This is an optimization exercise on Yosys and OpenROAD, whose aim is small area, not a production implementation.
RTL that was checked went through simulation tests only; none was proved equivalent to the original.
The series may have gaps, and a smaller design here may also do less where the tests do not look.
Function not checked in runs 11 and 12: the RTL went through the layout flow alone.
No driver is modelled on the clock port, so clocking that relies on it looks cheaper here than on a real chip.

$ cat flow/config.mk
export PLATFORM = sky130hd
export DESIGN_NAME = top
export DESIGN_NICKNAME = top
export VERILOG_FILES = /design/flow/design.v
export SDC_FILE = /design/flow/constraint.sdc
export NUM_CORES = 4
export LEC_CHECK = 0
export CAP_MARGIN = 20
export CORE_MARGIN = 2
export CORE_UTILIZATION = 40
export SLEW_MARGIN = 20
$ cat flow/constraint.sdc
create_clock -name core_clock -period 10.0 [get_ports {clk}]
set_input_delay 2.0000 -clock core_clock [delete_from_list [all_inputs] [get_ports {clk}]]
set_output_delay 2.0000 -clock core_clock [all_outputs]
set_load 0.01 [all_outputs]
$ cat flow/design.v
`timescale 1ns / 100ps
module top(
     input wire clk, reset,
     input wire start, si,
     output wire [3:0] an,
     output wire [7:0] sseg
    );
wire [4:0] dig3_in, dig2_in, dig1_in, dig0_in;
wire [4:0] dig3_out, dig2_out, dig1_out, dig0_out;
LF_counter top_unit
(.clk(clk), .reset(reset), .start(start), .si(si),
.dig3(dig3_in), .dig2(dig2_in), .dig1(dig1_in), .dig0(dig0_in));
my_register register_unit
(.clk(clk), .reset(reset), .data3_in(dig3_in), .data2_in(dig2_in), .data1_in(dig1_in), .data0_in(dig0_in), 
.data3_out(dig3_out), .data2_out(dig2_out), .data1_out(dig1_out), .data0_out(dig0_out));
seg7 seg7_unit
(.clk(clk), .reset(reset), .sseg(sseg), .an(an),
.in3(dig3_out), .in2(dig2_out), .in1(dig1_out), .in0(dig0_out));  
endmodule
`timescale 1ns / 100ps
module LF_counter(
     input wire clk, reset,
     input wire start, si,
     output wire [4:0] dig3, dig2, dig1, dig0
    );
reg [2:0] state_reg, state_next;
wire [15:0] prd;
wire [19:0] dvnd, dvsr, quo;
reg prd_start, div_start, b2b_start, adj_start;
wire prd_done_tick, div_done_tick, b2b_done_tick, adj_done_tick;
wire [3:0]  bcd10, bcd9, bcd8, bcd7, bcd6, bcd5, bcd4, bcd3, bcd2, bcd1, bcd0;
localparam [2:0] idle = 3'b000,
                 count = 3'b001,
                 frq = 3'b010,
                 b2b = 3'b011,
                 adjust = 3'b100;
counter counter_unit
(.clk(clk), .reset(reset), .start(prd_start), .si(si), .ready(),
.done_tick(prd_done_tick), .prd(prd));
division #(.W(20), .CBIT(6)) div_unit
(.clk(clk), .reset(reset), .start(div_start), .dvnd(dvnd), .dvsr(dvsr),
.quo(quo), .rmd(), .ready(), .done_tick(div_done_tick));
BCD b2b_unit
(.clk(clk), .reset(reset), .start(b2b_start), .bin(quo[19:0]), .ready(),
.done_tick(b2b_done_tick), .bcd10(bcd10), .bcd9(bcd9), .bcd8(bcd8), .bcd7(bcd7), .bcd6(bcd6), 
.bcd5(bcd5), .bcd4(bcd4),  .bcd3(bcd3), .bcd2(bcd2), .bcd1(bcd1), .bcd0(bcd0));
adjust adjust_unit
(.clk(clk), .reset(reset), .bcd10(bcd10), .bcd9(bcd9), .bcd8(bcd8), .bcd7(bcd7), .bcd6(bcd6),
.bcd5(bcd5), .bcd4(bcd4),  .bcd3(bcd3), .bcd2(bcd2), .bcd1(bcd1), .bcd0(bcd0), .done_tick(adj_done_tick), .start(adj_start),
.dig3(dig3), .dig2(dig2), .dig1(dig1), .dig0(dig0));
assign dvnd = 20'd1000000;  
assign dvsr =  prd;
always @(posedge clk)
  if (reset)
    state_reg <= idle;
  else
    state_reg <= state_next;
always @*
  begin
    state_next = state_reg;
    prd_start = 1'b0;
    div_start = 1'b0;
    b2b_start = 1'b0;
    adj_start = 1'b0;
      case (state_reg)
        idle: if (start) begin
              prd_start = 1'b1;
              state_next = count; end
        count: if (prd_done_tick) begin
               div_start = 1'b1;
               state_next = frq; end
        frq: if (div_done_tick) begin
             b2b_start = 1'b1;
             state_next = b2b; end
        b2b: if (b2b_done_tick) begin
             adj_start = 1'b1;
             state_next = adjust; end
        adjust: if (adj_done_tick)
                state_next = idle;
        default: state_next = idle;
      endcase
  end 
endmodule
`timescale 1ns / 100ps
module counter(
    input wire clk, reset,
    input wire start, si,
    output reg ready, done_tick,
    output wire [19:0] prd
    );
localparam [15:0] MAX_COUNTER_NUMBER = 50;  
reg [1:0] state_reg, state_next;
reg [6:0] t_reg, t_next;  
reg [19:0] p_reg, p_next;  
reg delay_reg;
wire edg;   
localparam [1:0] idle = 2'b00,
                 waite = 2'b01, 
                 count = 2'b10,
                 done = 2'b11;
always @(posedge clk)
  if (reset)
    begin
      state_reg <= idle;
      t_reg <= 0;
      p_reg <= 0;
      delay_reg <= 0;
    end
  else
    begin
      state_reg <= state_next;
      t_reg <= t_next;
      p_reg <= p_next;
      delay_reg <= si; 
    end
 assign edg = ~delay_reg & si;
always @*
  begin
    state_next = state_reg;
    ready = 1'b0;
    done_tick = 1'b0;
    t_next = t_reg;
    p_next = p_reg;
    case (state_reg)
      idle: begin ready = 1'b1;
              if (start == 1)
                state_next = waite;
            end
      waite: if (edg == 1) begin  
             state_next = count;
             t_next = 0;
             p_next = 0; end
      count: if (edg == 1)  
               state_next = done;
             else begin  
               t_next = t_reg + 1;
                 if (t_reg == MAX_COUNTER_NUMBER - 1) begin
                   t_next = 0;
                   p_next = p_reg + 1; end
               end
       done: begin done_tick = 1'b1;
               state_next = idle; end
       default: state_next = idle;
     endcase
  end
assign prd = p_reg;
endmodule
`timescale 1ns / 100ps
module division
#(
parameter W = 8,
         CBIT = 4  
 )
(
    input wire clk, reset,
    input wire start,
    input wire [W-1:0] dvsr, dvnd,
    output reg ready, done_tick,
    output wire [W-1:0] quo, rmd
    );
reg [1:0] state_reg, state_next;
reg [W-1:0] rh_reg, rh_next, rl_reg, rl_next, rh_tmp;
reg [W-1:0] d_reg, d_next;
reg [CBIT-1:0] n_reg, n_next;
reg q_bit;
localparam [1:0] idle = 2'b00,
                 op = 2'b01,
                 last = 2'b10,
                 done = 2'b11;
always @(posedge clk)
  if (reset)
    begin
      state_reg <= idle;
      rh_reg <= 0;
      rl_reg <= 0;
      n_reg <= 0;
      d_reg <= 0;
    end
  else
    begin
      state_reg <= state_next;
      rh_reg <= rh_next;
      rl_reg <= rl_next;
      d_reg <= d_next;
      n_reg <= n_next;
    end
always @*
  begin
    ready = 1'b0;
    done_tick = 1'b0;
    state_next = state_reg;
    n_next = n_reg;
    d_next = d_reg;
    rh_next = rh_reg;
    rl_next = rl_reg;
    case (state_reg)
      idle: begin ready = 1'b1;
              if (start) begin
                rh_next = 0;
                rl_next = dvnd;  
                d_next = dvsr;  
                n_next = W;  
                state_next = op; end end
      op: begin  
          rl_next = {rl_reg [W-2:0], q_bit};
          rh_next = {rh_tmp [W-2:0], rl_reg[W-1]};
          n_next = n_reg - 1;
            if (n_reg == 1) state_next = last;
          end
      last: begin
              rl_next = {rl_reg[W-2:0], q_bit};
              rh_next = rh_tmp;
              state_next = done; end
      done: begin 
              done_tick = 1'b1;
              state_next = idle; end
      default: state_next = idle;
   endcase
  end
always @*
  if (rh_reg >= d_reg) begin
    rh_tmp = rh_reg - d_reg;
    q_bit = 1'b1; end
  else begin
    rh_tmp = rh_reg;
    q_bit = 1'b0; end
assign quo = rl_reg;
assign rmd = rh_reg;
endmodule
`timescale 1ns / 100ps
module BCD(
    input wire [19:0] bin,
    input wire clk, reset, start,
    output reg ready, done_tick,
    output wire [3:0] bcd10, bcd9, bcd8, bcd7, bcd6, bcd5, bcd4, bcd3, bcd2, bcd1, bcd0
    );
reg [19:0] p2s_reg, p2s_next;  
reg [1:0] state_reg, state_next;
reg [3:0] bcd10_reg, bcd9_reg, bcd8_reg, bcd7_reg, bcd6_reg, bcd5_reg, bcd4_reg, bcd3_reg, bcd2_reg, bcd1_reg, bcd0_reg;
wire [3:0] bcd10_tmp, bcd9_tmp, bcd8_tmp, bcd7_tmp, bcd6_tmp, bcd5_tmp, bcd4_tmp, bcd3_tmp, bcd2_tmp, bcd1_tmp, bcd0_tmp;
reg [3:0] bcd10_next, bcd9_next, bcd8_next, bcd7_next, bcd6_next, bcd5_next, bcd4_next, bcd3_next, bcd2_next, bcd1_next, bcd0_next;
reg [6:0] n_reg, n_next;  
 localparam [1:0] idle = 2'b00,
                  op = 2'b01,
                  done = 2'b10;
always @(posedge clk)
  begin
    if (reset)
      begin
        p2s_reg <= 0;
        state_reg <= idle;
        n_reg <= 0;
        bcd10_reg <= 0;
        bcd9_reg <= 0;
        bcd8_reg <= 0;
        bcd7_reg <= 0;
        bcd6_reg <= 0;
        bcd5_reg <= 0;
        bcd4_reg <= 0;
        bcd3_reg <= 0;
        bcd2_reg <= 0;
        bcd1_reg <= 0;
        bcd0_reg <= 0;
      end
    else
      begin
         p2s_reg <= p2s_next;
         state_reg <= state_next;
         n_reg <= n_next;
         bcd10_reg <= bcd10_next;
         bcd9_reg <= bcd9_next;
         bcd8_reg <= bcd8_next;
         bcd7_reg <= bcd7_next;
         bcd6_reg <= bcd6_next;
         bcd5_reg <= bcd5_next;
         bcd4_reg <= bcd4_next;
         bcd3_reg <= bcd3_next;
         bcd2_reg <= bcd2_next;
         bcd1_reg <= bcd1_next;
         bcd0_reg <= bcd0_next;
       end
   end
always @*
  begin
    state_next = state_reg;
    p2s_next = p2s_reg;
    n_next = n_reg;
    bcd10_next = bcd10_reg;
    bcd9_next = bcd9_reg;
    bcd8_next = bcd8_reg;
    bcd7_next = bcd7_reg;
    bcd6_next = bcd6_reg;
    bcd5_next = bcd5_reg;
    bcd4_next = bcd4_reg;
    bcd3_next = bcd3_reg;
    bcd2_next = bcd2_reg;
    bcd1_next = bcd1_reg;
    bcd0_next = bcd0_reg;
    ready = 1'b0;
    done_tick = 1'b0;
      case (state_reg)
        idle: begin ready = 1'b1;
               if (start == 1'b1) begin
               state_next = op;
               n_next = 6'b010100;  
               bcd10_next = 0;
               bcd9_next = 0;
               bcd8_next = 0;
               bcd7_next = 0;
               bcd6_next = 0;
               bcd5_next = 0;
               bcd4_next = 0;
               bcd3_next = 0;
               bcd2_next = 0;
               bcd1_next = 0;
               bcd0_next = 0;
               p2s_next = bin; end end
        op: begin p2s_next = p2s_reg << 1;
            bcd0_next = {bcd0_tmp [2:0], p2s_reg [19]};
            bcd1_next = {bcd1_tmp [2:0], bcd0_tmp [3]};
            bcd2_next = {bcd2_tmp [2:0], bcd1_tmp [3]};
            bcd3_next = {bcd3_tmp [2:0], bcd2_tmp [3]};
            bcd4_next = {bcd4_tmp [2:0], bcd3_tmp [3]};
            bcd5_next = {bcd5_tmp [2:0], bcd4_tmp [3]};
            bcd6_next = {bcd6_tmp [2:0], bcd5_tmp [3]};
            bcd7_next = {bcd7_tmp [2:0], bcd6_tmp [3]};
            bcd8_next = {bcd8_tmp [2:0], bcd7_tmp [3]};
            bcd9_next = {bcd9_tmp [2:0], bcd8_tmp [3]};
            bcd10_next = {bcd10_tmp [2:0], bcd9_tmp [3]};
            n_next = n_reg - 1;
              if (n_next == 0)
                state_next = done;
            end
        done: begin done_tick = 1'b1;
              state_next = idle; end
        default: state_next = idle;
      endcase
  end
assign bcd0_tmp = (bcd0_reg > 4) ? bcd0_reg + 3 : bcd0_reg;
assign bcd1_tmp = (bcd1_reg > 4) ? bcd1_reg + 3 : bcd1_reg;
assign bcd2_tmp = (bcd2_reg > 4) ? bcd2_reg + 3 : bcd2_reg;
assign bcd3_tmp = (bcd3_reg > 4) ? bcd3_reg + 3 : bcd3_reg;
assign bcd4_tmp = (bcd4_reg > 4) ? bcd4_reg + 3 : bcd4_reg;
assign bcd5_tmp = (bcd5_reg > 4) ? bcd5_reg + 3 : bcd5_reg;
assign bcd6_tmp = (bcd6_reg > 4) ? bcd6_reg + 3 : bcd6_reg;
assign bcd7_tmp = (bcd7_reg > 4) ? bcd7_reg + 3 : bcd7_reg;
assign bcd8_tmp = (bcd8_reg > 4) ? bcd8_reg + 3 : bcd8_reg;
assign bcd9_tmp = (bcd9_reg > 4) ? bcd9_reg + 3 : bcd9_reg;
assign bcd10_tmp = (bcd10_reg > 4) ? bcd10_reg + 3 : bcd10_reg;
assign bcd10 = bcd10_reg;
assign bcd9 = bcd9_reg;
assign bcd8 = bcd8_reg;
assign bcd7 = bcd7_reg;
assign bcd6 = bcd6_reg;
assign bcd5 = bcd5_reg;
assign bcd4 = bcd4_reg;
assign bcd3 = bcd3_reg;
assign bcd2 = bcd2_reg;
assign bcd1 = bcd1_reg;
assign bcd0 = bcd0_reg;
endmodule
`timescale 1ns / 100ps
module adjust(
    input wire clk, reset,
    input wire start,
    input wire [3:0] bcd10, bcd9, bcd8, bcd7, bcd6, bcd5, bcd4, bcd3, bcd2, bcd1, bcd0,
    output wire [4:0] dig3, dig2, dig1, dig0,
    output reg done_tick, ready
    );
reg [1:0] state_reg, state_next;
reg [4:0] bcd10_reg, bcd9_reg, bcd8_reg, bcd7_reg, bcd6_reg, bcd5_reg, bcd4_reg, bcd3_reg, bcd2_reg, bcd1_reg, bcd0_reg;
reg [4:0] bcd10_next, bcd9_next, bcd8_next, bcd7_next, bcd6_next, bcd5_next, bcd4_next, bcd3_next, bcd2_next, bcd1_next, bcd0_next;
localparam [1:0] idle = 2'b00,
                 op = 2'b01,
                 done = 2'b10;
always @(posedge clk)
  if (reset)
    begin
      state_reg <= 0;
      bcd0_reg <= 0;
      bcd1_reg <= 0;
      bcd2_reg <= 0;
      bcd3_reg <= 0;
      bcd4_reg <= 0;
      bcd5_reg <= 0;
      bcd6_reg <= 0;
      bcd7_reg <= 0;
      bcd8_reg <= 0;
      bcd9_reg <= 0;
      bcd10_reg <= 0;
    end
  else
    begin
      state_reg <= state_next;
      bcd0_reg <= bcd0_next;
      bcd1_reg <= bcd1_next;
      bcd2_reg <= bcd2_next;
      bcd3_reg <= bcd3_next;
      bcd4_reg <= bcd4_next;
      bcd5_reg <= bcd5_next;
      bcd6_reg <= bcd6_next;
      bcd7_reg <= bcd7_next;
      bcd8_reg <= bcd8_next;
      bcd9_reg <= bcd9_next;
      bcd10_reg <= bcd10_next;
    end
always @*
  begin
    state_next = state_reg;
    bcd0_next = bcd0_reg;
    bcd1_next = bcd1_reg;
    bcd2_next = bcd2_reg;
    bcd3_next = bcd3_reg;
    bcd4_next = bcd4_reg;
    bcd5_next = bcd5_reg;
    bcd6_next = bcd6_reg;
    bcd7_next = bcd7_reg;
    bcd8_next = bcd8_reg;
    bcd9_next = bcd9_reg;
    bcd10_next = bcd10_reg;
    done_tick = 1'b0;
    ready = 1'b0;
      case (state_reg) idle: begin ready = 1'b1;
                               if (start == 1'b1) begin
                               bcd0_next = {1'b1, bcd0};
                               bcd1_next = {1'b0, bcd1};
                               bcd2_next = {1'b0, bcd2};
                               bcd3_next = {1'b0, bcd3};
                               bcd4_next = {1'b0, bcd4};
                               bcd5_next = {1'b0, bcd5};
                               bcd6_next = {1'b0, bcd6};
                               bcd7_next = {1'b0, bcd7};
                               bcd8_next = {1'b0, bcd8};
                               bcd9_next = {1'b0, bcd9};
                               bcd10_next = {1'b0, bcd10};
                               state_next = op; end
                             else state_next = idle; end
                       op: if (bcd10_next == 0) begin
                             {bcd10_next, bcd9_next, bcd8_next, bcd7_next, bcd6_next, bcd5_next, bcd4_next, bcd3_next, bcd2_next, bcd1_next, bcd0_next} =
                             {bcd10_next, bcd9_next, bcd8_next, bcd7_next, bcd6_next, bcd5_next, bcd4_next, bcd3_next, bcd2_next, bcd1_next, bcd0_next} << 5;
                             end
                           else
                             state_next = done;
                      done: begin done_tick = 1'b1;
                            state_next = idle; end
                      default: state_next = idle;
        endcase
  end
assign dig3 = bcd10_reg;
assign dig2 = bcd9_reg;
assign dig1 = bcd8_reg;
assign dig0 = bcd7_reg; 
endmodule
`timescale 1ns / 100ps
module my_register(
    input wire clk, reset,
    input wire [4:0] data3_in, data2_in, data1_in, data0_in,
    output reg [4:0] data3_out, data2_out, data1_out, data0_out
    );
always @(posedge clk)
  if (reset)
    begin
      data3_out <= 0; 
      data2_out <= 0;  
      data1_out <= 0;  
      data0_out <= 0;
    end
  else
    begin
      data3_out <= data3_in;   
      data2_out <= data2_in; 
      data1_out <= data1_in; 
      data0_out <= data0_in;   
    end
endmodule
`timescale 1ns / 100ps
module seg7(
    input wire clk, reset,
    input wire [4:0] in3, in2, in1, in0,
    output reg [3:0] an,  
    output reg [7:0] sseg  
    );
localparam N = 18;
reg [N-1:0] q_reg;
wire [N-1:0] q_next;
reg [3:0] hex_in;
wire [3:0] digit3, digit2, digit1, digit0;
wire  dot3, dot2, dot1, dot0;
reg dot;
assign digit3 = in3 [3:0];
assign digit2 = in2 [3:0];
assign digit1 = in1 [3:0];
assign digit0 = in0 [3:0];
assign dot3 = in3 [4];
assign dot2 = in2 [4];
assign dot1 = in1 [4];
assign dot0 = in0 [4];
always @(posedge clk)
  if (reset)
    q_reg <= 0; 
  else
    q_reg <= q_next;
assign q_next = q_reg + 1;
always @*
begin
  case (q_reg[N-1:N-2])
    2'b00:
      begin
        an = 4'b1110;
        hex_in = digit0;
        dot = dot0;
      end
    2'b01:
      begin
        an = 4'b1101;
        hex_in = digit1;
        dot = dot1;
      end
    2'b10:
      begin
        an = 4'b1011;
        hex_in = digit2;
        dot = dot2;
      end
    default:
      begin
        an = 4'b0111;
        hex_in = digit3;
        dot = dot3;
      end
    endcase
end
always @*
  begin
    case (hex_in)
      4'h0: sseg [6:0] = 7'b1111110;
      4'h1: sseg [6:0] = 7'b0110000;
      4'h2: sseg [6:0] = 7'b1101101;
      4'h3: sseg [6:0] = 7'b1111001;
      4'h4: sseg [6:0] = 7'b0110011;
      4'h5: sseg [6:0] = 7'b1011011;
      4'h6: sseg [6:0] = 7'b1011111;
      4'h7: sseg [6:0] = 7'b1110000;
      4'h8: sseg [6:0] = 7'b1111111;
      4'h9: sseg [6:0] = 7'b1111011;
      4'ha: sseg [6:0] = 7'b1110111;
      4'hb: sseg [6:0] = 7'b0011111;
      4'hc: sseg [6:0] = 7'b1001110;
      4'hd: sseg [6:0] = 7'b0111101;
      4'he: sseg [6:0] = 7'b1001111;
      default: sseg [6:0] =  7'b1000111;  
    endcase
    sseg[7] = dot;
  end
endmodule
$ cat flow/run.sh
#!/bin/bash
# synth_recipe.tcl (not shown) runs the flow's synth.tcl, then flattens the netlist and writes it again
# the make line also repeats each setting of config.mk as NAME=value (left out here)
make -C /OpenROAD-flow-scripts/flow DESIGN_CONFIG=/design/flow/config.mk WORK_HOME=/design/flow/orfs CLKGATE_MAP_FILE= SYNTH_SCRIPT=/design/flow/synth_recipe.tcl finish
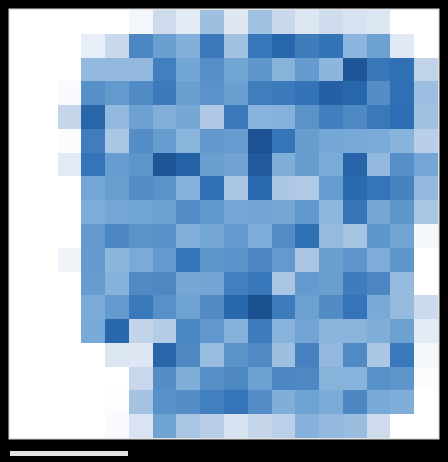
Figure 1: run 1, local utilization.
Bar = 50 um. The die is cut into 18 by 18 equal tiles; white is low, dark blue is high, 0 to 100% covered.
nearly empty tiles	21%
fullest tile	87%
tiles over 75% full	5.2%
emptiest ninth of the die	south-west
mean over tiles	41%
starting density of the core: 0.408
Finished Core Util: 0.453
Placeable Area: 0.0307 mm2

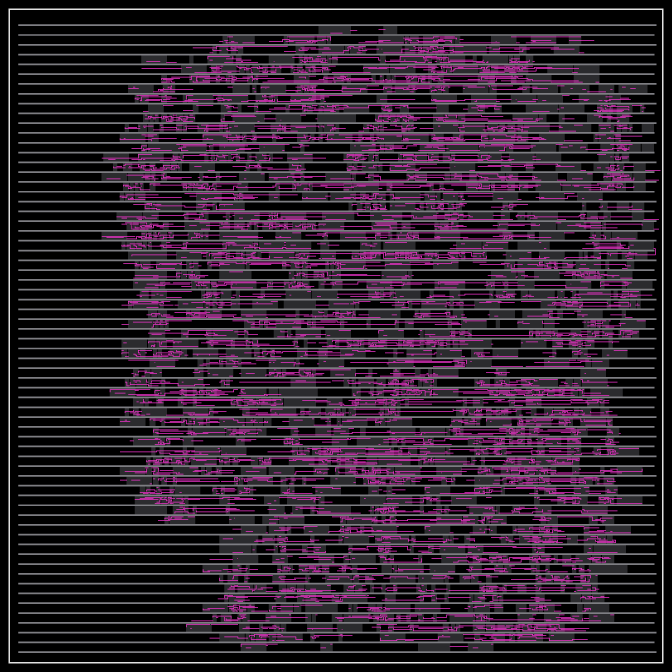
Figure 2: run 1, met1 routing.
Supply wires on this layer in grey. Cells faint in the background.
nets with wire on the layer	1,459
share of all routed wire	51%
longest straight run	39.6 um
main direction	horizontal
wire length on this layer	13,400 um
final WL: 26,500 um
M1 GR Usage: 0.223
via count: 10,200

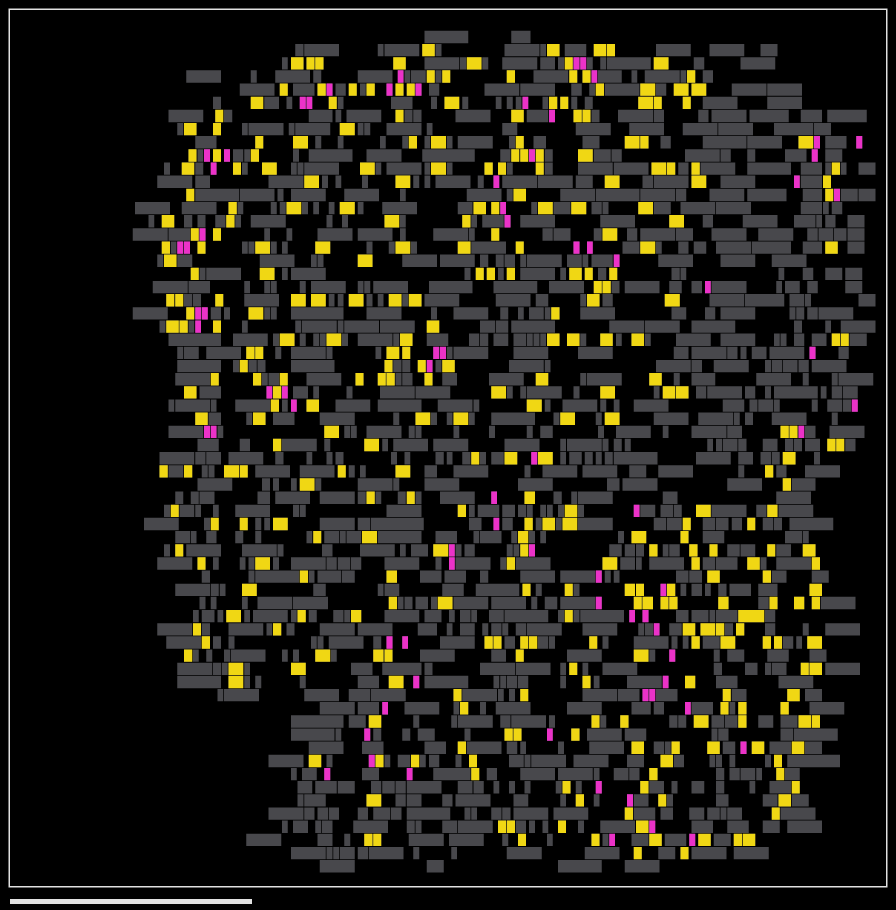
Figure 3: run 1, gate-type map.
Bar = 50 um.
colour	family	cells	where
magenta	inverters	77	all over the die
yellow	inverting AOI/OAI gates	344	all over the die
fraction of area in multi-input gates: 0.478
most common cell after layout, fill and taps aside: dfxtp_1

run 1: layer usage:
layer | wire length [um] | part of all wire | track usage | vias to the layer above
met4 | 385 | 0.015 | 0.0377 | 0
met5 | 0 | 0 | 0 | -
li1 | - | - | - | 5272
met2 | 11800 | 0.44 | 0.269 | 136
met1 | 13400 | 0.51 | 0.223 | 4778
met3 | 885 | 0.033 | 0.0230 | 38
run 1: cells by family (layout without fill, tap and decap cells):
logic type | Yosys count | after routing | share of synthesized area
adders and majority gates | 52 | 52 | 0.0525
DFF | 261 | 261 | 0.417
buffers and inverters | 169 | 154 | 0.0532
and+or+nand+nor | 584 | 584 | 0.214
muxes | 36 | 36 | 0.0360
AOI/OAI and AO/OA | 370 | 370 | 0.191
xor gates and xnor gates | 51 | 51 | 0.0356
run 1: cell type report:
type,instances,area (um2)
Fill cell,3053,16800
Multi-Input combinational cell,1093,6670
Sequential cell,261,5230
Clock buffer,38,800
Tap cell,396,495
Inverter,77,289
Timing Repair Buffer,26,234
Clock inverter,13,230
==> reports/metrics.csv, run 1 <==
stage,metric,value,unit
sta,Final setup viols,0,
sta,crit share post-route,0.522,
synthesis,average cell area after synthesis,8.23,um2
synthesis,Synth warnings,8,
hold_path,Hold Path Depth,2,
setup_path,crit path to,sseg[3],
synthesis,"count leader, synth",dfxtp_1,
synthesis,leading area contributor after synthesis,dfxtp_1,
placed_design,PortBufs,15,
setup_path,CP startpoint,seg7_unit.q_reg[16],
placed_design,post-DP HPWL,17000,um
synthesis,synth top area cells,"dfxtp_1, nand2_1, nor2_1, ha_1, a21oi_1",
floorplanning,io pins,16,
cts,CTS Sinks,261,
synthesis,sequential area share after synthesis,0.417,
hold_path,HP Class,flop to flop,
run_status,outcome,"complete, no violations",
final_layout,P&R area growth vs syn,11.2,%
cts,post-cts sizing count,0,
setup_path,CP Data Arrival Time,3.22,ns
sta,max_slew headroom,0.329,
synthesis,Synth Instances,1523,
cts,# hold bufs at CTS,0,
sta,FMAX,0.192,GHz
setup_path,r2r worst-path depth,11,
sta,Worst Clk Skew,0.0136,ns
setup_path,FF-to-FF End,top_unit.div_unit.rh_reg[15],
setup_path,CP top delay family,multiplexers,
synthesis,"FF+latch count, synth",261,
hold_path,worst min-delay path startpoint,top_unit.div_unit.d_reg[7],
setup_path,Critical Path Sink Type,primary output,
setup_path,"Max FO, Critical Path",11,
synthesis,asr flop ratio synth,0,
placed_design,global placement routability congestion,0.820,
placed_design,dpl cells,1853,
cts,Post-CTS Setup Bufs,0,
sta,RSZ-0062 raised after global routing,false,
setup_path,"Buf+Inv Stages, Crit Path",3,
synthesis,Mapped Area,0.0125,mm2
Figure 4. Final layout (run 1).
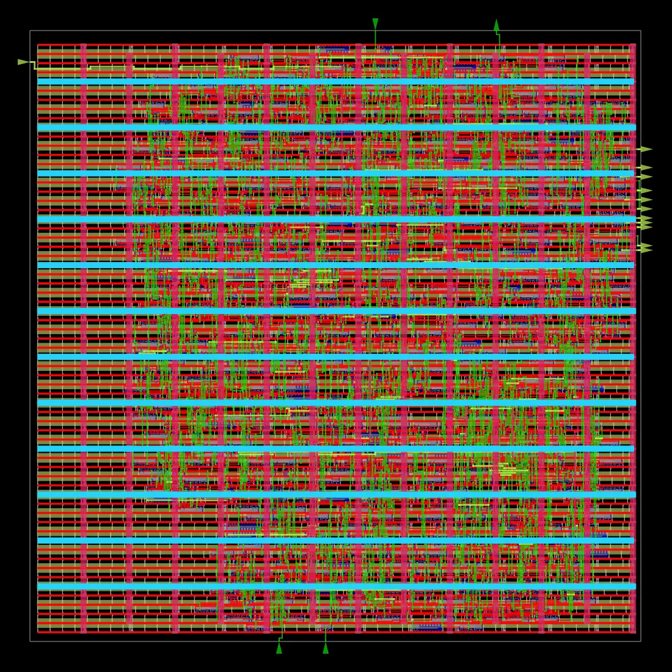

==> run 2: a larger rewrite; changed files in full <==
==> flow/design.v <==
`timescale 1ns / 100ps
module top(
     input wire clk, reset,
     input wire start, si,
     output reg [3:0] an,
     output reg [7:0] sseg
    );
localparam [2:0] IDLE = 3'd0, WAIT = 3'd1, CNT = 3'd2, FIN = 3'd3,
                 DIV = 3'd4, PAD = 3'd5;
reg [2:0] state;
reg [17:0] scan;           
reg si_d;
reg [5:0] t;               
reg z;                     
reg pend;                  
reg c;                     
reg s;                     
reg d;                     
reg [15:0] p;              
reg [15:0] r;              
reg [15:0] dsp;            
reg [1:0] dotp;            
wire [3:0] ph = scan[3:0];
wire ph0 = (ph == 4'd0);
wire ph15 = (ph == 4'd15);
wire edg = si & ~si_d;
wire div = (state == DIV);
wire first = (t == 6'd0);
wire tick = (state == CNT) & ~edg & (t == 6'd49);
wire le1 = z | (p[15:1] == 15'd0);
wire le10 = (p[15:4] == 12'd0) & (p[3:0] <= 4'd10);
wire le100 = (p[15:7] == 9'd0) & (p[6:0] <= 7'd100);
wire pz = z | (p == 16'd0);
wire [19:0] dvnd = le1 ? 20'd1000 : le10 ? 20'd10000 : le100 ? 20'd100000 : 20'd1000000;
wire [19:0] zq = 20'd1048;   
wire [4:0] bi = 5'd19 - t[4:0];
wire sub = div & ~s;
wire rb = r[0] & ~(div & first);
wire pb = p[0] & ~z;
wire a = div & (ph0 ? dvnd[bi] : d);
wire bx = pb ^ sub;
wire cin = ph0 ? (div ? sub : pend) : c;
wire sum = a ^ bx ^ cin;
wire cout = (a & bx) | (a & cin) | (bx & cin);
wire sgn = rb ^ sub ^ cout;    
wire q = pz ? zq[bi] : ~sgn;
function [3:0] adj(input [3:0] x);
  adj = (x >= 4'd5) ? x + 4'd3 : x;
endfunction
wire pad = (state == PAD);
wire [15:0] dd = pad ? dsp : {dsp[15:12], adj(dsp[11:8]), adj(dsp[7:4]), adj(dsp[3:0])};
wire top0 = (dsp[15:12] == 4'd0);
wire shift = (div & ph15) | (pad & ~(ph[1:0] == 2'd0 & ~top0));
always @(posedge clk)
  if (reset)
    begin
      state <= IDLE;
      scan <= 0;
      si_d <= 0;
      t <= 0;
      pend <= 0;
    end
  else
    begin
      scan <= scan + 1'b1;
      si_d <= si;
      pend <= tick | (pend & ~ph0);
      case (state)
        IDLE: if (start) state <= WAIT;
        WAIT: if (edg) state <= CNT;
        CNT: if (edg) state <= FIN;
        FIN: if (ph15 & ~pend) state <= DIV;
        DIV: if (ph15 & (t == 6'd19)) state <= PAD;
        PAD: if (ph[1:0] == 2'd0 & ~top0) state <= IDLE;
        default: state <= IDLE;
      endcase
      if (state == CNT)
        t <= (edg | (t == 6'd49)) ? 6'd0 : t + 1'b1;
      else if (div)
        t <= t + ph15;
      else
        t <= 0;
    end
always @(posedge clk)
  begin
    if (state == IDLE || state == WAIT)
      z <= 1'b1;
    else if (tick)
      z <= 1'b0;
    c <= cout;
    d <= rb;
    if (div & ph15)
      s <= sgn;
    else if (!div)
      s <= 1'b0;
    p <= {(state == CNT || state == FIN) ? (sum & ~z) : p[0], p[15:1]};
    r <= {sum, r[15:1]};
  end
always @(posedge clk)
  if (reset || state == FIN)
    begin
      dsp <= 0;
      dotp <= 0;
    end
  else
    begin
      if (shift)
        dsp <= {dd[14:0], div & q};
      if (div & first & ph0)
        dotp <= {1'b0, ~le1 & ~le100};
      else if (pad & (ph[1:0] == 2'd0) & top0)
        dotp <= dotp + 1'b1;
    end
reg [3:0] hex;
reg dot;
always @*
  begin
    case (scan[17:16])
      2'd0: begin an = 4'b1110; hex = dsp[3:0]; dot = (dotp == 2'd1); end
      2'd1: begin an = 4'b1101; hex = dsp[7:4]; dot = (dotp == 2'd2); end
      2'd2: begin an = 4'b1011; hex = dsp[11:8]; dot = (dotp == 2'd3); end
      default: begin an = 4'b0111; hex = dsp[15:12]; dot = 1'b0; end
    endcase
    case (hex)
      4'h0: sseg[6:0] = 7'b1111110;
      4'h1: sseg[6:0] = 7'b0110000;
      4'h2: sseg[6:0] = 7'b1101101;
      4'h3: sseg[6:0] = 7'b1111001;
      4'h4: sseg[6:0] = 7'b0110011;
      4'h5: sseg[6:0] = 7'b1011011;
      4'h6: sseg[6:0] = 7'b1011111;
      4'h7: sseg[6:0] = 7'b1110000;
      4'h8: sseg[6:0] = 7'b1111111;
      default: sseg[6:0] = 7'b1111011;
    endcase
    sseg[7] = dot;
  end
endmodule
==> flow/config.mk <==
export PLATFORM = sky130hd
export DESIGN_NAME = top
export DESIGN_NICKNAME = top
export VERILOG_FILES = /design/flow/design.v
export SDC_FILE = /design/flow/constraint.sdc
export NUM_CORES = 4
export LEC_CHECK = 0
export ABC_AREA = 1
export CAP_MARGIN = 20
export CORE_MARGIN = 2
export CORE_UTILIZATION = 40
export SLEW_MARGIN = 20
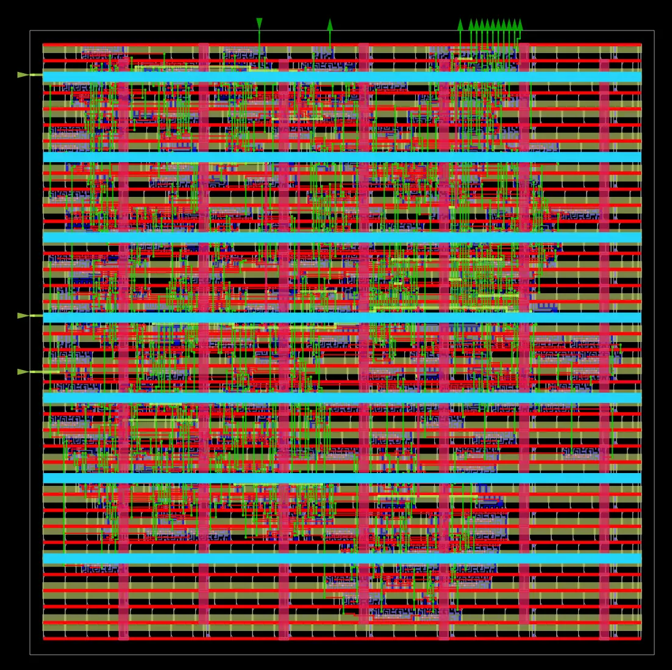
Figure 5: run 2, final layout.
final WL: 8190 um
Die Span Y: 106 um
Finished Core Util: 0.453

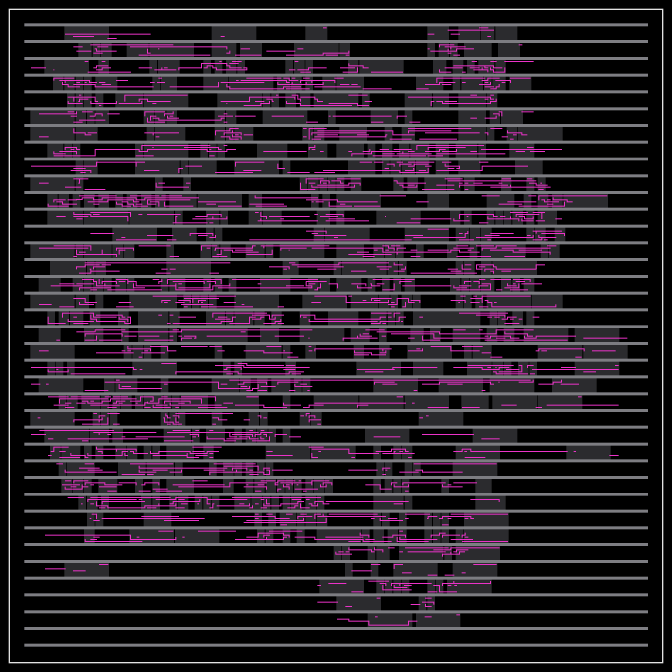
Figure 6: run 2, met1 routing.
Supply wires on this layer in grey. Cells faint in the background.
main direction	horizontal
wire length on this layer	4,020 um
longest straight run	48.8 um
share of all routed wire	49%
nets with wire on the layer	540
via count: 3,371
M1 GR Usage: 0.201

==> run 2 against run 1 <==
Effect of this change: still clean; via count shrank 67%; die area shrank 66%; design area decreased by 67%; clock-buffer cell count fell by 25; worst hold slack got worse by 0.13 ns; clock skew is 0.00067 ns lower; setup slack improved by 0.18 ns; non-clock buffer count shrank 11.
==> reports/metrics.csv, run 2 <==
stage,metric,value,unit,change
run_status,outcome,"complete, no violations",,unchanged
sta,crit share post-route,0.503,,was 0.522
synthesis,asr flop ratio synth,0,,unchanged
cts,CTS Sinks,83,,was 261
drt,WL met2,3820,um,"was 11,800 um"
hold_path,HP Class,flop to flop,,unchanged
final_layout,Layout clock buffers,13,,was 38
synthesis,synth top area cells,"dfxtp_1, ha_1, nand2_1, inv_1, o21ai_0",,"was dfxtp_1, nand2_1, nor2_1, ha_1, a21oi_1"
synthesis,average cell area after synthesis,7.69,um2,was 8.23 um2
synthesis,"count leader, synth",dfxtp_1,,unchanged
synthesis,Synth warnings,1,,was 8
placed_design,placed cell area,0.00442,mm2,was 0.0129 mm2
sta,FMAX,0.199,GHz,was 0.192 GHz
hold_path,Hold Path Depth,0,,was 2
synthesis,Mapped Area,0.00414,mm2,was 0.0125 mm2
drt,routed metal-1 wirelength,4020,um,"was 13,400 um"
floorplanning,starting density of the core,0.407,,was 0.408
final_layout,Non-clock inverters,80,,was 77
cts,post-cts sizing count,0,,unchanged
drt,DR top layer,met4,,unchanged
synthesis,"FF+latch count, synth",83,,was 261
floorplanning,tap cells,136,,was 396
cts,Post-CTS Setup Bufs,0,,unchanged
synthesis,Synth Instances,539,,"was 1,523"
setup_path,"Buf+Inv Stages, Crit Path",4,,was 3
placed_design,dpl cells,680,,"was 1,853"
setup_path,r2r worst-path depth,14,,was 11
global_routing,M2 GR Usage,0.262,,was 0.269
placed_design,post-DP HPWL,6030,um,"was 17,000 um"
final_layout,Seq area share,0.362,,was 0.375
final_layout,num sequential,83,,was 261
final_layout,Register Area,0.00167,mm2,was 0.00523 mm2
floorplanning,Placeable Area,0.0102,mm2,was 0.0307 mm2
final_layout,fraction of area in multi-input gates,0.461,,was 0.478
final_layout,"most common cell after layout, fill and taps aside",dfxtp_1,,unchanged
sta,RSZ-0062 raised after global routing,false,,unchanged
final_layout,NonClk Buf Share,0.0326,,was 0.0168
setup_path,"Max FO, Critical Path",6,,was 11
final_layout,footprint of the multi-input gates,0.00212,mm2,was 0.00667 mm2
drt,met3 wire len,233,um,was 885 um
floorplanning,io pins,16,,unchanged
setup_path,CP top delay family,buffers and inverters,,was multiplexers
final_layout,P&R area growth vs syn,11.3,%,was 11.2%
global_routing,GR Util met3,0.0383,,was 0.0230
synthesis,sequential area share after synthesis,0.404,,was 0.417
setup_path,CP Data Arrival Time,3.03,ns,was 3.22 ns
cts,# hold bufs at CTS,0,,unchanged
final_layout,buffers outside the clock class,15,,was 26
final_layout,top cell category,multi-input combinational cells,,unchanged
placed_design,PortBufs,15,,unchanged
placed_design,global placement routability congestion,0.857,,was 0.820
## run 2: changes by cell type after synthesis, moves of 30 or more
cell	previous run	this run
o21ai_0	76	46
nand2_1	206	80
nor2_1	172	61
a311oi_1	46	0
a22oi_1	48	0
dfxtp_1	261	82
a21oi_1	118	43
clkbuf_1	73	5
## run 2: logic make-up after synthesis
group | share of synthesized area
AO/OA/AOI/OAI | 0.161
XOR/XNOR | 0.0251
adder cells (fa/ha/maj) | 0.0834
buffers and inverters | 0.0837
flip-flops | 0.404
multiplexers | 0.00815
AND/OR/NAND/NOR | 0.236
## run 2: worst register-to-register path: stages, from the launching register on
cell and delay (ns):
dfxtp_1 0.50, inv_1 0.18, ha_1 0.25, nand2_1 0.09, inv_1 0.05, nor2_1 0.17, o21ai_0 0.11, nand2_1 0.08
a21oi_1 0.09, fa_1 0.52, xnor2_2 0.21, xor2_1 0.16, inv_1 0.08, o211ai_2 0.15, a21oi_1 0.08
## run 2: final timing paths
kind              slack, ns  endpoint      from
hold reg to reg        0.32     r[12]     r[13]
hold / removal         0.32     r[12]     r[13]
setup / recovery       4.97   sseg[6]  scan[16]
setup reg to reg       7.14    dsp[0]      t[2]
Figure 7. Clock wires, drivers and flops (run 2).
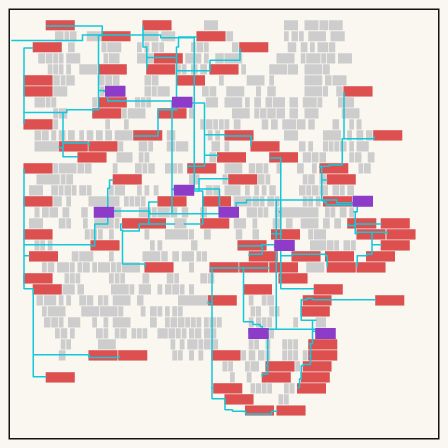

==> run 2 -> run 3 <==
--- a/flow/config.mk
+++ b/flow/config.mk
@@ -6,7 +6,8 @@
 export NUM_CORES = 4
 export LEC_CHECK = 0
-export ABC_AREA = 1
 export CAP_MARGIN = 20
 export CORE_MARGIN = 2
 export CORE_UTILIZATION = 40
+export CTS_CLUSTER_DIAMETER = 100
+export CTS_CLUSTER_SIZE = 40
 export SLEW_MARGIN = 20
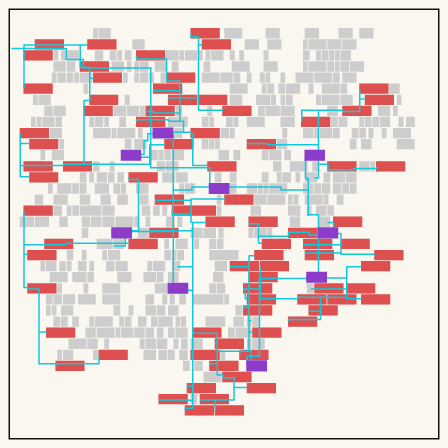
Figure 8: run 3, clock wires, drivers and flops.
[cyan] clock wires | length: 1,030 um
[purple] clock drivers | count: 9
[red] flip-flops | count: 83
flops lie	all over the die
clk latency of the worst-skew pair: 0.35 ns

==> run 3 against run 2 <==
Effect of this change: clock skew decreased by 0.0040 ns; global-route usage decreased by 0.67 points; sequential cell count unchanged; synthesized area decreased by 1.5%; via count decreased by 6.8%; die area decreased by 1.5%; critical path type unchanged; critical endpoint is now sseg[1]; largest cell class unchanged; highest routed layer unchanged.
==> reports/metrics.csv, run 3 <==
stage,metric,value,unit,change
setup_path,"Max FO, Critical Path",5,,was 6
final_layout,Finished Core Util,0.453,,about the same
setup_path,r2r worst-path depth,14,,unchanged
synthesis,"count leader, synth",dfxtp_1,,unchanged
floorplanning,Placeable Area,0.00982,mm2,was 0.0102 mm2
floorplanning,starting density of the core,0.415,,was 0.407
synthesis,sequential area share after synthesis,0.410,,was 0.404
setup_path,CP Data Arrival Time,3.18,ns,was 3.03 ns
sta,RSZ-0062 raised after global routing,false,,unchanged
synthesis,leading area contributor after synthesis,dfxtp_1,,unchanged
final_layout,P&R area growth vs syn,9.08,%,was 11.3%
placed_design,placed cell area,0.00427,mm2,was 0.00442 mm2
cts,post-cts sizing count,0,,unchanged
synthesis,asr flop ratio synth,0,,unchanged
placed_design,post-DP HPWL,5610,um,was 6030 um
placed_design,dpl cells,591,,was 680
hold_path,Hold Path Depth,0,,unchanged
run_status,outcome,"complete, no violations",,unchanged
hold_path,HP Class,flop to flop,,unchanged
floorplanning,io pins,16,,unchanged
setup_path,"Buf+Inv Stages, Crit Path",3,,was 4
sta,FMAX,0.193,GHz,was 0.199 GHz
synthesis,Synth Instances,463,,was 539
synthesis,"FF+latch count, synth",83,,unchanged
synthesis,average cell area after synthesis,8.81,um2,was 7.69 um2
cts,CTS Sinks,83,,unchanged
sta,max_slew headroom,0.533,,was 0.409
sta,Worst Clk Skew,0.00892,ns,was 0.0130 ns
sta,crit share post-route,0.518,,was 0.503
setup_path,r2r setup slk,6.47,ns,was 7.14 ns
cts,# hold bufs at CTS,0,,unchanged
cts,Post-CTS Setup Bufs,0,,unchanged
floorplanning,Die Span Y,105,um,was 106 um
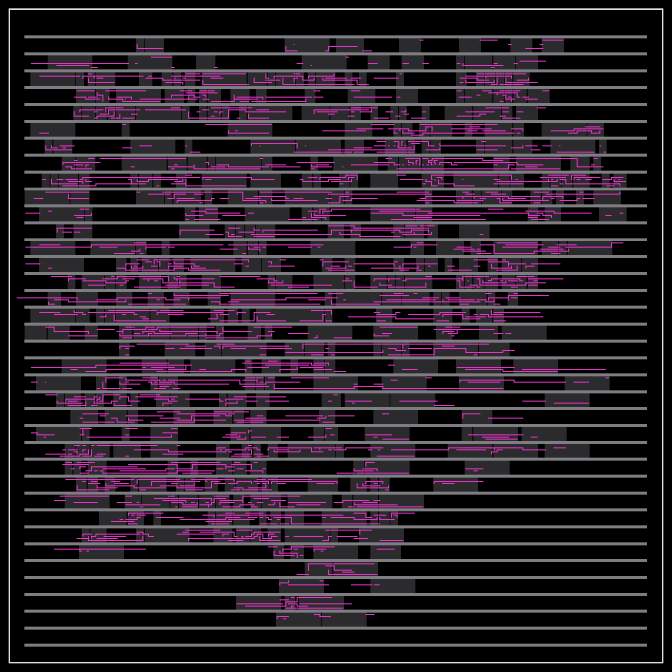
Figure 9: run 3, met1 routing.
Supply wires on this layer in grey. Cells faint in the background.
nets with wire on the layer	457
share of all routed wire	51%
main direction	horizontal
longest straight run	29.9 um
wire length on this layer	4,020 um
final WL: 7890 um
M1 GR Usage: 0.199
via count: 3,141

run 3: changes by cell type after synthesis, sizes merged, moves of 8 or more:
cell    previous run  this run
a21oi             44        29
inv               80        26
nand2             82        42
o21ai             50        26
nor2b              0         8
nor2              66        48
xnor2              2        16
nand3             31        14
nand2b             0        12
run 3: cells by family after synthesis:
family	share of synthesized area
XOR/XNOR	0.0580
AND/OR/NAND/NOR	0.205
buffers and inverters	0.0571
flip-flops	0.410
adder cells (fa/ha/maj)	0.0847
multiplexers	0.00736
AO/OA/AOI/OAI	0.178
run 3: layout make-up:
class	count	area [um2]
multi-input cells	332	2170
clock inverters	5	36.3
inverters	27	101
well taps	133	166
fillers	1006	5370
flip-flops and latches	83	1670
clock buffers	11	141
repair buffers	16	158
run 3: layer usage:
metal	global-route usage	share of wire	vias to the layer above
met5	0	0	-
met4	0.0562	0.012	0
met3	0.0299	0.029	13
met2	0.244	0.45	41
met1	0.199	0.51	1461
li1	-	-	1626
==> run 3 -> run 4 <==
--- a/flow/config.mk
+++ b/flow/config.mk
@@ -6,8 +6,7 @@
 export NUM_CORES = 4
 export LEC_CHECK = 0
+export ABC_CLOCK_PERIOD_IN_PS = 100000
 export CAP_MARGIN = 20
 export CORE_MARGIN = 2
 export CORE_UTILIZATION = 40
-export CTS_CLUSTER_DIAMETER = 100
-export CTS_CLUSTER_SIZE = 40
 export SLEW_MARGIN = 20
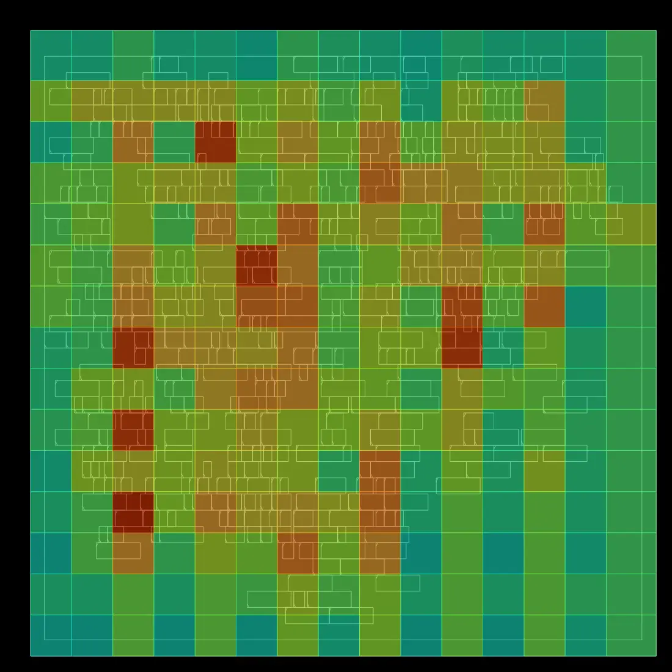
Figure 10: run 4, routing congestion map.
GR Util met3: 0.0299
layer with the highest usage: met2

==> run 4 against run 3 <==
Effect of this change: core utilization unchanged; clock skew unchanged; still clean on timing, DRC and antenna; die area unchanged; clock-buffer cell count unchanged; synthesized area unchanged.
==> reports/metrics.csv, run 4 <==
stage,metric,value,unit,change
synthesis,average cell area after synthesis,8.81,um2,unchanged
sta,crit share post-route,0.518,,unchanged
sta,FMAX,0.193,GHz,unchanged
synthesis,Post-synth EDFFs,1,,unchanged
cts,CTS Sinks,83,,unchanged
cts,Post-CTS Setup Bufs,0,,unchanged
drt,DR WL/cell,13.0,um,unchanged
cts,# hold bufs at CTS,0,,unchanged
setup_path,"Buf+Inv Stages, Crit Path",3,,unchanged
final_layout,footprint of the multi-input gates,0.00217,mm2,unchanged
synthesis,Synth Area in Compound Gates,0.178,,unchanged
floorplanning,Die Span Y,105,um,unchanged
synthesis,leading area contributor after synthesis,dfxtp_1,,unchanged
synthesis,Mapped Area,0.00408,mm2,unchanged
cts,root buffer cell,clkbuf_8,,unchanged
floorplanning,Placeable Area,0.00982,mm2,unchanged
setup_path,CP top delay family,compound AO/OA/AOI/OAI gates,,unchanged
placed_design,post-DP HPWL,5610,um,unchanged
placed_design,placed cell area,0.00427,mm2,unchanged
synthesis,mux cell area share after synthesis,0.00736,,unchanged
final_layout,P&R area growth vs syn,9.08,%,unchanged
global_routing,M1 GR Usage,0.199,,unchanged
synthesis,asr flop ratio synth,0,,unchanged
synthesis,"FF+latch count, synth",83,,unchanged
cts,post-cts sizing count,0,,unchanged
final_layout,Register Area,0.00167,mm2,unchanged
setup_path,Critical Path Sink Type,primary output,,unchanged
sta,Worst Clk Skew,0.00892,ns,unchanged
synthesis,synth top area cells,"dfxtp_1, ha_1, nor2_1, nand2_1, a21oi_1",,unchanged
synthesis,Synth Instances,463,,unchanged
run_status,outcome,"complete, no violations",,unchanged
sta,max_slew headroom,0.533,,unchanged
floorplanning,io pins,16,,unchanged
sta,final setup TNS,0,ns,unchanged
synthesis,sequential area share after synthesis,0.410,,unchanged
sta,Final setup viols,0,,unchanged
drt,First-pass DRT Iterations,6,,unchanged
final_layout,fill count,1006,,unchanged
global_routing,M2 GR Usage,0.244,,unchanged
cts,clk latency of the worst-skew pair,0.35,ns,about the same
final_layout,"most common cell after layout, fill and taps aside",dfxtp_1,,unchanged
sta,RSZ-0062 raised after global routing,false,,unchanged
setup_path,"Max FO, Critical Path",5,,unchanged
cts,H-tree depth,3,,unchanged
placed_design,global placement routability congestion,0.787,,unchanged
drt,final WL,7890,um,unchanged
drt,via count,3141,,unchanged
placed_design,PortBufs,15,,unchanged
synthesis,largest family of logic cells by synthesized area,simple AND/OR/NAND/NOR gates,,unchanged
synthesis,Synth warnings,1,,unchanged
synthesis,Post-Synth Adder-Cell Area,0.0847,,unchanged
setup_path,CP Data Arrival Time,3.18,ns,about the same
synthesis,XOR/XNOR Fraction of Synth Area,0.0580,,unchanged
synthesis,"count leader, synth",dfxtp_1,,unchanged
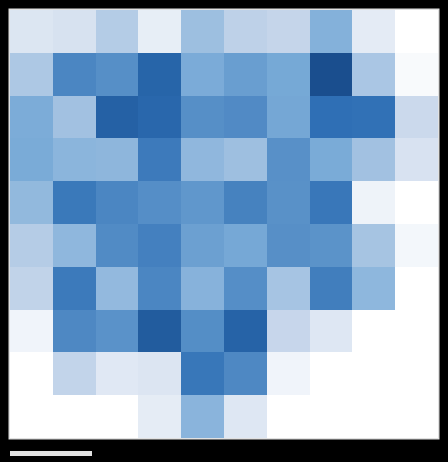
Figure 11: run 4, local utilization.
Bar = 20 um. The die is cut into 10 by 10 equal tiles; white is low, dark blue is high, 0 to 100% covered.
nearly empty tiles	16%
emptiest ninth of the die	south-east
fullest tile	88%
Finished Core Util: 0.453
starting density of the core: 0.415

==> run 4: through the flow <==
stage / hold WS (ns) / instances / util
after floorplan: 0.310 / 463 / -
after global placement: 0.312 / 591 / 0.435
after detailed placement: 0.312 / 591 / 0.435
after CTS: 0.331 / 607 / 0.453
after global routing: 0.337 / 607 / 0.453
final: 0.330 / 607 / 0.453
==> run 4: worst paths after layout <==
path	from	to	slack, ns	depth (start not counted)
worst max-delay path	scan[16]	sseg[1]	4.82	10
worst min-delay path	r[11]	r[10]	0.33	0
worst max register to register	t[2]	dsp[0]	6.47	14
worst min register to register	r[11]	r[10]	0.33	0
==> run 4: area by class of cell <==
cell class,instances,area share
clock buffer,11,0.0318
multi-input combinational,332,0.489
clock inverter,5,0.00816
tap,133,0.0374
timing repair buffer,16,0.0354
sequential,83,0.376
inverter,27,0.0228
==> run 4: per-layer routing <==
layer	part of all wire	vias to the layer above
met4	0.012	0
met1	0.51	1461
li1	-	1626
met3	0.029	13
met2	0.45	41
met5	0	-
==> run 4 -> run 5 <==
--- a/flow/config.mk
+++ b/flow/config.mk
@@ -6,5 +6,4 @@
 export NUM_CORES = 4
 export LEC_CHECK = 0
-export ABC_CLOCK_PERIOD_IN_PS = 100000
 export CAP_MARGIN = 20
 export CORE_MARGIN = 2
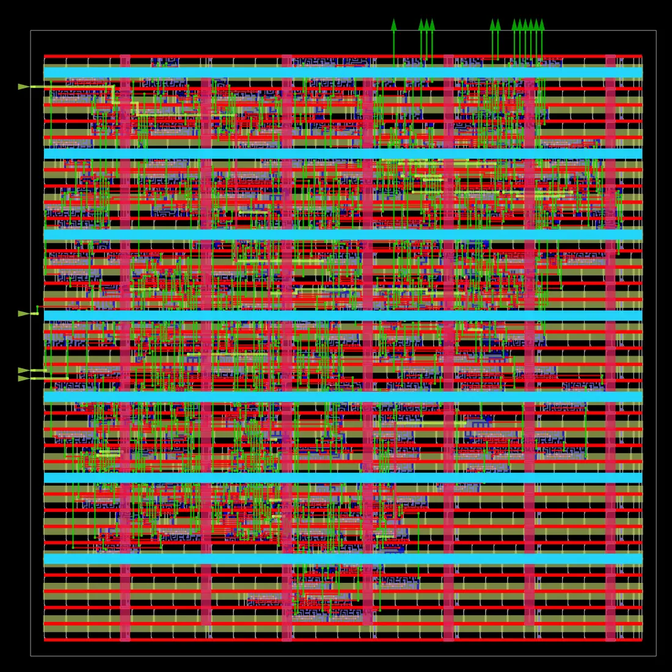
Figure 12: run 5, final layout.
Die Span Y: 105 um
Final Instance Area: 0.00445 mm2
Die Width: 105 um
row count: 36
fin cells: 607

==> run 5 against run 4 <==
Effect of this change: still clean; global-route usage unchanged; worst hold slack is the same; non-clock buffer count unchanged; sequential cell count unchanged; critical endpoint unchanged.
==> reports/metrics.csv, run 5 <==
stage,metric,value,unit,change
floorplanning,io pins,16,,unchanged
sta,Min Hold Slack,0.330,ns,unchanged
placed_design,dpl cells,591,,unchanged
hold_path,worst min-delay path startpoint,r[11],,unchanged
synthesis,synth top area cells,"dfxtp_1, ha_1, nor2_1, nand2_1, a21oi_1",,unchanged
final_layout,P&R area growth vs syn,9.08,%,unchanged
final_layout,Finished Core Util,0.453,,unchanged
placed_design,placed cell area,0.00427,mm2,unchanged
sta,max_slew headroom,0.533,,unchanged
cts,root buffer cell,clkbuf_8,,unchanged
drt,vias per inst,5.17,,unchanged
placed_design,global placement routability congestion,0.787,,unchanged
hold_path,HP Class,flop to flop,,unchanged
cts,clk latency of the worst-skew pair,0.35,ns,about the same
synthesis,leading area contributor after synthesis,dfxtp_1,,unchanged
placed_design,post-DP HPWL,5610,um,unchanged
cts,Post-CTS Setup Bufs,0,,unchanged
sta,Worst Clk Skew,0.00892,ns,unchanged
synthesis,Post-synth EDFFs,1,,unchanged
synthesis,Mapped Area,0.00408,mm2,unchanged
sta,Final setup viols,0,,unchanged
setup_path,CP top delay family,compound AO/OA/AOI/OAI gates,,unchanged
setup_path,Reg2Reg Launch Point,t[2],,unchanged
setup_path,CP startpoint,scan[16],,unchanged
floorplanning,starting density of the core,0.415,,unchanged
setup_path,"Buf+Inv Stages, Crit Path",3,,unchanged
synthesis,Synth warnings,1,,unchanged
sta,final setup TNS,0,ns,unchanged
setup_path,"Max FO, Critical Path",5,,unchanged
cts,H-tree depth,3,,unchanged
final_layout,"most common cell after layout, fill and taps aside",dfxtp_1,,unchanged
synthesis,"count leader, synth",dfxtp_1,,unchanged
cts,post-cts sizing count,0,,unchanged
sta,FMAX,0.193,GHz,unchanged
run_status,outcome,"complete, no violations",,unchanged
floorplanning,Placeable Area,0.00982,mm2,unchanged
drt,via count,3141,,unchanged
cts,CTS Sinks,83,,unchanged
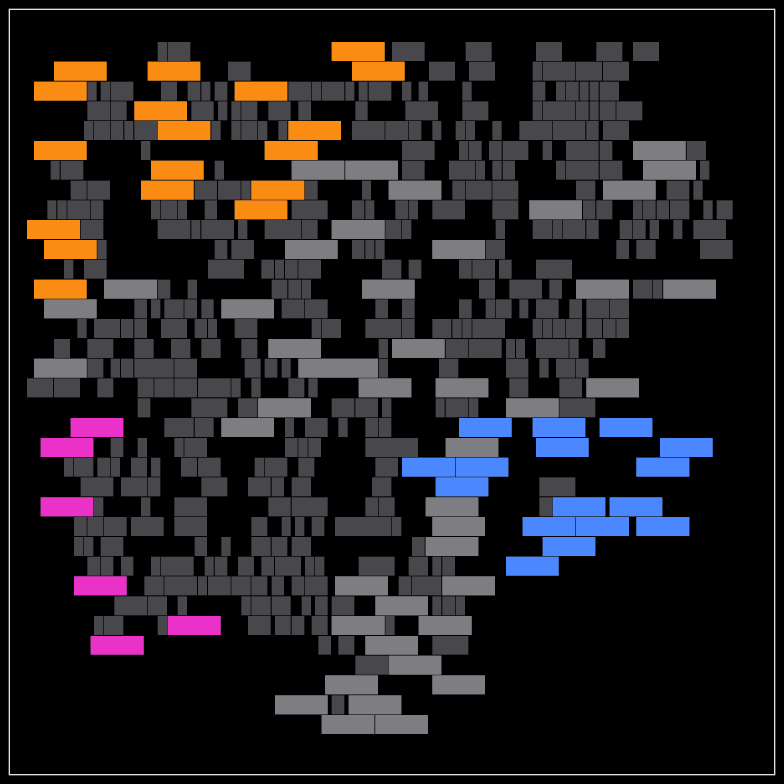
Figure 13: run 5, register map, names as in the netlist.
Other sequential cells in the stronger grey, the rest of the logic in the fainter grey.
colour	signal	placed flops
blue	r	16
orange	scan	18
magenta	t	6
Seq area share: 0.376
Register Area: 0.00167 mm2

run 5: cell counts after synthesis:
Identical to the previous run, type by type.
run 5: layer usage:
layer	part of all wire	wire length [um]	global-route usage	vias up
met1	0.51	4020	0.199	1461
met5	0	0	0	-
met4	0.012	94	0.0562	0
met2	0.45	3550	0.244	41
met3	0.029	226	0.0299	13
li1	-	-	-	1626
run 5: final cells by class:
cell class / count / area, um2
clock inverters: 5 / 36.3
clock buffers: 11 / 141
well taps: 133 / 166
flip-flops and latches: 83 / 1670
multi-input cells: 332 / 2170
inverters: 27 / 101
repair buffers: 16 / 158
fillers: 1006 / 5370
run 5: path summary, 6_finish.rpt:
kind	endpoint	cells past startpoint	slack, ns
setup / recovery	sseg[1]	10	4.82
hold / removal	r[10]	0	0.33
setup reg to reg	dsp[0]	14	6.47
hold reg to reg	r[10]	0	0.33
run 5: logic make-up after synthesis:
logic type / count (synthesis) / synth area share
buffers and inverters: 48 / 0.0571
AOI/OAI and AO/OA: 108 / 0.178
muxes: 3 / 0.00736
and+or+nand+nor: 167 / 0.205
adders and majority gates: 27 / 0.0847
DFF: 83 / 0.410
xor gates and xnor gates: 27 / 0.0580
==> run 5 -> run 6 <==
--- a/flow/config.mk
+++ b/flow/config.mk
@@ -9,3 +9,4 @@
 export CORE_MARGIN = 2
 export CORE_UTILIZATION = 40
+export CTS_BUF_LIST = sky130_fd_sc_hd__clkbuf_8
 export SLEW_MARGIN = 20
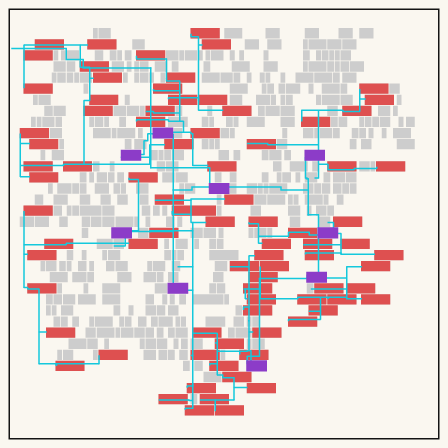
Figure 14: run 6, clock wires, drivers and flops.
[cyan] clock wires | length: 1,030 um
[red] flip-flops | count: 83
[purple] clock drivers | count: 9
flops lie	all over the die
routed clock nets	10
Worst Clk Skew: 0.00883 ns

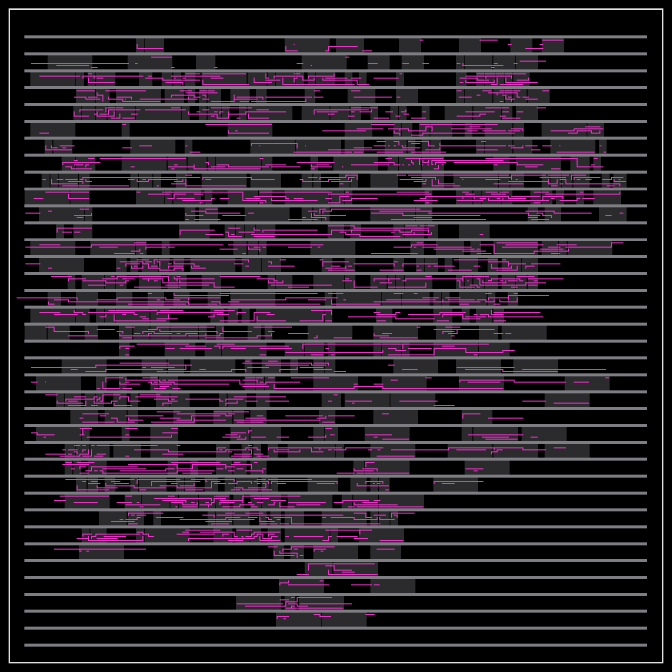
Figure 15: run 6, met1 routing.
Supply wires on this layer in grey. Cells faint in the background.
share of all routed wire	51%
nets with wire on the layer	457
main direction	horizontal
longest straight run	29.9 um
wire length on this layer	4,030 um
via count: 3,149
final WL: 7900 um

==> run 6 against run 5 <==
Effect of this change: still clean on timing, DRC and antenna; register-to-register slack barely moved; global-route usage did not move; synthesized cell count did not move; worst hold slack did not move; core utilization did not move; sequential share of layout area did not move; synthesized area did not move.
==> reports/metrics.csv, run 6 <==
stage,metric,value,unit,change
run_status,outcome,"complete, no violations",,unchanged
synthesis,average cell area after synthesis,8.81,um2,unchanged
sta,RSZ-0062 raised after global routing,false,,unchanged
placed_design,dpl cells,591,,unchanged
final_layout,P&R area growth vs syn,9.08,%,unchanged
synthesis,Synth warnings,1,,unchanged
synthesis,Post-synth EDFFs,1,,unchanged
setup_path,r2r worst-path depth,14,,unchanged
setup_path,CP top delay family,compound AO/OA/AOI/OAI gates,,unchanged
cts,H-tree depth,3,,unchanged
setup_path,CP Data Arrival Time,3.18,ns,about the same
placed_design,PortBufs,15,,unchanged
cts,clk latency of the worst-skew pair,0.35,ns,about the same
cts,root buffer cell,clkbuf_8,,unchanged
floorplanning,Die Width,105,um,unchanged
sta,crit share post-route,0.518,,about the same
synthesis,sequential area share after synthesis,0.410,,unchanged
sta,Min Hold Slack,0.330,ns,unchanged
drt,First-pass DRT Iterations,6,,unchanged
drt,vias per inst,5.19,,was 5.17
synthesis,leading area contributor after synthesis,dfxtp_1,,unchanged
final_layout,Finished Core Util,0.453,,unchanged
synthesis,Synth Instances,463,,unchanged
cts,CTS Sinks,83,,unchanged
synthesis,asr flop ratio synth,0,,unchanged
setup_path,Critical Path Sink Type,primary output,,unchanged
floorplanning,starting density of the core,0.415,,unchanged
synthesis,Mapped Area,0.00408,mm2,unchanged
sta,final setup TNS,0,ns,unchanged
setup_path,"Buf+Inv Stages, Crit Path",3,,unchanged
sta,FMAX,0.193,GHz,about the same
setup_path,"Max FO, Critical Path",5,,unchanged
drt,WL met2,3560,um,was 3550 um
synthesis,"FF+latch count, synth",83,,unchanged
placed_design,global placement routability congestion,0.787,,unchanged
setup_path,CP Depth,10,,unchanged
final_layout,fin cells,607,,unchanged
cts,post-cts sizing count,0,,unchanged
setup_path,WS Path Type,flop to primary output,,unchanged
floorplanning,row count,36,,unchanged
drt,met3 wire len,220,um,was 226 um
drt,DR top layer,met4,,unchanged
hold_path,Hold Path Depth,0,,unchanged
hold_path,HP Class,flop to flop,,unchanged
final_layout,Final Instance Area,0.00445,mm2,unchanged
hold_path,worst min-delay path startpoint,r[11],,unchanged
floorplanning,Die Span Y,105,um,unchanged
placed_design,post-DP HPWL,5610,um,unchanged
drt,routed metal-1 wirelength,4030,um,was 4020 um
sta,max_slew headroom,0.533,,about the same
drt,DR WL/cell,13.0,um,about the same
cts,Post-CTS Setup Bufs,0,,unchanged
[run 6: layout make-up]
type                    count  area (um2)  share of cell area
clock buffers              10         138              0.0309
clock inverters             6        40.0             0.00900
inverters                  27         101              0.0228
multi-input cells         332        2170               0.489
flip-flops and latches     83        1670               0.376
well taps                 133         166              0.0374
repair buffers             16         158              0.0354
[run 6: cells by family (layout without fill, tap and decap cells)]
group / after synthesis / count (layout) / share of synthesized area
buf+inv: 48 / 59 / 0.0571
xor+xnor: 27 / 27 / 0.0580
compound gates: 108 / 108 / 0.178
simple gates: 167 / 167 / 0.205
flops: 83 / 83 / 0.410
fa+ha+maj: 27 / 27 / 0.0847
mux: 3 / 3 / 0.00736
[run 6: layer usage]
layer,GRT usage,vias up
met5,0,-
met4,0.0562,0
met3,0.0299,11
met2,0.244,34
met1,0.199,1479
li1,-,1625
[run 6: worst paths after layout]
kind	end	slack, ns
max	sseg[1]	4.82
min	r[10]	0.33
max reg2reg	dsp[0]	6.47
min reg2reg	r[10]	0.33
Figure 16. Final layout (run 6).
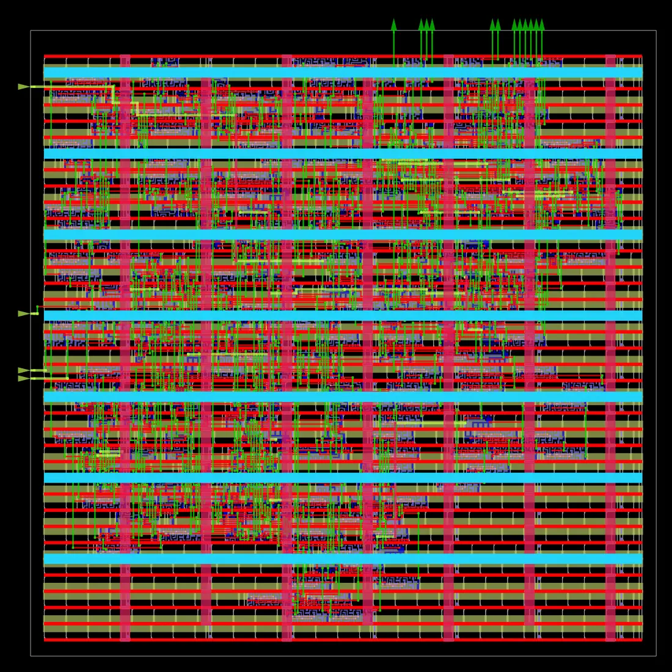

==> run 6 -> run 7 <==
--- a/flow/design.v
+++ b/flow/design.v
@@ -7,5 +7,5 @@
     );
 localparam [2:0] IDLE = 3'd0, WAIT = 3'd1, CNT = 3'd2, FIN = 3'd3,
-                 DIV = 3'd4, PAD = 3'd5;
+                 DIV = 3'd4, FMT = 3'd5;
 reg [2:0] state;
 reg [17:0] scan;           
@@ -48,8 +48,9 @@
   adj = (x >= 4'd5) ? x + 4'd3 : x;
 endfunction
-wire pad = (state == PAD);
-wire [15:0] dd = pad ? dsp : {dsp[15:12], adj(dsp[11:8]), adj(dsp[7:4]), adj(dsp[3:0])};
-wire top0 = (dsp[15:12] == 4'd0);
-wire shift = (div & ph15) | (pad & ~(ph[1:0] == 2'd0 & ~top0));
+wire [15:0] dd = {dsp[15:12], adj(dsp[11:8]), adj(dsp[7:4]), adj(dsp[3:0])};
+wire shift = div & ph15;
+wire m6 = ~le1 & ~le100;
+wire d3z = (dsp[15:12] == 4'd0);
+wire d2z = (dsp[11:8] == 4'd0);
 always @(posedge clk)
   if (reset)
@@ -71,6 +72,6 @@
         CNT: if (edg) state <= FIN;
         FIN: if (ph15 & ~pend) state <= DIV;
-        DIV: if (ph15 & (t == 6'd19)) state <= PAD;
-        PAD: if (ph[1:0] == 2'd0 & ~top0) state <= IDLE;
+        DIV: if (ph15 & (t == 6'd19)) state <= FMT;
+        FMT: state <= IDLE;
         default: state <= IDLE;
       endcase
@@ -107,32 +108,40 @@
       if (shift)
         dsp <= {dd[14:0], div & q};
-      if (div & first & ph0)
-        dotp <= {1'b0, ~le1 & ~le100};
-      else if (pad & (ph[1:0] == 2'd0) & top0)
-        dotp <= dotp + 1'b1;
+      if (state == FMT)
+        dotp <= {m6 & d3z, m6 & (~d3z | d2z)};
     end
-reg [3:0] hex;
-reg dot;
+wire [1:0] sel = scan[17:16];
+wire [1:0] sh = {dotp[1] & dotp[0], dotp[1] & ~dotp[0]};
+wire [1:0] idx = sel - sh;
+wire blank = (sel < sh);
+reg [3:0] h;
 always @*
   begin
-    case (scan[17:16])
-      2'd0: begin an = 4'b1110; hex = dsp[3:0]; dot = (dotp == 2'd1); end
-      2'd1: begin an = 4'b1101; hex = dsp[7:4]; dot = (dotp == 2'd2); end
-      2'd2: begin an = 4'b1011; hex = dsp[11:8]; dot = (dotp == 2'd3); end
-      default: begin an = 4'b0111; hex = dsp[15:12]; dot = 1'b0; end
+    case (sel)
+      2'd0: an = 4'b1110;
+      2'd1: an = 4'b1101;
+      2'd2: an = 4'b1011;
+      default: an = 4'b0111;
     endcase
-    case (hex)
-      4'h0: sseg[6:0] = 7'b1111110;
-      4'h1: sseg[6:0] = 7'b0110000;
-      4'h2: sseg[6:0] = 7'b1101101;
-      4'h3: sseg[6:0] = 7'b1111001;
-      4'h4: sseg[6:0] = 7'b0110011;
-      4'h5: sseg[6:0] = 7'b1011011;
-      4'h6: sseg[6:0] = 7'b1011111;
-      4'h7: sseg[6:0] = 7'b1110000;
-      4'h8: sseg[6:0] = 7'b1111111;
-      default: sseg[6:0] = 7'b1111011;
+    case (idx)
+      2'd0: h = dsp[3:0];
+      2'd1: h = dsp[7:4];
+      2'd2: h = dsp[11:8];
+      default: h = dsp[15:12];
     endcase
-    sseg[7] = dot;
+    if (blank)
+      h = 4'd0;
+  end
+wire A = h[3], B = h[2], C = h[1], D = h[0];
+always @*
+  begin
+    sseg[6] = A | C | ~(B ^ D);
+    sseg[5] = ~B | ~(C ^ D);
+    sseg[4] = ~C | D | B;
+    sseg[3] = A | (~B & ~D) | (~B & C) | (C & ~D) | (B & ~C & D);
+    sseg[2] = ~D & (~B | C);
+    sseg[1] = A | (~C & ~D) | (B & ~(C & D));
+    sseg[0] = A | (B ^ C) | (C & ~D);
+    sseg[7] = (dotp != 2'd0) & (sel == sh);
   end
 endmodule
--- a/flow/config.mk
+++ b/flow/config.mk
@@ -9,4 +9,3 @@
 export CORE_MARGIN = 2
 export CORE_UTILIZATION = 40
-export CTS_BUF_LIST = sky130_fd_sc_hd__clkbuf_8
 export SLEW_MARGIN = 20
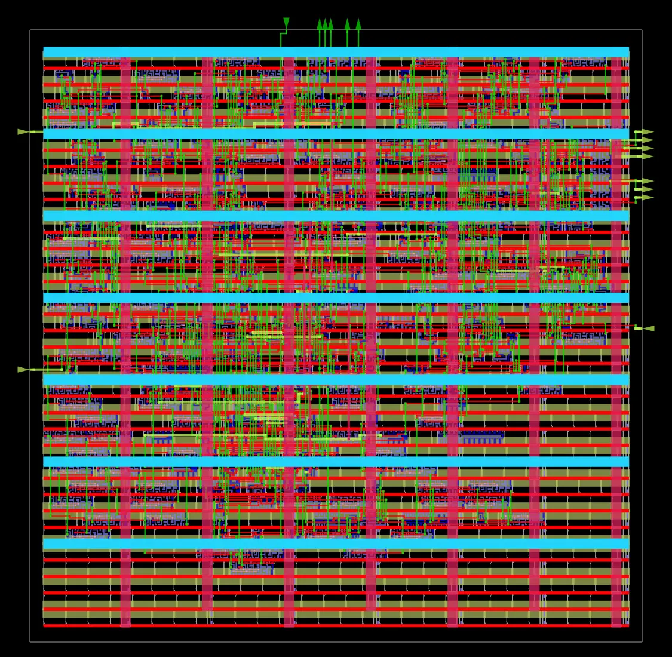
Figure 17: run 7, final layout.
final WL: 7470 um
Die Width: 102 um
row count: 35
io pins: 16

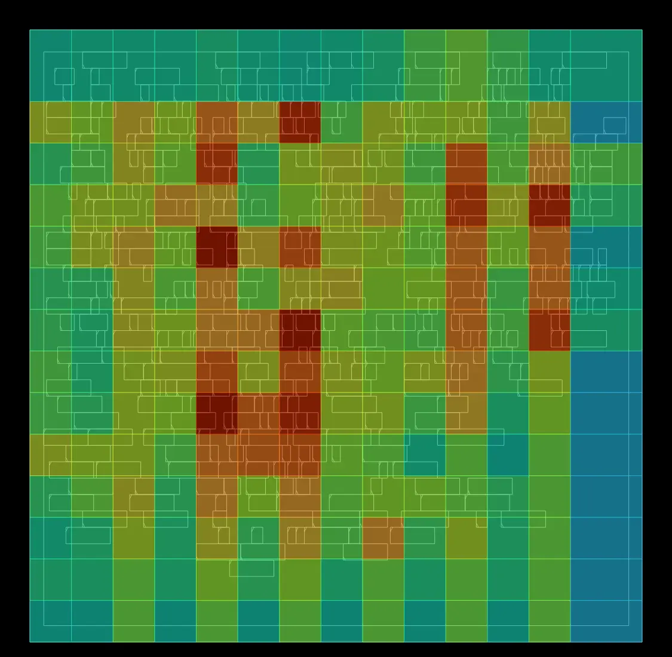
Figure 18: run 7, routing congestion map.
GR Util met3: 0.0497
M2 GR Usage: 0.251
DR WL/cell: 13.2 um

==> run 7 against run 6 <==
Effect of this change: still clean on timing, DRC and antenna; clock-buffer cell count stayed put; global-route usage grew 0.70 points; sequential cell count stayed put; final cell count down 6.6%; design area shrank 3.1%; first-iteration DRC count is 13% higher; synthesized area fell by 6.6%; core utilization is 1.4 points higher; worst hold slack got worse by 0.0038 ns; critical path type unchanged.
==> reports/metrics.csv, run 7 <==
stage,metric,value,unit,change
run_status,outcome,"complete, no violations",,unchanged
placed_design,placed cell area,0.00407,mm2,was 0.00427 mm2
cts,clk latency of the worst-skew pair,0.34,ns,was 0.35 ns
final_layout,fin cells,567,,was 607
sta,crit share post-route,0.539,,was 0.518
synthesis,Post-Synth Adder-Cell Area,0.0861,,was 0.0847
synthesis,Mapped Area,0.00381,mm2,was 0.00408 mm2
drt,DR top layer,met4,,unchanged
final_layout,footprint of the multi-input gates,0.00200,mm2,was 0.00217 mm2
sta,FMAX,0.186,GHz,was 0.193 GHz
synthesis,Synth Area in Compound Gates,0.141,,was 0.178
cts,H-tree depth,3,,unchanged
sta,RSZ-0062 raised after global routing,false,,unchanged
final_layout,Finished Core Util,0.467,,was 0.453
final_layout,"most common cell after layout, fill and taps aside",dfxtp_1,,unchanged
placed_design,dpl cells,551,,was 591
setup_path,Critical Path Sink Type,primary output,,unchanged
sta,Final setup viols,0,,unchanged
hold_path,HP Class,flop to flop,,unchanged
drt,WL met2,3400,um,was 3560 um
synthesis,asr flop ratio synth,0,,unchanged
cts,root buffer cell,clkbuf_8,,unchanged
setup_path,"Max FO, Critical Path",4,,was 5
floorplanning,starting density of the core,0.412,,was 0.415
sta,Min Hold Slack,0.326,ns,was 0.330 ns
global_routing,layer with the highest usage,met2,,unchanged
synthesis,largest family of logic cells by synthesized area,simple AND/OR/NAND/NOR gates,,unchanged
drt,met3 wire len,265,um,was 220 um
drt,First-pass DRT Iterations,4,,was 6
sta,Worst Clk Skew,0.00738,ns,was 0.00883 ns
synthesis,post-synthesis simple-gate area fraction,0.214,,was 0.205
setup_path,CP Data Arrival Time,3.39,ns,was 3.18 ns
cts,CTS Sinks,83,,unchanged
drt,routed metal-1 wirelength,3670,um,was 4030 um
synthesis,Synth warnings,1,,unchanged
synthesis,leading area contributor after synthesis,dfxtp_1,,unchanged
-- run 7: cell types whose count changed in the layout (fill, tap and decap cells not counted), sizes merged, moves of 5 or more --
cell / delta
xnor2: -6
o211ai: -7
inv: -7
a21o: -6
nor2: -5
nand3: +5
nand2: +8
o21ai: -6
nor3: -7
nand2b: -5
-- run 7: cell type report --
class,instances,share of cell area
multi-input combinational,301,0.463
inverter,22,0.0192
clock inverter,6,0.0264
timing repair buffer,16,0.0366
sequential,83,0.388
tap,129,0.0374
clock buffer,10,0.0296
-- run 7: path summary, 6_finish.rpt --
check	end	slack (ns)	cells past startpoint
setup / recovery	sseg[3]	4.61	11
setup reg to reg	dsp[0]	6.62	11
hold / removal	r[4]	0.33	0
hold reg to reg	r[4]	0.33	0
Figure 19. Clock wires, drivers and flops (run 7).
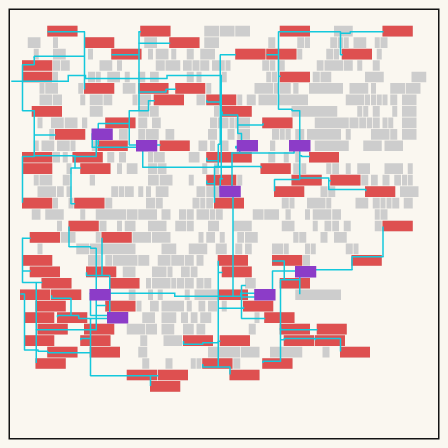

==> run 7 -> run 8 <==
==> flow/flow/run.sh (new file) <==
#!/bin/bash
# Own flow: the standard synthesis, then the combinational logic is mapped
# again by ABC for area (flip-flops kept as they are), then the standard layout.
set -euo pipefail
W=$(pwd)
R=$W/orfs/results/$FLOW_PLATFORM/top/base
bash standard.sh synth > $W/flow_synth.log 2>&1
cp $R/1_2_yosys.v $W/std_synth.v
export REMAP_LIB=$FLOW_HOME/platforms/$FLOW_PLATFORM/lib/sky130_fd_sc_hd__tt_025C_1v80.lib
export REMAP_IN=$W/std_synth.v
export REMAP_OUT=$W/remap.v
export REMAP_ABC=$W/flow/area.abc
export REMAP_DONTUSE="$(grep -o 'sky130_fd_sc_hd__[a-z0-9_]*' $FLOW_HOME/platforms/$FLOW_PLATFORM/config.mk | sort -u | tr '\n' ' ')"
yosys -c $W/flow/remap.tcl > $W/flow_remap.log 2>&1
cp $W/remap.v $R/1_2_yosys.v
bash standard.sh \
  "BUFFER_PORTS_ARGS=-buffer_cell sky130_fd_sc_hd__buf_1" \
  "CTS_ARGS=-sink_clustering_enable -repair_clock_nets -dont_use_dummy_load" \
  finish > $W/flow_finish.log 2>&1
==> flow/flow/area.abc (new file) <==
strash
&get -n
&deepsyn -T 30 -S 1
&put
dch -f
amap
topo
==> flow/flow/remap.tcl (new file) <==
# Map the combinational cells of the standard synthesis again, for area.
yosys read_liberty -ignore_miss_func $::env(REMAP_LIB)
yosys read_verilog $::env(REMAP_IN)
yosys hierarchy -top top
set seq {}
foreach m [split [exec grep -o {sky130_fd_sc_hd__[a-z0-9_]*} $::env(REMAP_IN)] "\n"] {
  if {[regexp {__(s?df|s?edf|dl|sdl)} $m]} { lappend seq $m }
}
set seq [lsort -unique $seq]
foreach m $seq { yosys setattr -mod -set keep_hierarchy 1 $m }
yosys flatten
yosys delete t:\$scopeinfo
yosys opt_clean
set du {}
foreach c $::env(REMAP_DONTUSE) { lappend du -dont_use $c }
yosys abc -liberty $::env(REMAP_LIB) {*}$du -script $::env(REMAP_ABC)
yosys opt_clean -purge
yosys hilomap -singleton -hicell sky130_fd_sc_hd__conb_1 HI -locell sky130_fd_sc_hd__conb_1 LO
yosys setundef -zero
yosys splitnets
yosys opt_clean -purge
yosys rename -enumerate -pattern remap_% w:*:* w:*/*
yosys stat -liberty $::env(REMAP_LIB)
foreach m $seq { yosys blackbox $m }
yosys hierarchy -top top
yosys write_verilog -noattr -noexpr -nohex -nodec $::env(REMAP_OUT)
==> flow/standard.sh (new file) <==
#!/bin/bash
# synth_recipe.tcl (not shown) runs the flow's synth.tcl, then flattens the netlist and writes it again
# the make line also repeats each setting of config.mk as NAME=value (left out here)
make -C /OpenROAD-flow-scripts/flow DESIGN_CONFIG=/design/flow/config.mk WORK_HOME=/design/flow/orfs CLKGATE_MAP_FILE= SYNTH_SCRIPT=/design/flow/synth_recipe.tcl "${@:-finish}"
removed: flow/run.sh
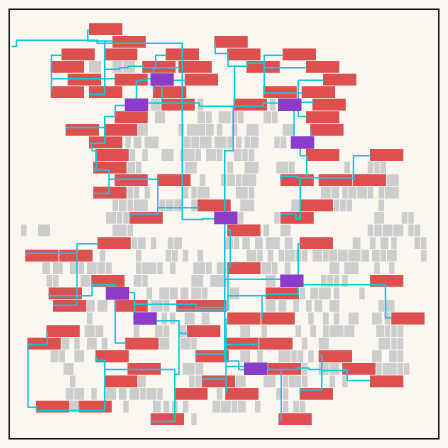
Figure 20: run 8, clock wires, drivers and flops.
[red] flip-flops | count: 83
[cyan] clock wires | length: 912 um
[purple] clock drivers | count: 9
flops lie	all over the die
routed clock nets	10
Worst Clk Skew: 0.0212 ns

==> run 8 against run 7 <==
Effect of this change: core utilization shrank 1.5 points; setup slack lost 0.14 ns; worst hold slack gained 0.0015 ns; register-to-register slack lost 0.81 ns; sequential share of layout area up 9.7 points; critical path depth is 3 higher; highest routed layer unchanged.
==> reports/metrics.csv, run 8 <==
stage,metric,value,unit,change
synthesis,Synth Instances,376,,was 420
drt,via count,2600,,"was 2,929"
setup_path,r2r worst-path depth,16,,was 11
drt,DR WL/cell,12.0,um,was 13.2 um
placed_design,placed cell area,0.00333,mm2,was 0.00407 mm2
cts,# hold bufs at CTS,0,,unchanged
hold_path,Hold EP,r[5],,was r[4]
drt,vias per inst,5.17,,about the same
drt,WL met2,2710,um,was 3400 um
final_layout,fin cells,503,,was 567
cts,H-tree depth,3,,unchanged
final_layout,Register Area,0.00167,mm2,unchanged
setup_path,WS Path Type,flop to primary output,,unchanged
drt,First-pass DRT Iterations,4,,unchanged
drt,DR top layer,met4,,unchanged
cts,clk latency of the worst-skew pair,0.35,ns,was 0.34 ns
floorplanning,Placeable Area,0.00765,mm2,was 0.00924 mm2
hold_path,HP Class,flop to flop,,unchanged
drt,met3 wire len,253,um,was 265 um
placed_design,global placement routability congestion,0.864,,was 0.920
placed_design,post-DP HPWL,4520,um,was 5350 um
cts,post-cts sizing count,0,,unchanged
setup_path,CP Data Arrival Time,3.53,ns,was 3.39 ns
setup_path,Critical Path Sink Type,primary output,,unchanged
sta,RSZ-0062 raised after global routing,false,,unchanged
cts,Post-CTS Setup Bufs,0,,unchanged
placed_design,dpl cells,494,,was 551
sta,max_slew headroom,0.381,,was 0.526
final_layout,Finished Core Util,0.451,,was 0.467
hold_path,worst min-delay path startpoint,r[6],,was r[5]
placed_design,PortBufs,15,,unchanged
final_layout,fill count,779,,was 921
cts,CTS Sinks,83,,unchanged
cts,root buffer cell,clkbuf_8,,unchanged
hold_path,Hold Path Depth,0,,unchanged
run_status,outcome,"complete, no violations",,unchanged
synthesis,average cell area after synthesis,8.34,um2,was 9.07 um2
final_layout,P&R area growth vs syn,10.1,%,was 13.2%
final_layout,footprint of the multi-input gates,0.00127,mm2,was 0.00200 mm2
sta,crit share post-route,0.553,,was 0.539
setup_path,"Max FO, Critical Path",7,,was 4
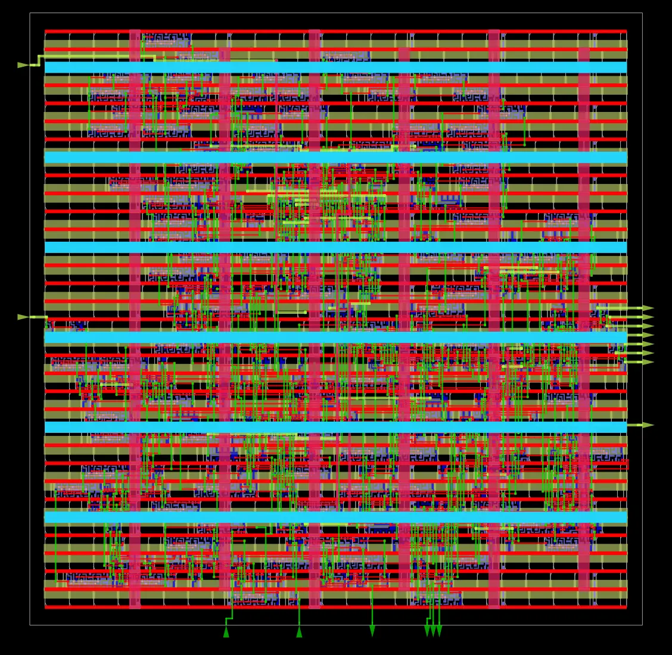
Figure 21: run 8, final layout.
Die Span Y: 92.6 um
Die Width: 92.6 um

-- run 8: routing by layer --
layer | track usage | vias to the layer above
met4 | 0.0771 | 0
met5 | 0 | -
met1 | 0.191 | 1175
li1 | - | 1370
met2 | 0.248 | 44
met3 | 0.0439 | 11
-- run 8: critical path: stages (launching register included) --
cell      delay [ns]
dfxtp_1         0.37
clkinv_1        0.18
o21ai_0         0.61
clkinv_1        0.19
nor2_1          0.27
nand2_1         0.08
o221ai_1        0.15
clkinv_1        0.19
nor2_1          0.16
a21oi_1         0.05
nand2_1         0.10
o211ai_1        0.13
or3_1           0.38
or2_0           0.20
buf_1           0.13
-- run 8: how the worst max path moves through the flow --
stage / start / endpoint / slack (ns) / cells after the start
after floorplan: scan[16] / sseg[6] / 5.21 / 13
after global placement: scan[16] / sseg[6] / 5.07 / 14
after detailed placement: scan[16] / sseg[6] / 4.86 / 14
after CTS: scan[16] / sseg[6] / 4.48 / 14
after global routing: scan[16] / sseg[6] / 4.06 / 14
final: scan[16] / sseg[6] / 4.47 / 14
-- run 8: cell type report --
class                   instances  area share
flip-flops and latches         83       0.484
multi-input cells             242       0.369
inverters                      51      0.0555
well taps                     102      0.0370
clock buffers                   9      0.0359
repair buffers                 16      0.0185
Figure 22. Routing congestion map (run 8).
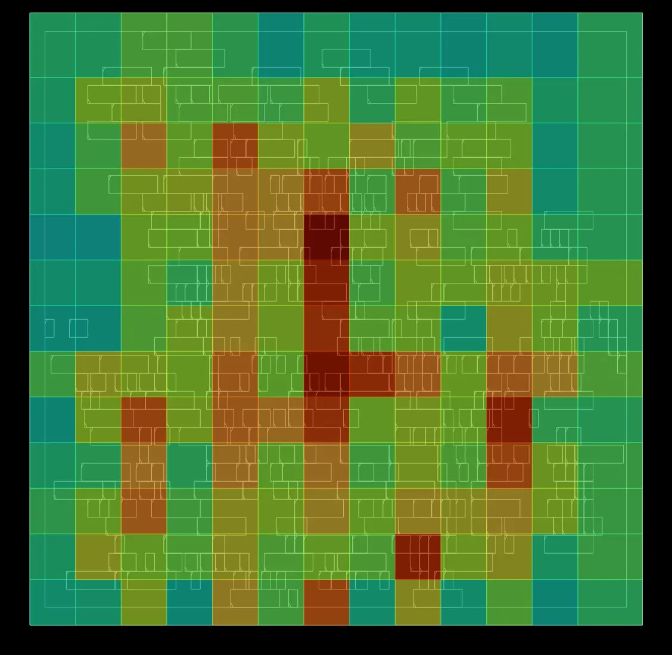

==> run 8 -> run 9 <==
--- a/flow/flow/run.sh
+++ b/flow/flow/run.sh
@@ -16,4 +16,4 @@
 bash standard.sh \
   "BUFFER_PORTS_ARGS=-buffer_cell sky130_fd_sc_hd__buf_1" \
-  "CTS_ARGS=-sink_clustering_enable -repair_clock_nets -dont_use_dummy_load" \
+  "CTS_ARGS=$(cat $W/flow/cts_args.txt)" \
   finish > $W/flow_finish.log 2>&1
==> flow/flow/cts_args.txt (new file) <==
-sink_clustering_enable -repair_clock_nets -dont_use_dummy_load
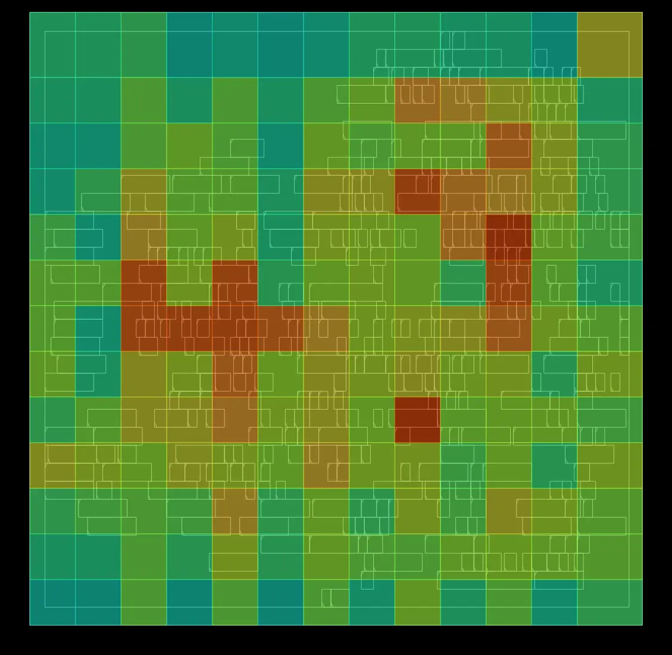
Figure 23: run 9, routing congestion map.
GR Util met3: 0.0496
M1 GR Usage: 0.204
M2 GR Usage: 0.243

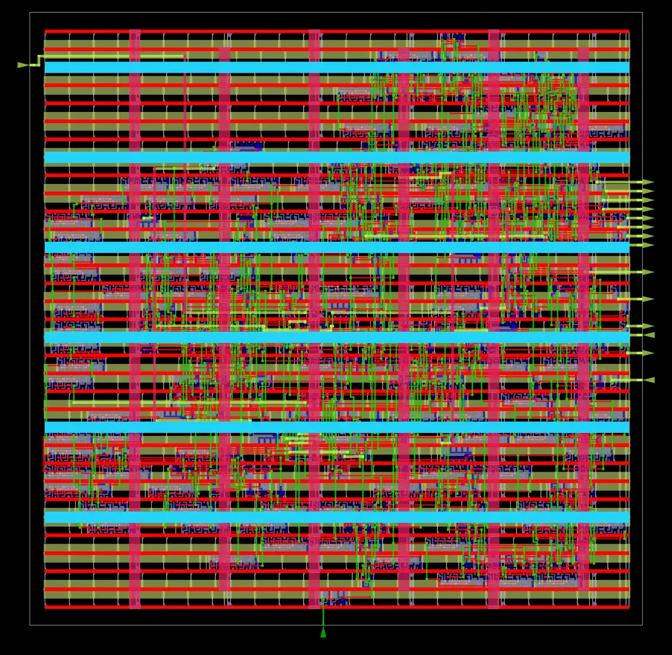
Figure 24: run 9, final layout.
fin cells: 503
Final Instance Area: 0.00346 mm2
Finished Core Util: 0.450

==> run 9 against run 8 <==
Effect of this change: still clean on timing, DRC and antenna; via count grew 0.96%; core utilization shrank 0.15 points; synthesized area grew 0.20%; clock skew shrank 0.0061 ns; final cell count is the same; critical path type unchanged; critical endpoint unchanged.
==> reports/metrics.csv, run 9 <==
stage,metric,value,unit,change
run_status,outcome,"complete, no violations",,unchanged
cts,H-tree depth,3,,unchanged
drt,DR WL/cell,12.2,um,was 12.0 um
setup_path,crit-path cells,clkinv_1 -> nand2_1 -> a31oi_1 -> a21oi_1 -> a221oi_1 -> nor2_1 -> a211o_1 -> o211ai_1 -> a21oi_1 -> o21ai_0 -> or2_0 -> buf_1,,was clkinv_1 -> o21ai_0 -> clkinv_1 -> nor2_1 -> nand2_1 -> o221ai_1 -> clkinv_1 -> nor2_1 -> a21oi_1 -> nand2_1 -> o211ai_1 -> or3_1 -> or2_0 -> buf_1
drt,First-pass DRT Iterations,4,,unchanged
setup_path,Critical Path Sink Type,primary output,,unchanged
sta,Final setup viols,0,,unchanged
hold_path,Hold EP,r[1],,was r[5]
placed_design,global placement routability congestion,0.911,,was 0.864
final_layout,fill count,812,,was 779
setup_path,CP Data Arrival Time,3.13,ns,was 3.53 ns
setup_path,Reg2Reg Launch Point,p[8],,unchanged
setup_path,"Max FO, Critical Path",7,,unchanged
drt,final WL,6140,um,was 6040 um
floorplanning,starting density of the core,0.409,,was 0.410
synthesis,Synth warnings,1,,unchanged
placed_design,dpl cells,494,,unchanged
cts,Post-CTS Setup Bufs,0,,unchanged
setup_path,FF-to-FF End,dsp[0],,unchanged
cts,CTS Sinks,83,,unchanged
cts,post-cts sizing count,0,,unchanged
setup_path,r2r worst-path depth,14,,was 16
setup_path,WS Path Type,flop to primary output,,unchanged
floorplanning,Die Span Y,92.6,um,about the same
synthesis,Mapped Area,0.00314,mm2,about the same
sta,FMAX,0.195,GHz,was 0.181 GHz
setup_path,slowest cell delay on critical path,0.69,ns,was 0.61 ns
## run 9: worst max path at each step
stage | start | endpoint | slack, ns
6_report | scan[17] | sseg[6] | 4.87
5_1_grt | scan[16] | sseg[6] | 4.45
4_1_cts | scan[16] | sseg[6] | 4.84
3_5_place_dp | dotp[0] | sseg[6] | 5.24
3_3_place_gp | scan[16] | sseg[6] | 5.41
2_1_floorplan | dotp[0] | sseg[6] | 5.49
## run 9: worst max-delay path, delay by kind of cell (launching register included)
family	cells	cell delay [ns]
buf+inv	2	0.25
compound gates	7	1.84
flops	1	0.33
simple gates	3	0.36
## run 9: layout make-up
class	count	area, um2	share of cell area
multi-input combinational	249	1310	0.378
inverter	44	165	0.0478
clock buffer	9	124	0.0358
timing repair buffer	16	63.8	0.0185
sequential	83	1670	0.483
tap	102	128	0.0369
## run 9: routing by layer
layer,track usage,up-vias,wire [um]
met1,0.204,1188,3060
met3,0.0496,13,278
met2,0.243,44,2660
met4,0.0699,0,132
met5,0,-,0
li1,-,1380,-
Figure 25. Clock wires, drivers and flops (run 9).
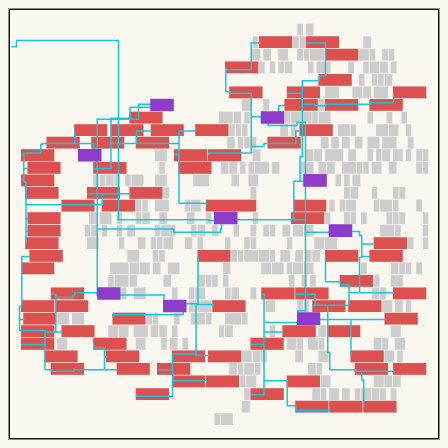

==> run 9 -> run 10 <==
==> flow/flow/cts_args.txt (replaced) <==
-sink_clustering_enable -repair_clock_nets -dont_use_dummy_load -sink_clustering_size 20 -sink_clustering_max_diameter 60 -buf_list sky130_fd_sc_hd__clkbuf_4
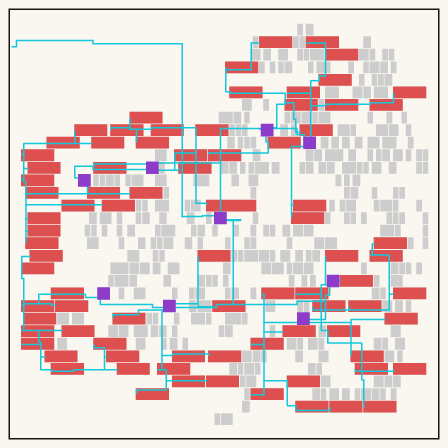
Figure 26: run 10, clock wires, drivers and flops.
[red] flip-flops | count: 83
[purple] clock drivers | count: 9
[cyan] clock wires | length: 914 um
routed clock nets	10
Worst Clk Skew: 0.0292 ns
clk latency of the worst-skew pair: 0.42 ns

==> run 10 against run 9 <==
Effect of this change: global-route usage fell by 0.35 points; worst hold slack improved by 0.0082 ns; critical path depth did not move; sequential cell count did not move; clock skew rose by 0.014 ns; routed wire length barely moved; critical endpoint unchanged.
==> reports/metrics.csv, run 10 <==
stage,metric,value,unit,change
final_layout,Final Instance Area,0.00340,mm2,was 0.00346 mm2
floorplanning,io pins,16,,unchanged
floorplanning,starting density of the core,0.409,,unchanged
final_layout,fin cells,503,,unchanged
cts,# hold bufs at CTS,0,,unchanged
sta,Min Hold Slack,0.334,ns,was 0.326 ns
drt,via count,2613,,"was 2,625"
placed_design,placed cell area,0.00333,mm2,unchanged
setup_path,CP max-delay cell,a221oi_1,,unchanged
cts,H-tree depth,3,,unchanged
floorplanning,Die Width,92.6,um,unchanged
setup_path,WS Path Type,flop to primary output,,unchanged
setup_path,r2r worst-path depth,14,,unchanged
sta,RSZ-0062 raised after global routing,false,,unchanged
placed_design,post-DP HPWL,4510,um,unchanged
synthesis,Synth warnings,1,,unchanged
final_layout,P&R area growth vs syn,8.24,%,was 10.0%
setup_path,slowest cell delay on critical path,0.69,ns,about the same
run_status,outcome,"complete, no violations",,unchanged
sta,Final setup viols,0,,unchanged
synthesis,average cell area after synthesis,8.36,um2,unchanged
synthesis,Mapped Area,0.00314,mm2,unchanged
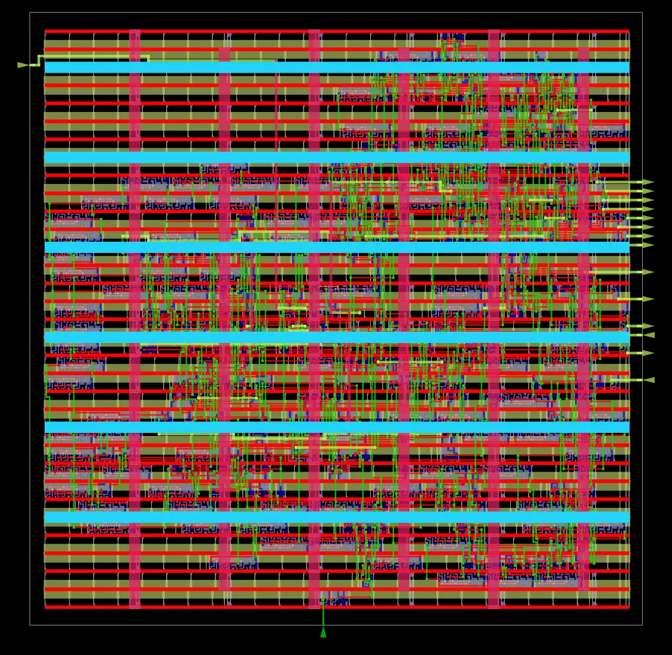
Figure 27: run 10, final layout.
Die ar.: 0.00858 mm2
row count: 32
final WL: 6140 um
Die Span Y: 92.6 um

run 10: changes by cell type in the layout (fill, tap and decap cells not counted):
| cell | change |
|---|---|
| clkbuf_8 | -9 |
| clkbuf_4 | +9 |
run 10: layout make-up:
class	count	area [um2]
fill	815	4290
inverter	44	165
multi-input combinational	249	1310
tap	102	128
clock buffer	9	67.6
sequential	83	1670
timing repair buffer	16	63.8
run 10: worst min-delay path by stage:
stage,to,slack (ns),cells after the start
4_1_cts,r[1],0.34,0
5_1_grt,r[1],0.35,0
3_5_place_dp,r[6],0.31,0
6_report,r[2],0.33,0
2_1_floorplan,r[0],0.31,0
3_3_place_gp,r[1],0.31,0
run 10: worst max-delay path: cells and delay by family, from the launching register on:
kind	cells	cell delay [ns]
simple gates	3	0.36
flops	1	0.35
compound gates	7	1.84
buf+inv	2	0.25
run 10: routing by layer:
layer  global-route usage  part of all wire  up-vias
li1                     -                 -     1376
met1                0.202              0.51     1178
met2                0.240              0.42       48
met3               0.0537             0.052       11
met4               0.0502             0.017        0
met5                    0                 0        -
==> run 10 -> run 11 <==
--- a/flow/design.v
+++ b/flow/design.v
@@ -6,6 +6,6 @@
      output reg [7:0] sseg
     );
-localparam [2:0] IDLE = 3'd0, WAIT = 3'd1, CNT = 3'd2, FIN = 3'd3,
-                 DIV = 3'd4, FMT = 3'd5;
+localparam [2:0] IDLE = 3'b000, WAIT = 3'b001, CNT = 3'b011, FIN = 3'b010,
+                 DIV = 3'b110, FMT = 3'b100;
 reg [2:0] state;
 reg [17:0] scan;           
@@ -26,6 +26,7 @@
 wire edg = si & ~si_d;
 wire div = (state == DIV);
-wire first = (t == 6'd0);
-wire tick = (state == CNT) & ~edg & (t == 6'd49);
+wire [4:0] pass = scan[8:4];
+wire first = (pass == 5'd0);
+wire tick = (state == CNT) & ~edg & (t == 6'd26);
 wire le1 = z | (p[15:1] == 15'd0);
 wire le10 = (p[15:4] == 12'd0) & (p[3:0] <= 4'd10);
@@ -34,5 +35,5 @@
 wire [19:0] dvnd = le1 ? 20'd1000 : le10 ? 20'd10000 : le100 ? 20'd100000 : 20'd1000000;
 wire [19:0] zq = 20'd1048;   
-wire [4:0] bi = 5'd19 - t[4:0];
+wire [4:0] bi = 5'd19 - pass;
 wire sub = div & ~s;
 wire rb = r[0] & ~(div & first);
@@ -58,29 +59,27 @@
       state <= IDLE;
       scan <= 0;
-      si_d <= 0;
-      t <= 0;
-      pend <= 0;
     end
   else
     begin
       scan <= scan + 1'b1;
-      si_d <= si;
-      pend <= tick | (pend & ~ph0);
       case (state)
         IDLE: if (start) state <= WAIT;
         WAIT: if (edg) state <= CNT;
         CNT: if (edg) state <= FIN;
-        FIN: if (ph15 & ~pend) state <= DIV;
-        DIV: if (ph15 & (t == 6'd19)) state <= FMT;
+        FIN: if (ph15 & (pass == 5'd31) & ~pend) state <= DIV;
+        DIV: if (ph15 & (pass == 5'd19)) state <= FMT;
         FMT: state <= IDLE;
         default: state <= IDLE;
       endcase
-      if (state == CNT)
-        t <= (edg | (t == 6'd49)) ? 6'd0 : t + 1'b1;
-      else if (div)
-        t <= t + ph15;
-      else
-        t <= 0;
     end
+always @(posedge clk)
+  begin
+    si_d <= si;
+    pend <= tick | (pend & ~ph0);
+    if (state == CNT && !edg && t != 6'd26)
+      t <= {t[4:0], t[5] ^ t[4]};
+    else
+      t <= 6'd1;
+  end
 always @(posedge clk)
   begin
==> flow/flow/run.sh (replaced) <==
#!/bin/bash
# Own flow: the standard synthesis, then the combinational logic is mapped
# again by ABC for area (flip-flops kept as they are, same names and cells),
# then the standard layout with small port buffers and a lighter clock tree.
set -euo pipefail
W=$(pwd)
R=$W/orfs/results/$FLOW_PLATFORM/top/base
bash standard.sh synth > $W/flow_synth.log 2>&1
cp $R/1_2_yosys.v $W/std_synth.v
export REMAP_LIB=$FLOW_HOME/platforms/$FLOW_PLATFORM/lib/sky130_fd_sc_hd__tt_025C_1v80.lib
export REMAP_IN=$W/std_synth.v
export REMAP_DONTUSE="$(grep -o 'sky130_fd_sc_hd__[a-z0-9_]*' $FLOW_HOME/platforms/$FLOW_PLATFORM/config.mk | sort -u | tr '\n' ' ')"
# several ABC seeds in parallel; keep the smallest result
for s in 1 2 3 4; do
  sed "s/@SEED@/$s/" $W/flow/area.abc.in > $W/area_$s.abc
  REMAP_ABC=$W/area_$s.abc REMAP_OUT=$W/remap_$s.v \
    yosys -c $W/flow/remap.tcl > $W/flow_remap_$s.log 2>&1 &
done
wait
best=""; besta=""
for s in 1 2 3 4; do
  a=$(grep 'Chip area for top module' $W/flow_remap_$s.log | tail -1 | awk '{print $NF}')
  [[ -n "$a" && -s $W/remap_$s.v ]] || continue
  if [[ -z "$best" ]] || awk -v a="$a" -v b="$besta" 'BEGIN{exit !(a<b)}'; then best=$s; besta=$a; fi
done
echo "remap: seed $best, area $besta" > $W/flow_remap_choice.log
cp $W/remap_$best.v $R/1_2_yosys.v
bash standard.sh \
  "BUFFER_PORTS_ARGS=-buffer_cell sky130_fd_sc_hd__buf_1" \
  "CTS_ARGS=$(cat $W/flow/cts_args.txt)" \
  finish > $W/flow_finish.log 2>&1
==> flow/flow/area.abc.in (new file) <==
strash
&get -n
&deepsyn -T 30 -S @SEED@
&put
dch -f
amap
topo
==> flow/flow/cts_args.txt (replaced) <==
-sink_clustering_enable -repair_clock_nets -dont_use_dummy_load -buf_list sky130_fd_sc_hd__clkbuf_4 sky130_fd_sc_hd__clkbuf_8
--- a/flow/flow/remap.tcl
+++ b/flow/flow/remap.tcl
@@ -5,5 +5,5 @@
 set seq {}
 foreach m [split [exec grep -o {sky130_fd_sc_hd__[a-z0-9_]*} $::env(REMAP_IN)] "\n"] {
-  if {[regexp {__(s?df|s?edf|dl|sdl)} $m]} { lappend seq $m }
+  if {[regexp {__(s?df|s?edf|dlx|dlr|dlclk|sdlclk)} $m]} { lappend seq $m }
 }
 set seq [lsort -unique $seq]
removed: flow/flow/area.abc
==> run 11 against run 10 <==
Effect of this change: the flow now stops in clock tree synthesis; synthesized area decreased by 2.4%; synthesized cell count decreased by 3.7%.
==> reports/metrics.csv, run 11 <==
stage,metric,value,unit,change
floorplanning,io pins,16,,unchanged
floorplanning,row count,31,,was 32
placed_design,global placement routability congestion,0.794,,was 0.911
synthesis,syn nets,366,,was 380
placed_design,post-DP HPWL,4240,um,was 4510 um
run_status,first error,[ERROR STA-0564] clock_tree_synthesis positional arguments not supported.,,
synthesis,Synth warnings,1,,unchanged
synthesis,average cell area after synthesis,8.47,um2,was 8.36 um2
run_status,outcome,aborted with a tool error,,"was complete, no violations"
floorplanning,Die Span Y,91.6,um,was 92.6 um
floorplanning,Die Width,91.6,um,was 92.6 um
placed_design,pre-CTS setup slack,4.91,ns,was 5.24 ns
synthesis,Synth Instances,362,,was 376
run_status,Stop stage,clock tree synthesis,,
placed_design,PortBufs,15,,unchanged
synthesis,Mapped Area,0.00307,mm2,was 0.00314 mm2
floorplanning,starting density of the core,0.418,,was 0.409
==> run 11: worst max path at each step <==
| stage | start | endpoint | cells after the start |
|---|---|---|---|
| after floorplan | scan[16] | sseg[6] | 12 |
| after global placement | scan[16] | sseg[6] | 13 |
| after detailed placement | scan[16] | sseg[6] | 13 |
==> run 11: through the flow <==
stage | instance area, um2 | hold slack [ns] | utilization | cells
floorplan | 3070 | 0.310 | - | 362
global placement | 3260 | 0.312 | 0.445 | 478
detailed placement | 3260 | 0.316 | 0.445 | 478
==> run 11 -> run 12 <==
--- a/flow/flow/run.sh
+++ b/flow/flow/run.sh
@@ -29,3 +29,4 @@
   "BUFFER_PORTS_ARGS=-buffer_cell sky130_fd_sc_hd__buf_1" \
   "CTS_ARGS=$(cat $W/flow/cts_args.txt)" \
+  "POST_CTS_TCL=$W/flow/post_cts.tcl" \
   finish > $W/flow_finish.log 2>&1
==> flow/flow/cts_args.txt (replaced) <==
-sink_clustering_enable -repair_clock_nets -dont_use_dummy_load -buf_list sky130_fd_sc_hd__clkbuf_4
==> flow/flow/post_cts.tcl (new file) <==
# After clock tree synthesis: a clock buffer that drives many flip-flops is
# upsized so that the slew at their clock pins stays well inside the limit.
set block [ord::get_db_block]
set changed 0
foreach inst [$block getInsts] {
  if {[[$inst getMaster] getName] != "sky130_fd_sc_hd__clkbuf_4"} { continue }
  set out [$inst findITerm X]
  set net [$out getNet]
  if {$net == "NULL"} { continue }
  set fanout [expr {[llength [$net getITerms]] - 1}]
  if {$fanout > 10} {
    replace_cell [$inst getName] sky130_fd_sc_hd__clkbuf_8
    incr changed
    puts "post_cts: [$inst getName] drives $fanout pins, now clkbuf_8"
  }
}
if {$changed > 0} {
  detailed_placement
  check_placement -verbose
  estimate_parasitics -placement
}
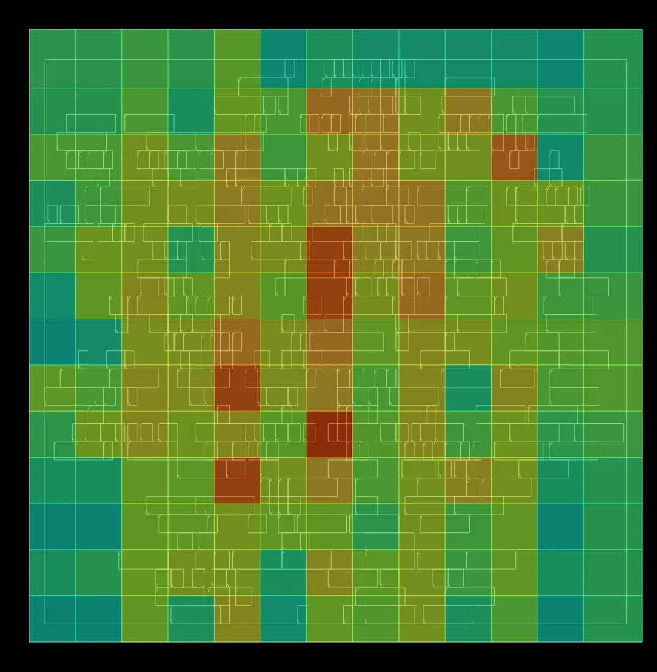
Figure 28: run 12, routing congestion map.
GR Util met3: 0.0548
total track usage: 0.152

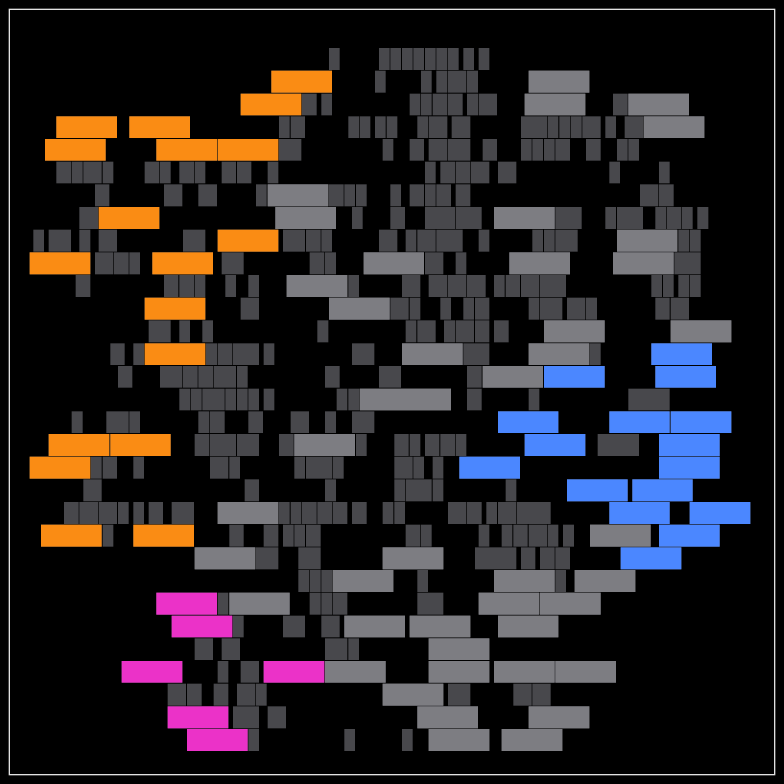
Figure 29: run 12, register map, names as in the netlist.
Other sequential cells in the stronger grey, the rest of the logic in the fainter grey.
colour	signal	placed flops
magenta	t	6
orange	scan	18
blue	r	16
Finished Core Util: 0.457
Seq area share: 0.499

==> run 12 against run 11 <==
Effect of this change: now clean on timing, DRC and antenna; synthesized cell count is the same; synthesized area is the same.
==> reports/metrics.csv, run 12 <==
stage,metric,value,unit,change
setup_path,"Max FO, Critical Path",7,,
sta,final setup TNS,0,ns,
placed_design,PortBufs,15,,unchanged
floorplanning,Die Width,91.6,um,unchanged
setup_path,CP top delay family,compound AO/OA/AOI/OAI gates,,
final_layout,fill count,717,,
run_status,outcome,"complete, no violations",,was aborted with a tool error
synthesis,average cell area after synthesis,8.47,um2,unchanged
placed_design,post-DP HPWL,4240,um,unchanged
sta,Final Hold Viols,0,,
hold_path,HP Class,flop to flop,,
global_routing,vias in the first global route,2249,,
placed_design,global placement routability congestion,0.794,,unchanged
synthesis,Mapped Area,0.00307,mm2,unchanged
synthesis,syn nets,366,,unchanged
placed_design,dpl cells,478,,unchanged
final_layout,layout cells sized above 1,0.0284,,
sta,Final Max Tran Viols,0,,
floorplanning,starting density of the core,0.418,,unchanged
floorplanning,row count,31,,unchanged
setup_path,slowest cell delay on critical path,0.37,ns,
synthesis,Synth warnings,1,,unchanged
cts,CTS Sinks,83,,
hold_path,Hold Path Depth,0,,
setup_path,Critical Path Sink Type,primary output,,
sta,Min Hold Slack,0.324,ns,
drt,DR WL/cell,11.9,um,
synthesis,Synth Instances,362,,unchanged
setup_path,CP max-delay cell,dfxtp_1,,
setup_path,crit-path cells,clkinv_1 -> o21ai_0 -> clkinv_1 -> a21oi_1 -> clkinv_1 -> o21ai_0 -> o22ai_1 -> a21oi_1 -> a21oi_1 -> nor2b_1 -> or3_1 -> or2_0 -> buf_1,,
drt,vias per inst,5.08,,
hold_path,Hold EP,r[12],,
floorplanning,io pins,16,,unchanged
sta,crit share post-route,0.554,,
sta,FMAX,0.180,GHz,
setup_path,FF-to-FF End,dsp[0],,
floorplanning,Die Span Y,91.6,um,unchanged
setup_path,CP Data Arrival Time,3.54,ns,
final_layout,"commonest cells after routing, fill and taps aside","dfxtp_1, nor2_1, clkinv_1",,
drt,First-pass DRT Iterations,4,,
setup_path,WS Path Type,flop to primary output,,
sta,Worst Clk Skew,0.0385,ns,
final_layout,max reg flops,18,,
placed_design,pre-CTS setup slack,4.91,ns,unchanged
floorplanning,Die ar.,0.00838,mm2,
hold_path,worst min-delay path startpoint,r[13],,
final_layout,Final Instance Area,0.00335,mm2,
final_layout,"most common cell after layout, fill and taps aside",dfxtp_1,,
sta,RSZ-0062 raised after global routing,false,,
setup_path,"Buf+Inv Stages, Crit Path",4,,
drt,final WL,5800,um,
cts,clk latency of the worst-skew pair,0.42,ns,
sta,Final setup viols,0,,
final_layout,P&R area growth vs syn,9.18,%,
setup_path,r2r setup slk,6.36,ns,
drt,via count,2474,,
final_layout,fin cells,487,,
sta,max_slew headroom,0.454,,
==> run 12: worst max path at each step <==
| stage | cells after the start | start | end | slack (ns) |
|---|---|---|---|---|
| floorplan | 12 | scan[16] | sseg[6] | 5.30 |
| global placement | 13 | scan[16] | sseg[6] | 5.12 |
| detailed placement | 13 | scan[16] | sseg[6] | 4.91 |
| global route | 13 | scan[16] | sseg[6] | 4.04 |
| finish | 13 | scan[16] | sseg[6] | 4.46 |
==> run 12: cell type report <==
| cell class | count | area [um2] | area share |
|---|---|---|---|
| sequential | 83 | 1670 | 0.499 |
| tap | 99 | 124 | 0.0370 |
| multi-input combinational | 229 | 1210 | 0.361 |
| inverter | 50 | 188 | 0.0561 |
| clock buffer | 9 | 86.3 | 0.0258 |
| timing repair buffer | 17 | 71.3 | 0.0213 |
==> run 12: per-layer routing <==
metal	GRT usage	vias to the layer above	routed length [um]
met5	0	-	0
met4	0.0530	0	72
met3	0.0548	6	190
met2	0.227	22	2520
met1	0.202	1127	3020
li1	-	1319	-

==> gallery <==
Local utilization.
Plate I
Bar = 20 um. The die is cut into 9 by 9 equal tiles; white is low, dark blue is high, 0 to 100% covered.
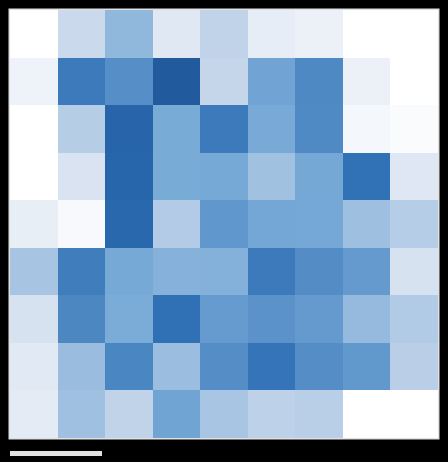
Plate II
Bar = 20 um. The die is cut into 11 by 11 equal tiles; white is low, dark blue is high, 0 to 100% covered.
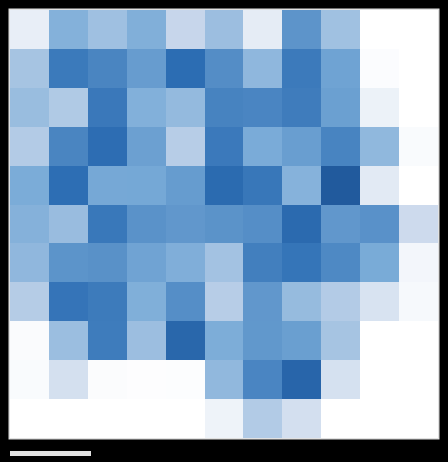
Plate III
Bar = 20 um. The die is cut into 10 by 10 equal tiles; white is low, dark blue is high, 0 to 100% covered.
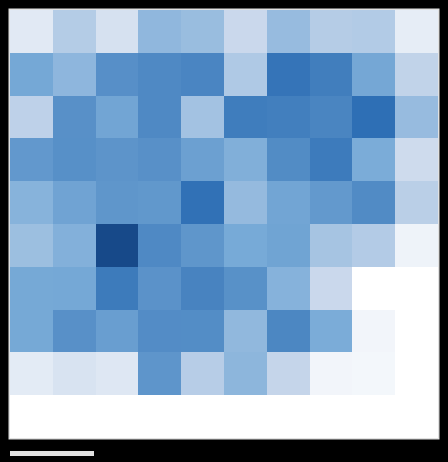
Plate IV
Bar = 20 um. The die is cut into 9 by 9 equal tiles; white is low, dark blue is high, 0 to 100% covered.
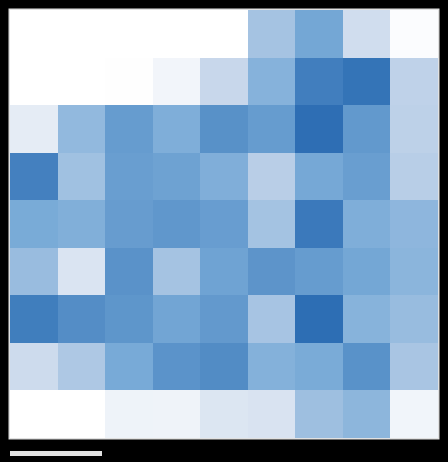
Plate V
Bar = 20 um. The die is cut into 9 by 9 equal tiles; white is low, dark blue is high, 0 to 100% covered.
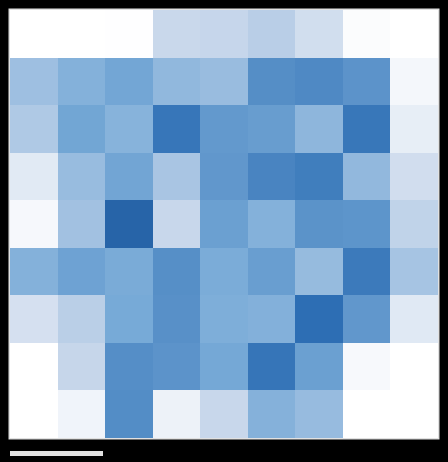
run 2: Plate II
run 12: Plate V
run 9: Plate IV
run 8: Plate I
run 7: Plate III

Key to Plate IV:
fullest tile	75%
tiles over 75% full	1.2%
emptiest ninth of the die	north-west


## Gallery

Met1 routing.
Supply wires on this layer in grey. Cells faint in the background.
(a)
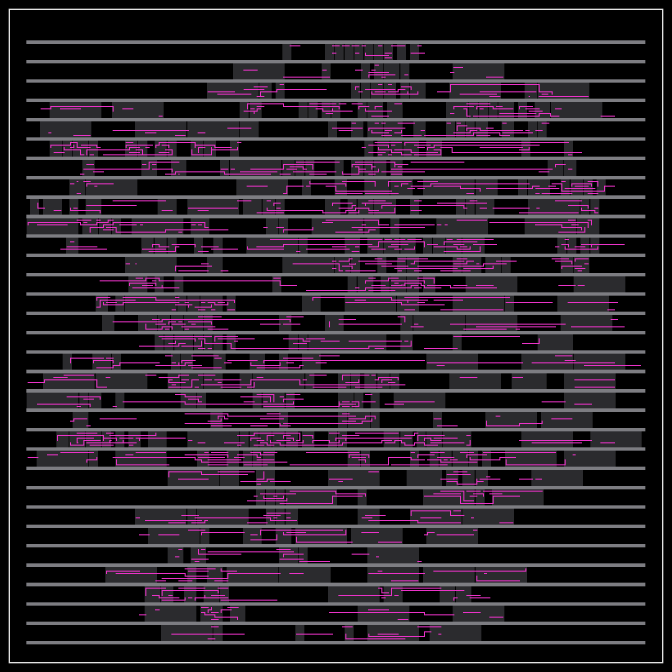
(b)
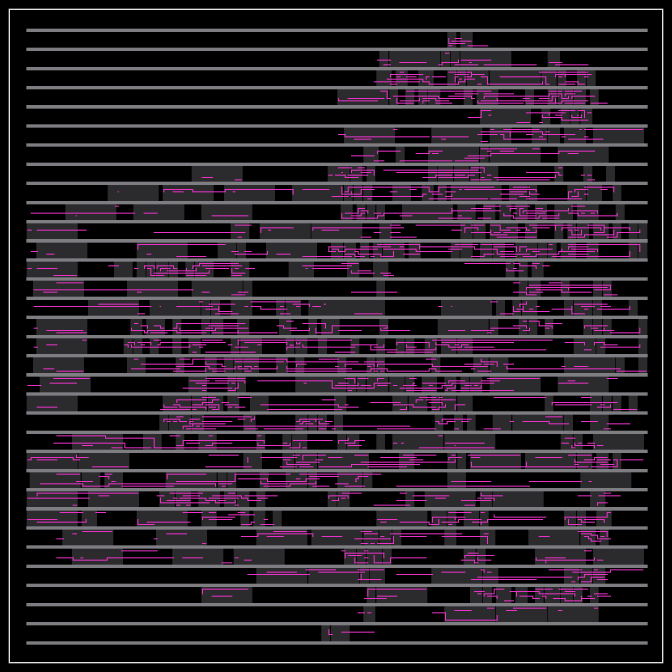
(c)
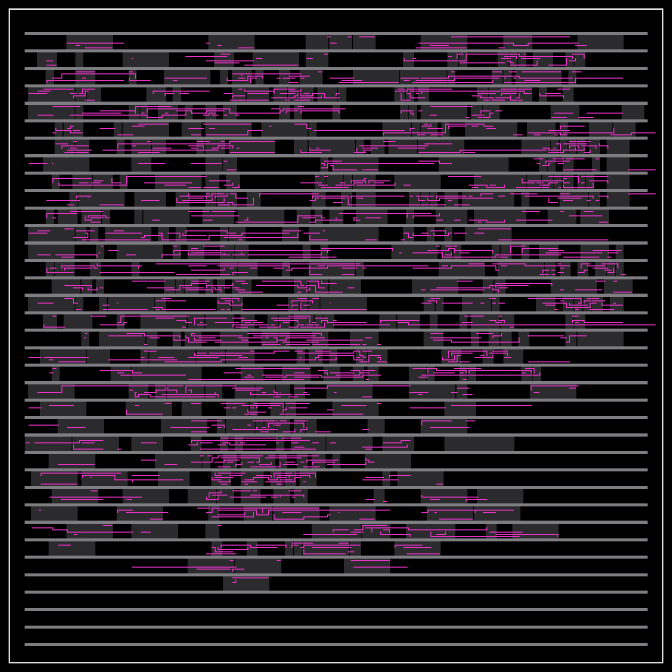
(d)
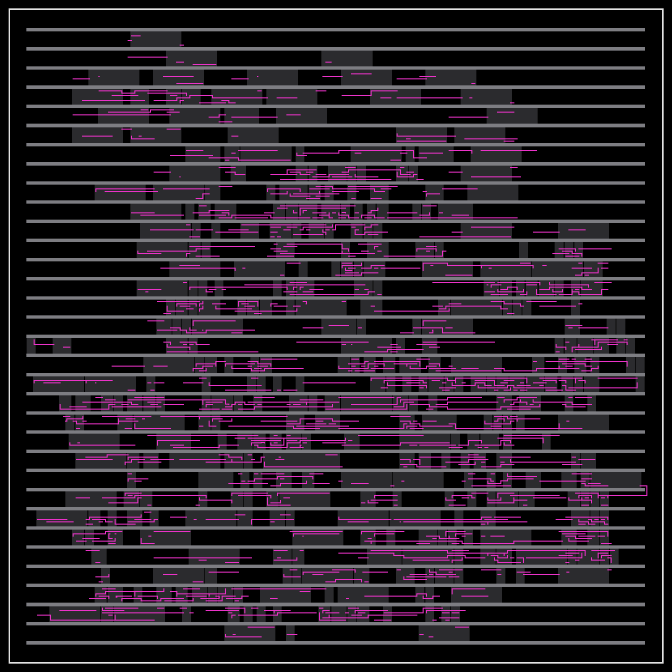
run 12 -> (a)
run 7 -> (c)
run 10 -> (b)
run 8 -> (d)

-- port drivers added, routing unchanged --
The flow's constraints put no driver on any port. The routed layouts listed below were extracted and timed again, unchanged, in two steps.
Step 1: set_driving_cell puts a clkbuf_16 on clk and a buf_2 on each other input, an assumption about the parent block.
Step 2 adds t to the input delays and takes it off the output delays; t is the mean of the earliest and latest rising clock arrival at the registers after step 1. Input paths then give back, and output paths get back, about the clock's delay inside the block.
Slacks: no drivers / after step 1 / after step 2; pairs: no drivers / after step 1.
run | t, ns | setup slack, ns | slew at the worst register clock pin (ns)
run 1 | 0.603 | 4.783 / 4.734 / 5.336 | 0.06 / 0.06
run 2 | 0.378 | 4.968 / 4.933 / 5.311 | 0.09 / 0.09
run 3 | 0.380 | 4.819 / 4.788 / 5.168 | 0.09 / 0.09
run 4 | 0.380 | 4.819 / 4.788 / 5.168 | 0.09 / 0.09
run 5 | 0.380 | 4.819 / 4.788 / 5.168 | 0.09 / 0.09
run 6 | 0.380 | 4.818 / 4.786 / 5.166 | 0.09 / 0.09
run 7 | 0.372 | 4.613 / 4.581 / 4.953 | 0.08 / 0.08
run 8 | 0.367 | 4.470 / 4.440 / 4.807 | 0.08 / 0.08
run 9 | 0.371 | 4.874 / 4.844 / 5.215 | 0.08 / 0.08
run 10 | 0.431 | 4.783 / 4.757 / 5.188 | 0.12 / 0.12
run 12 | 0.429 | 4.458 / 4.431 / 4.861 | 0.11 / 0.11
After both steps setup and hold are still met in every run listed.
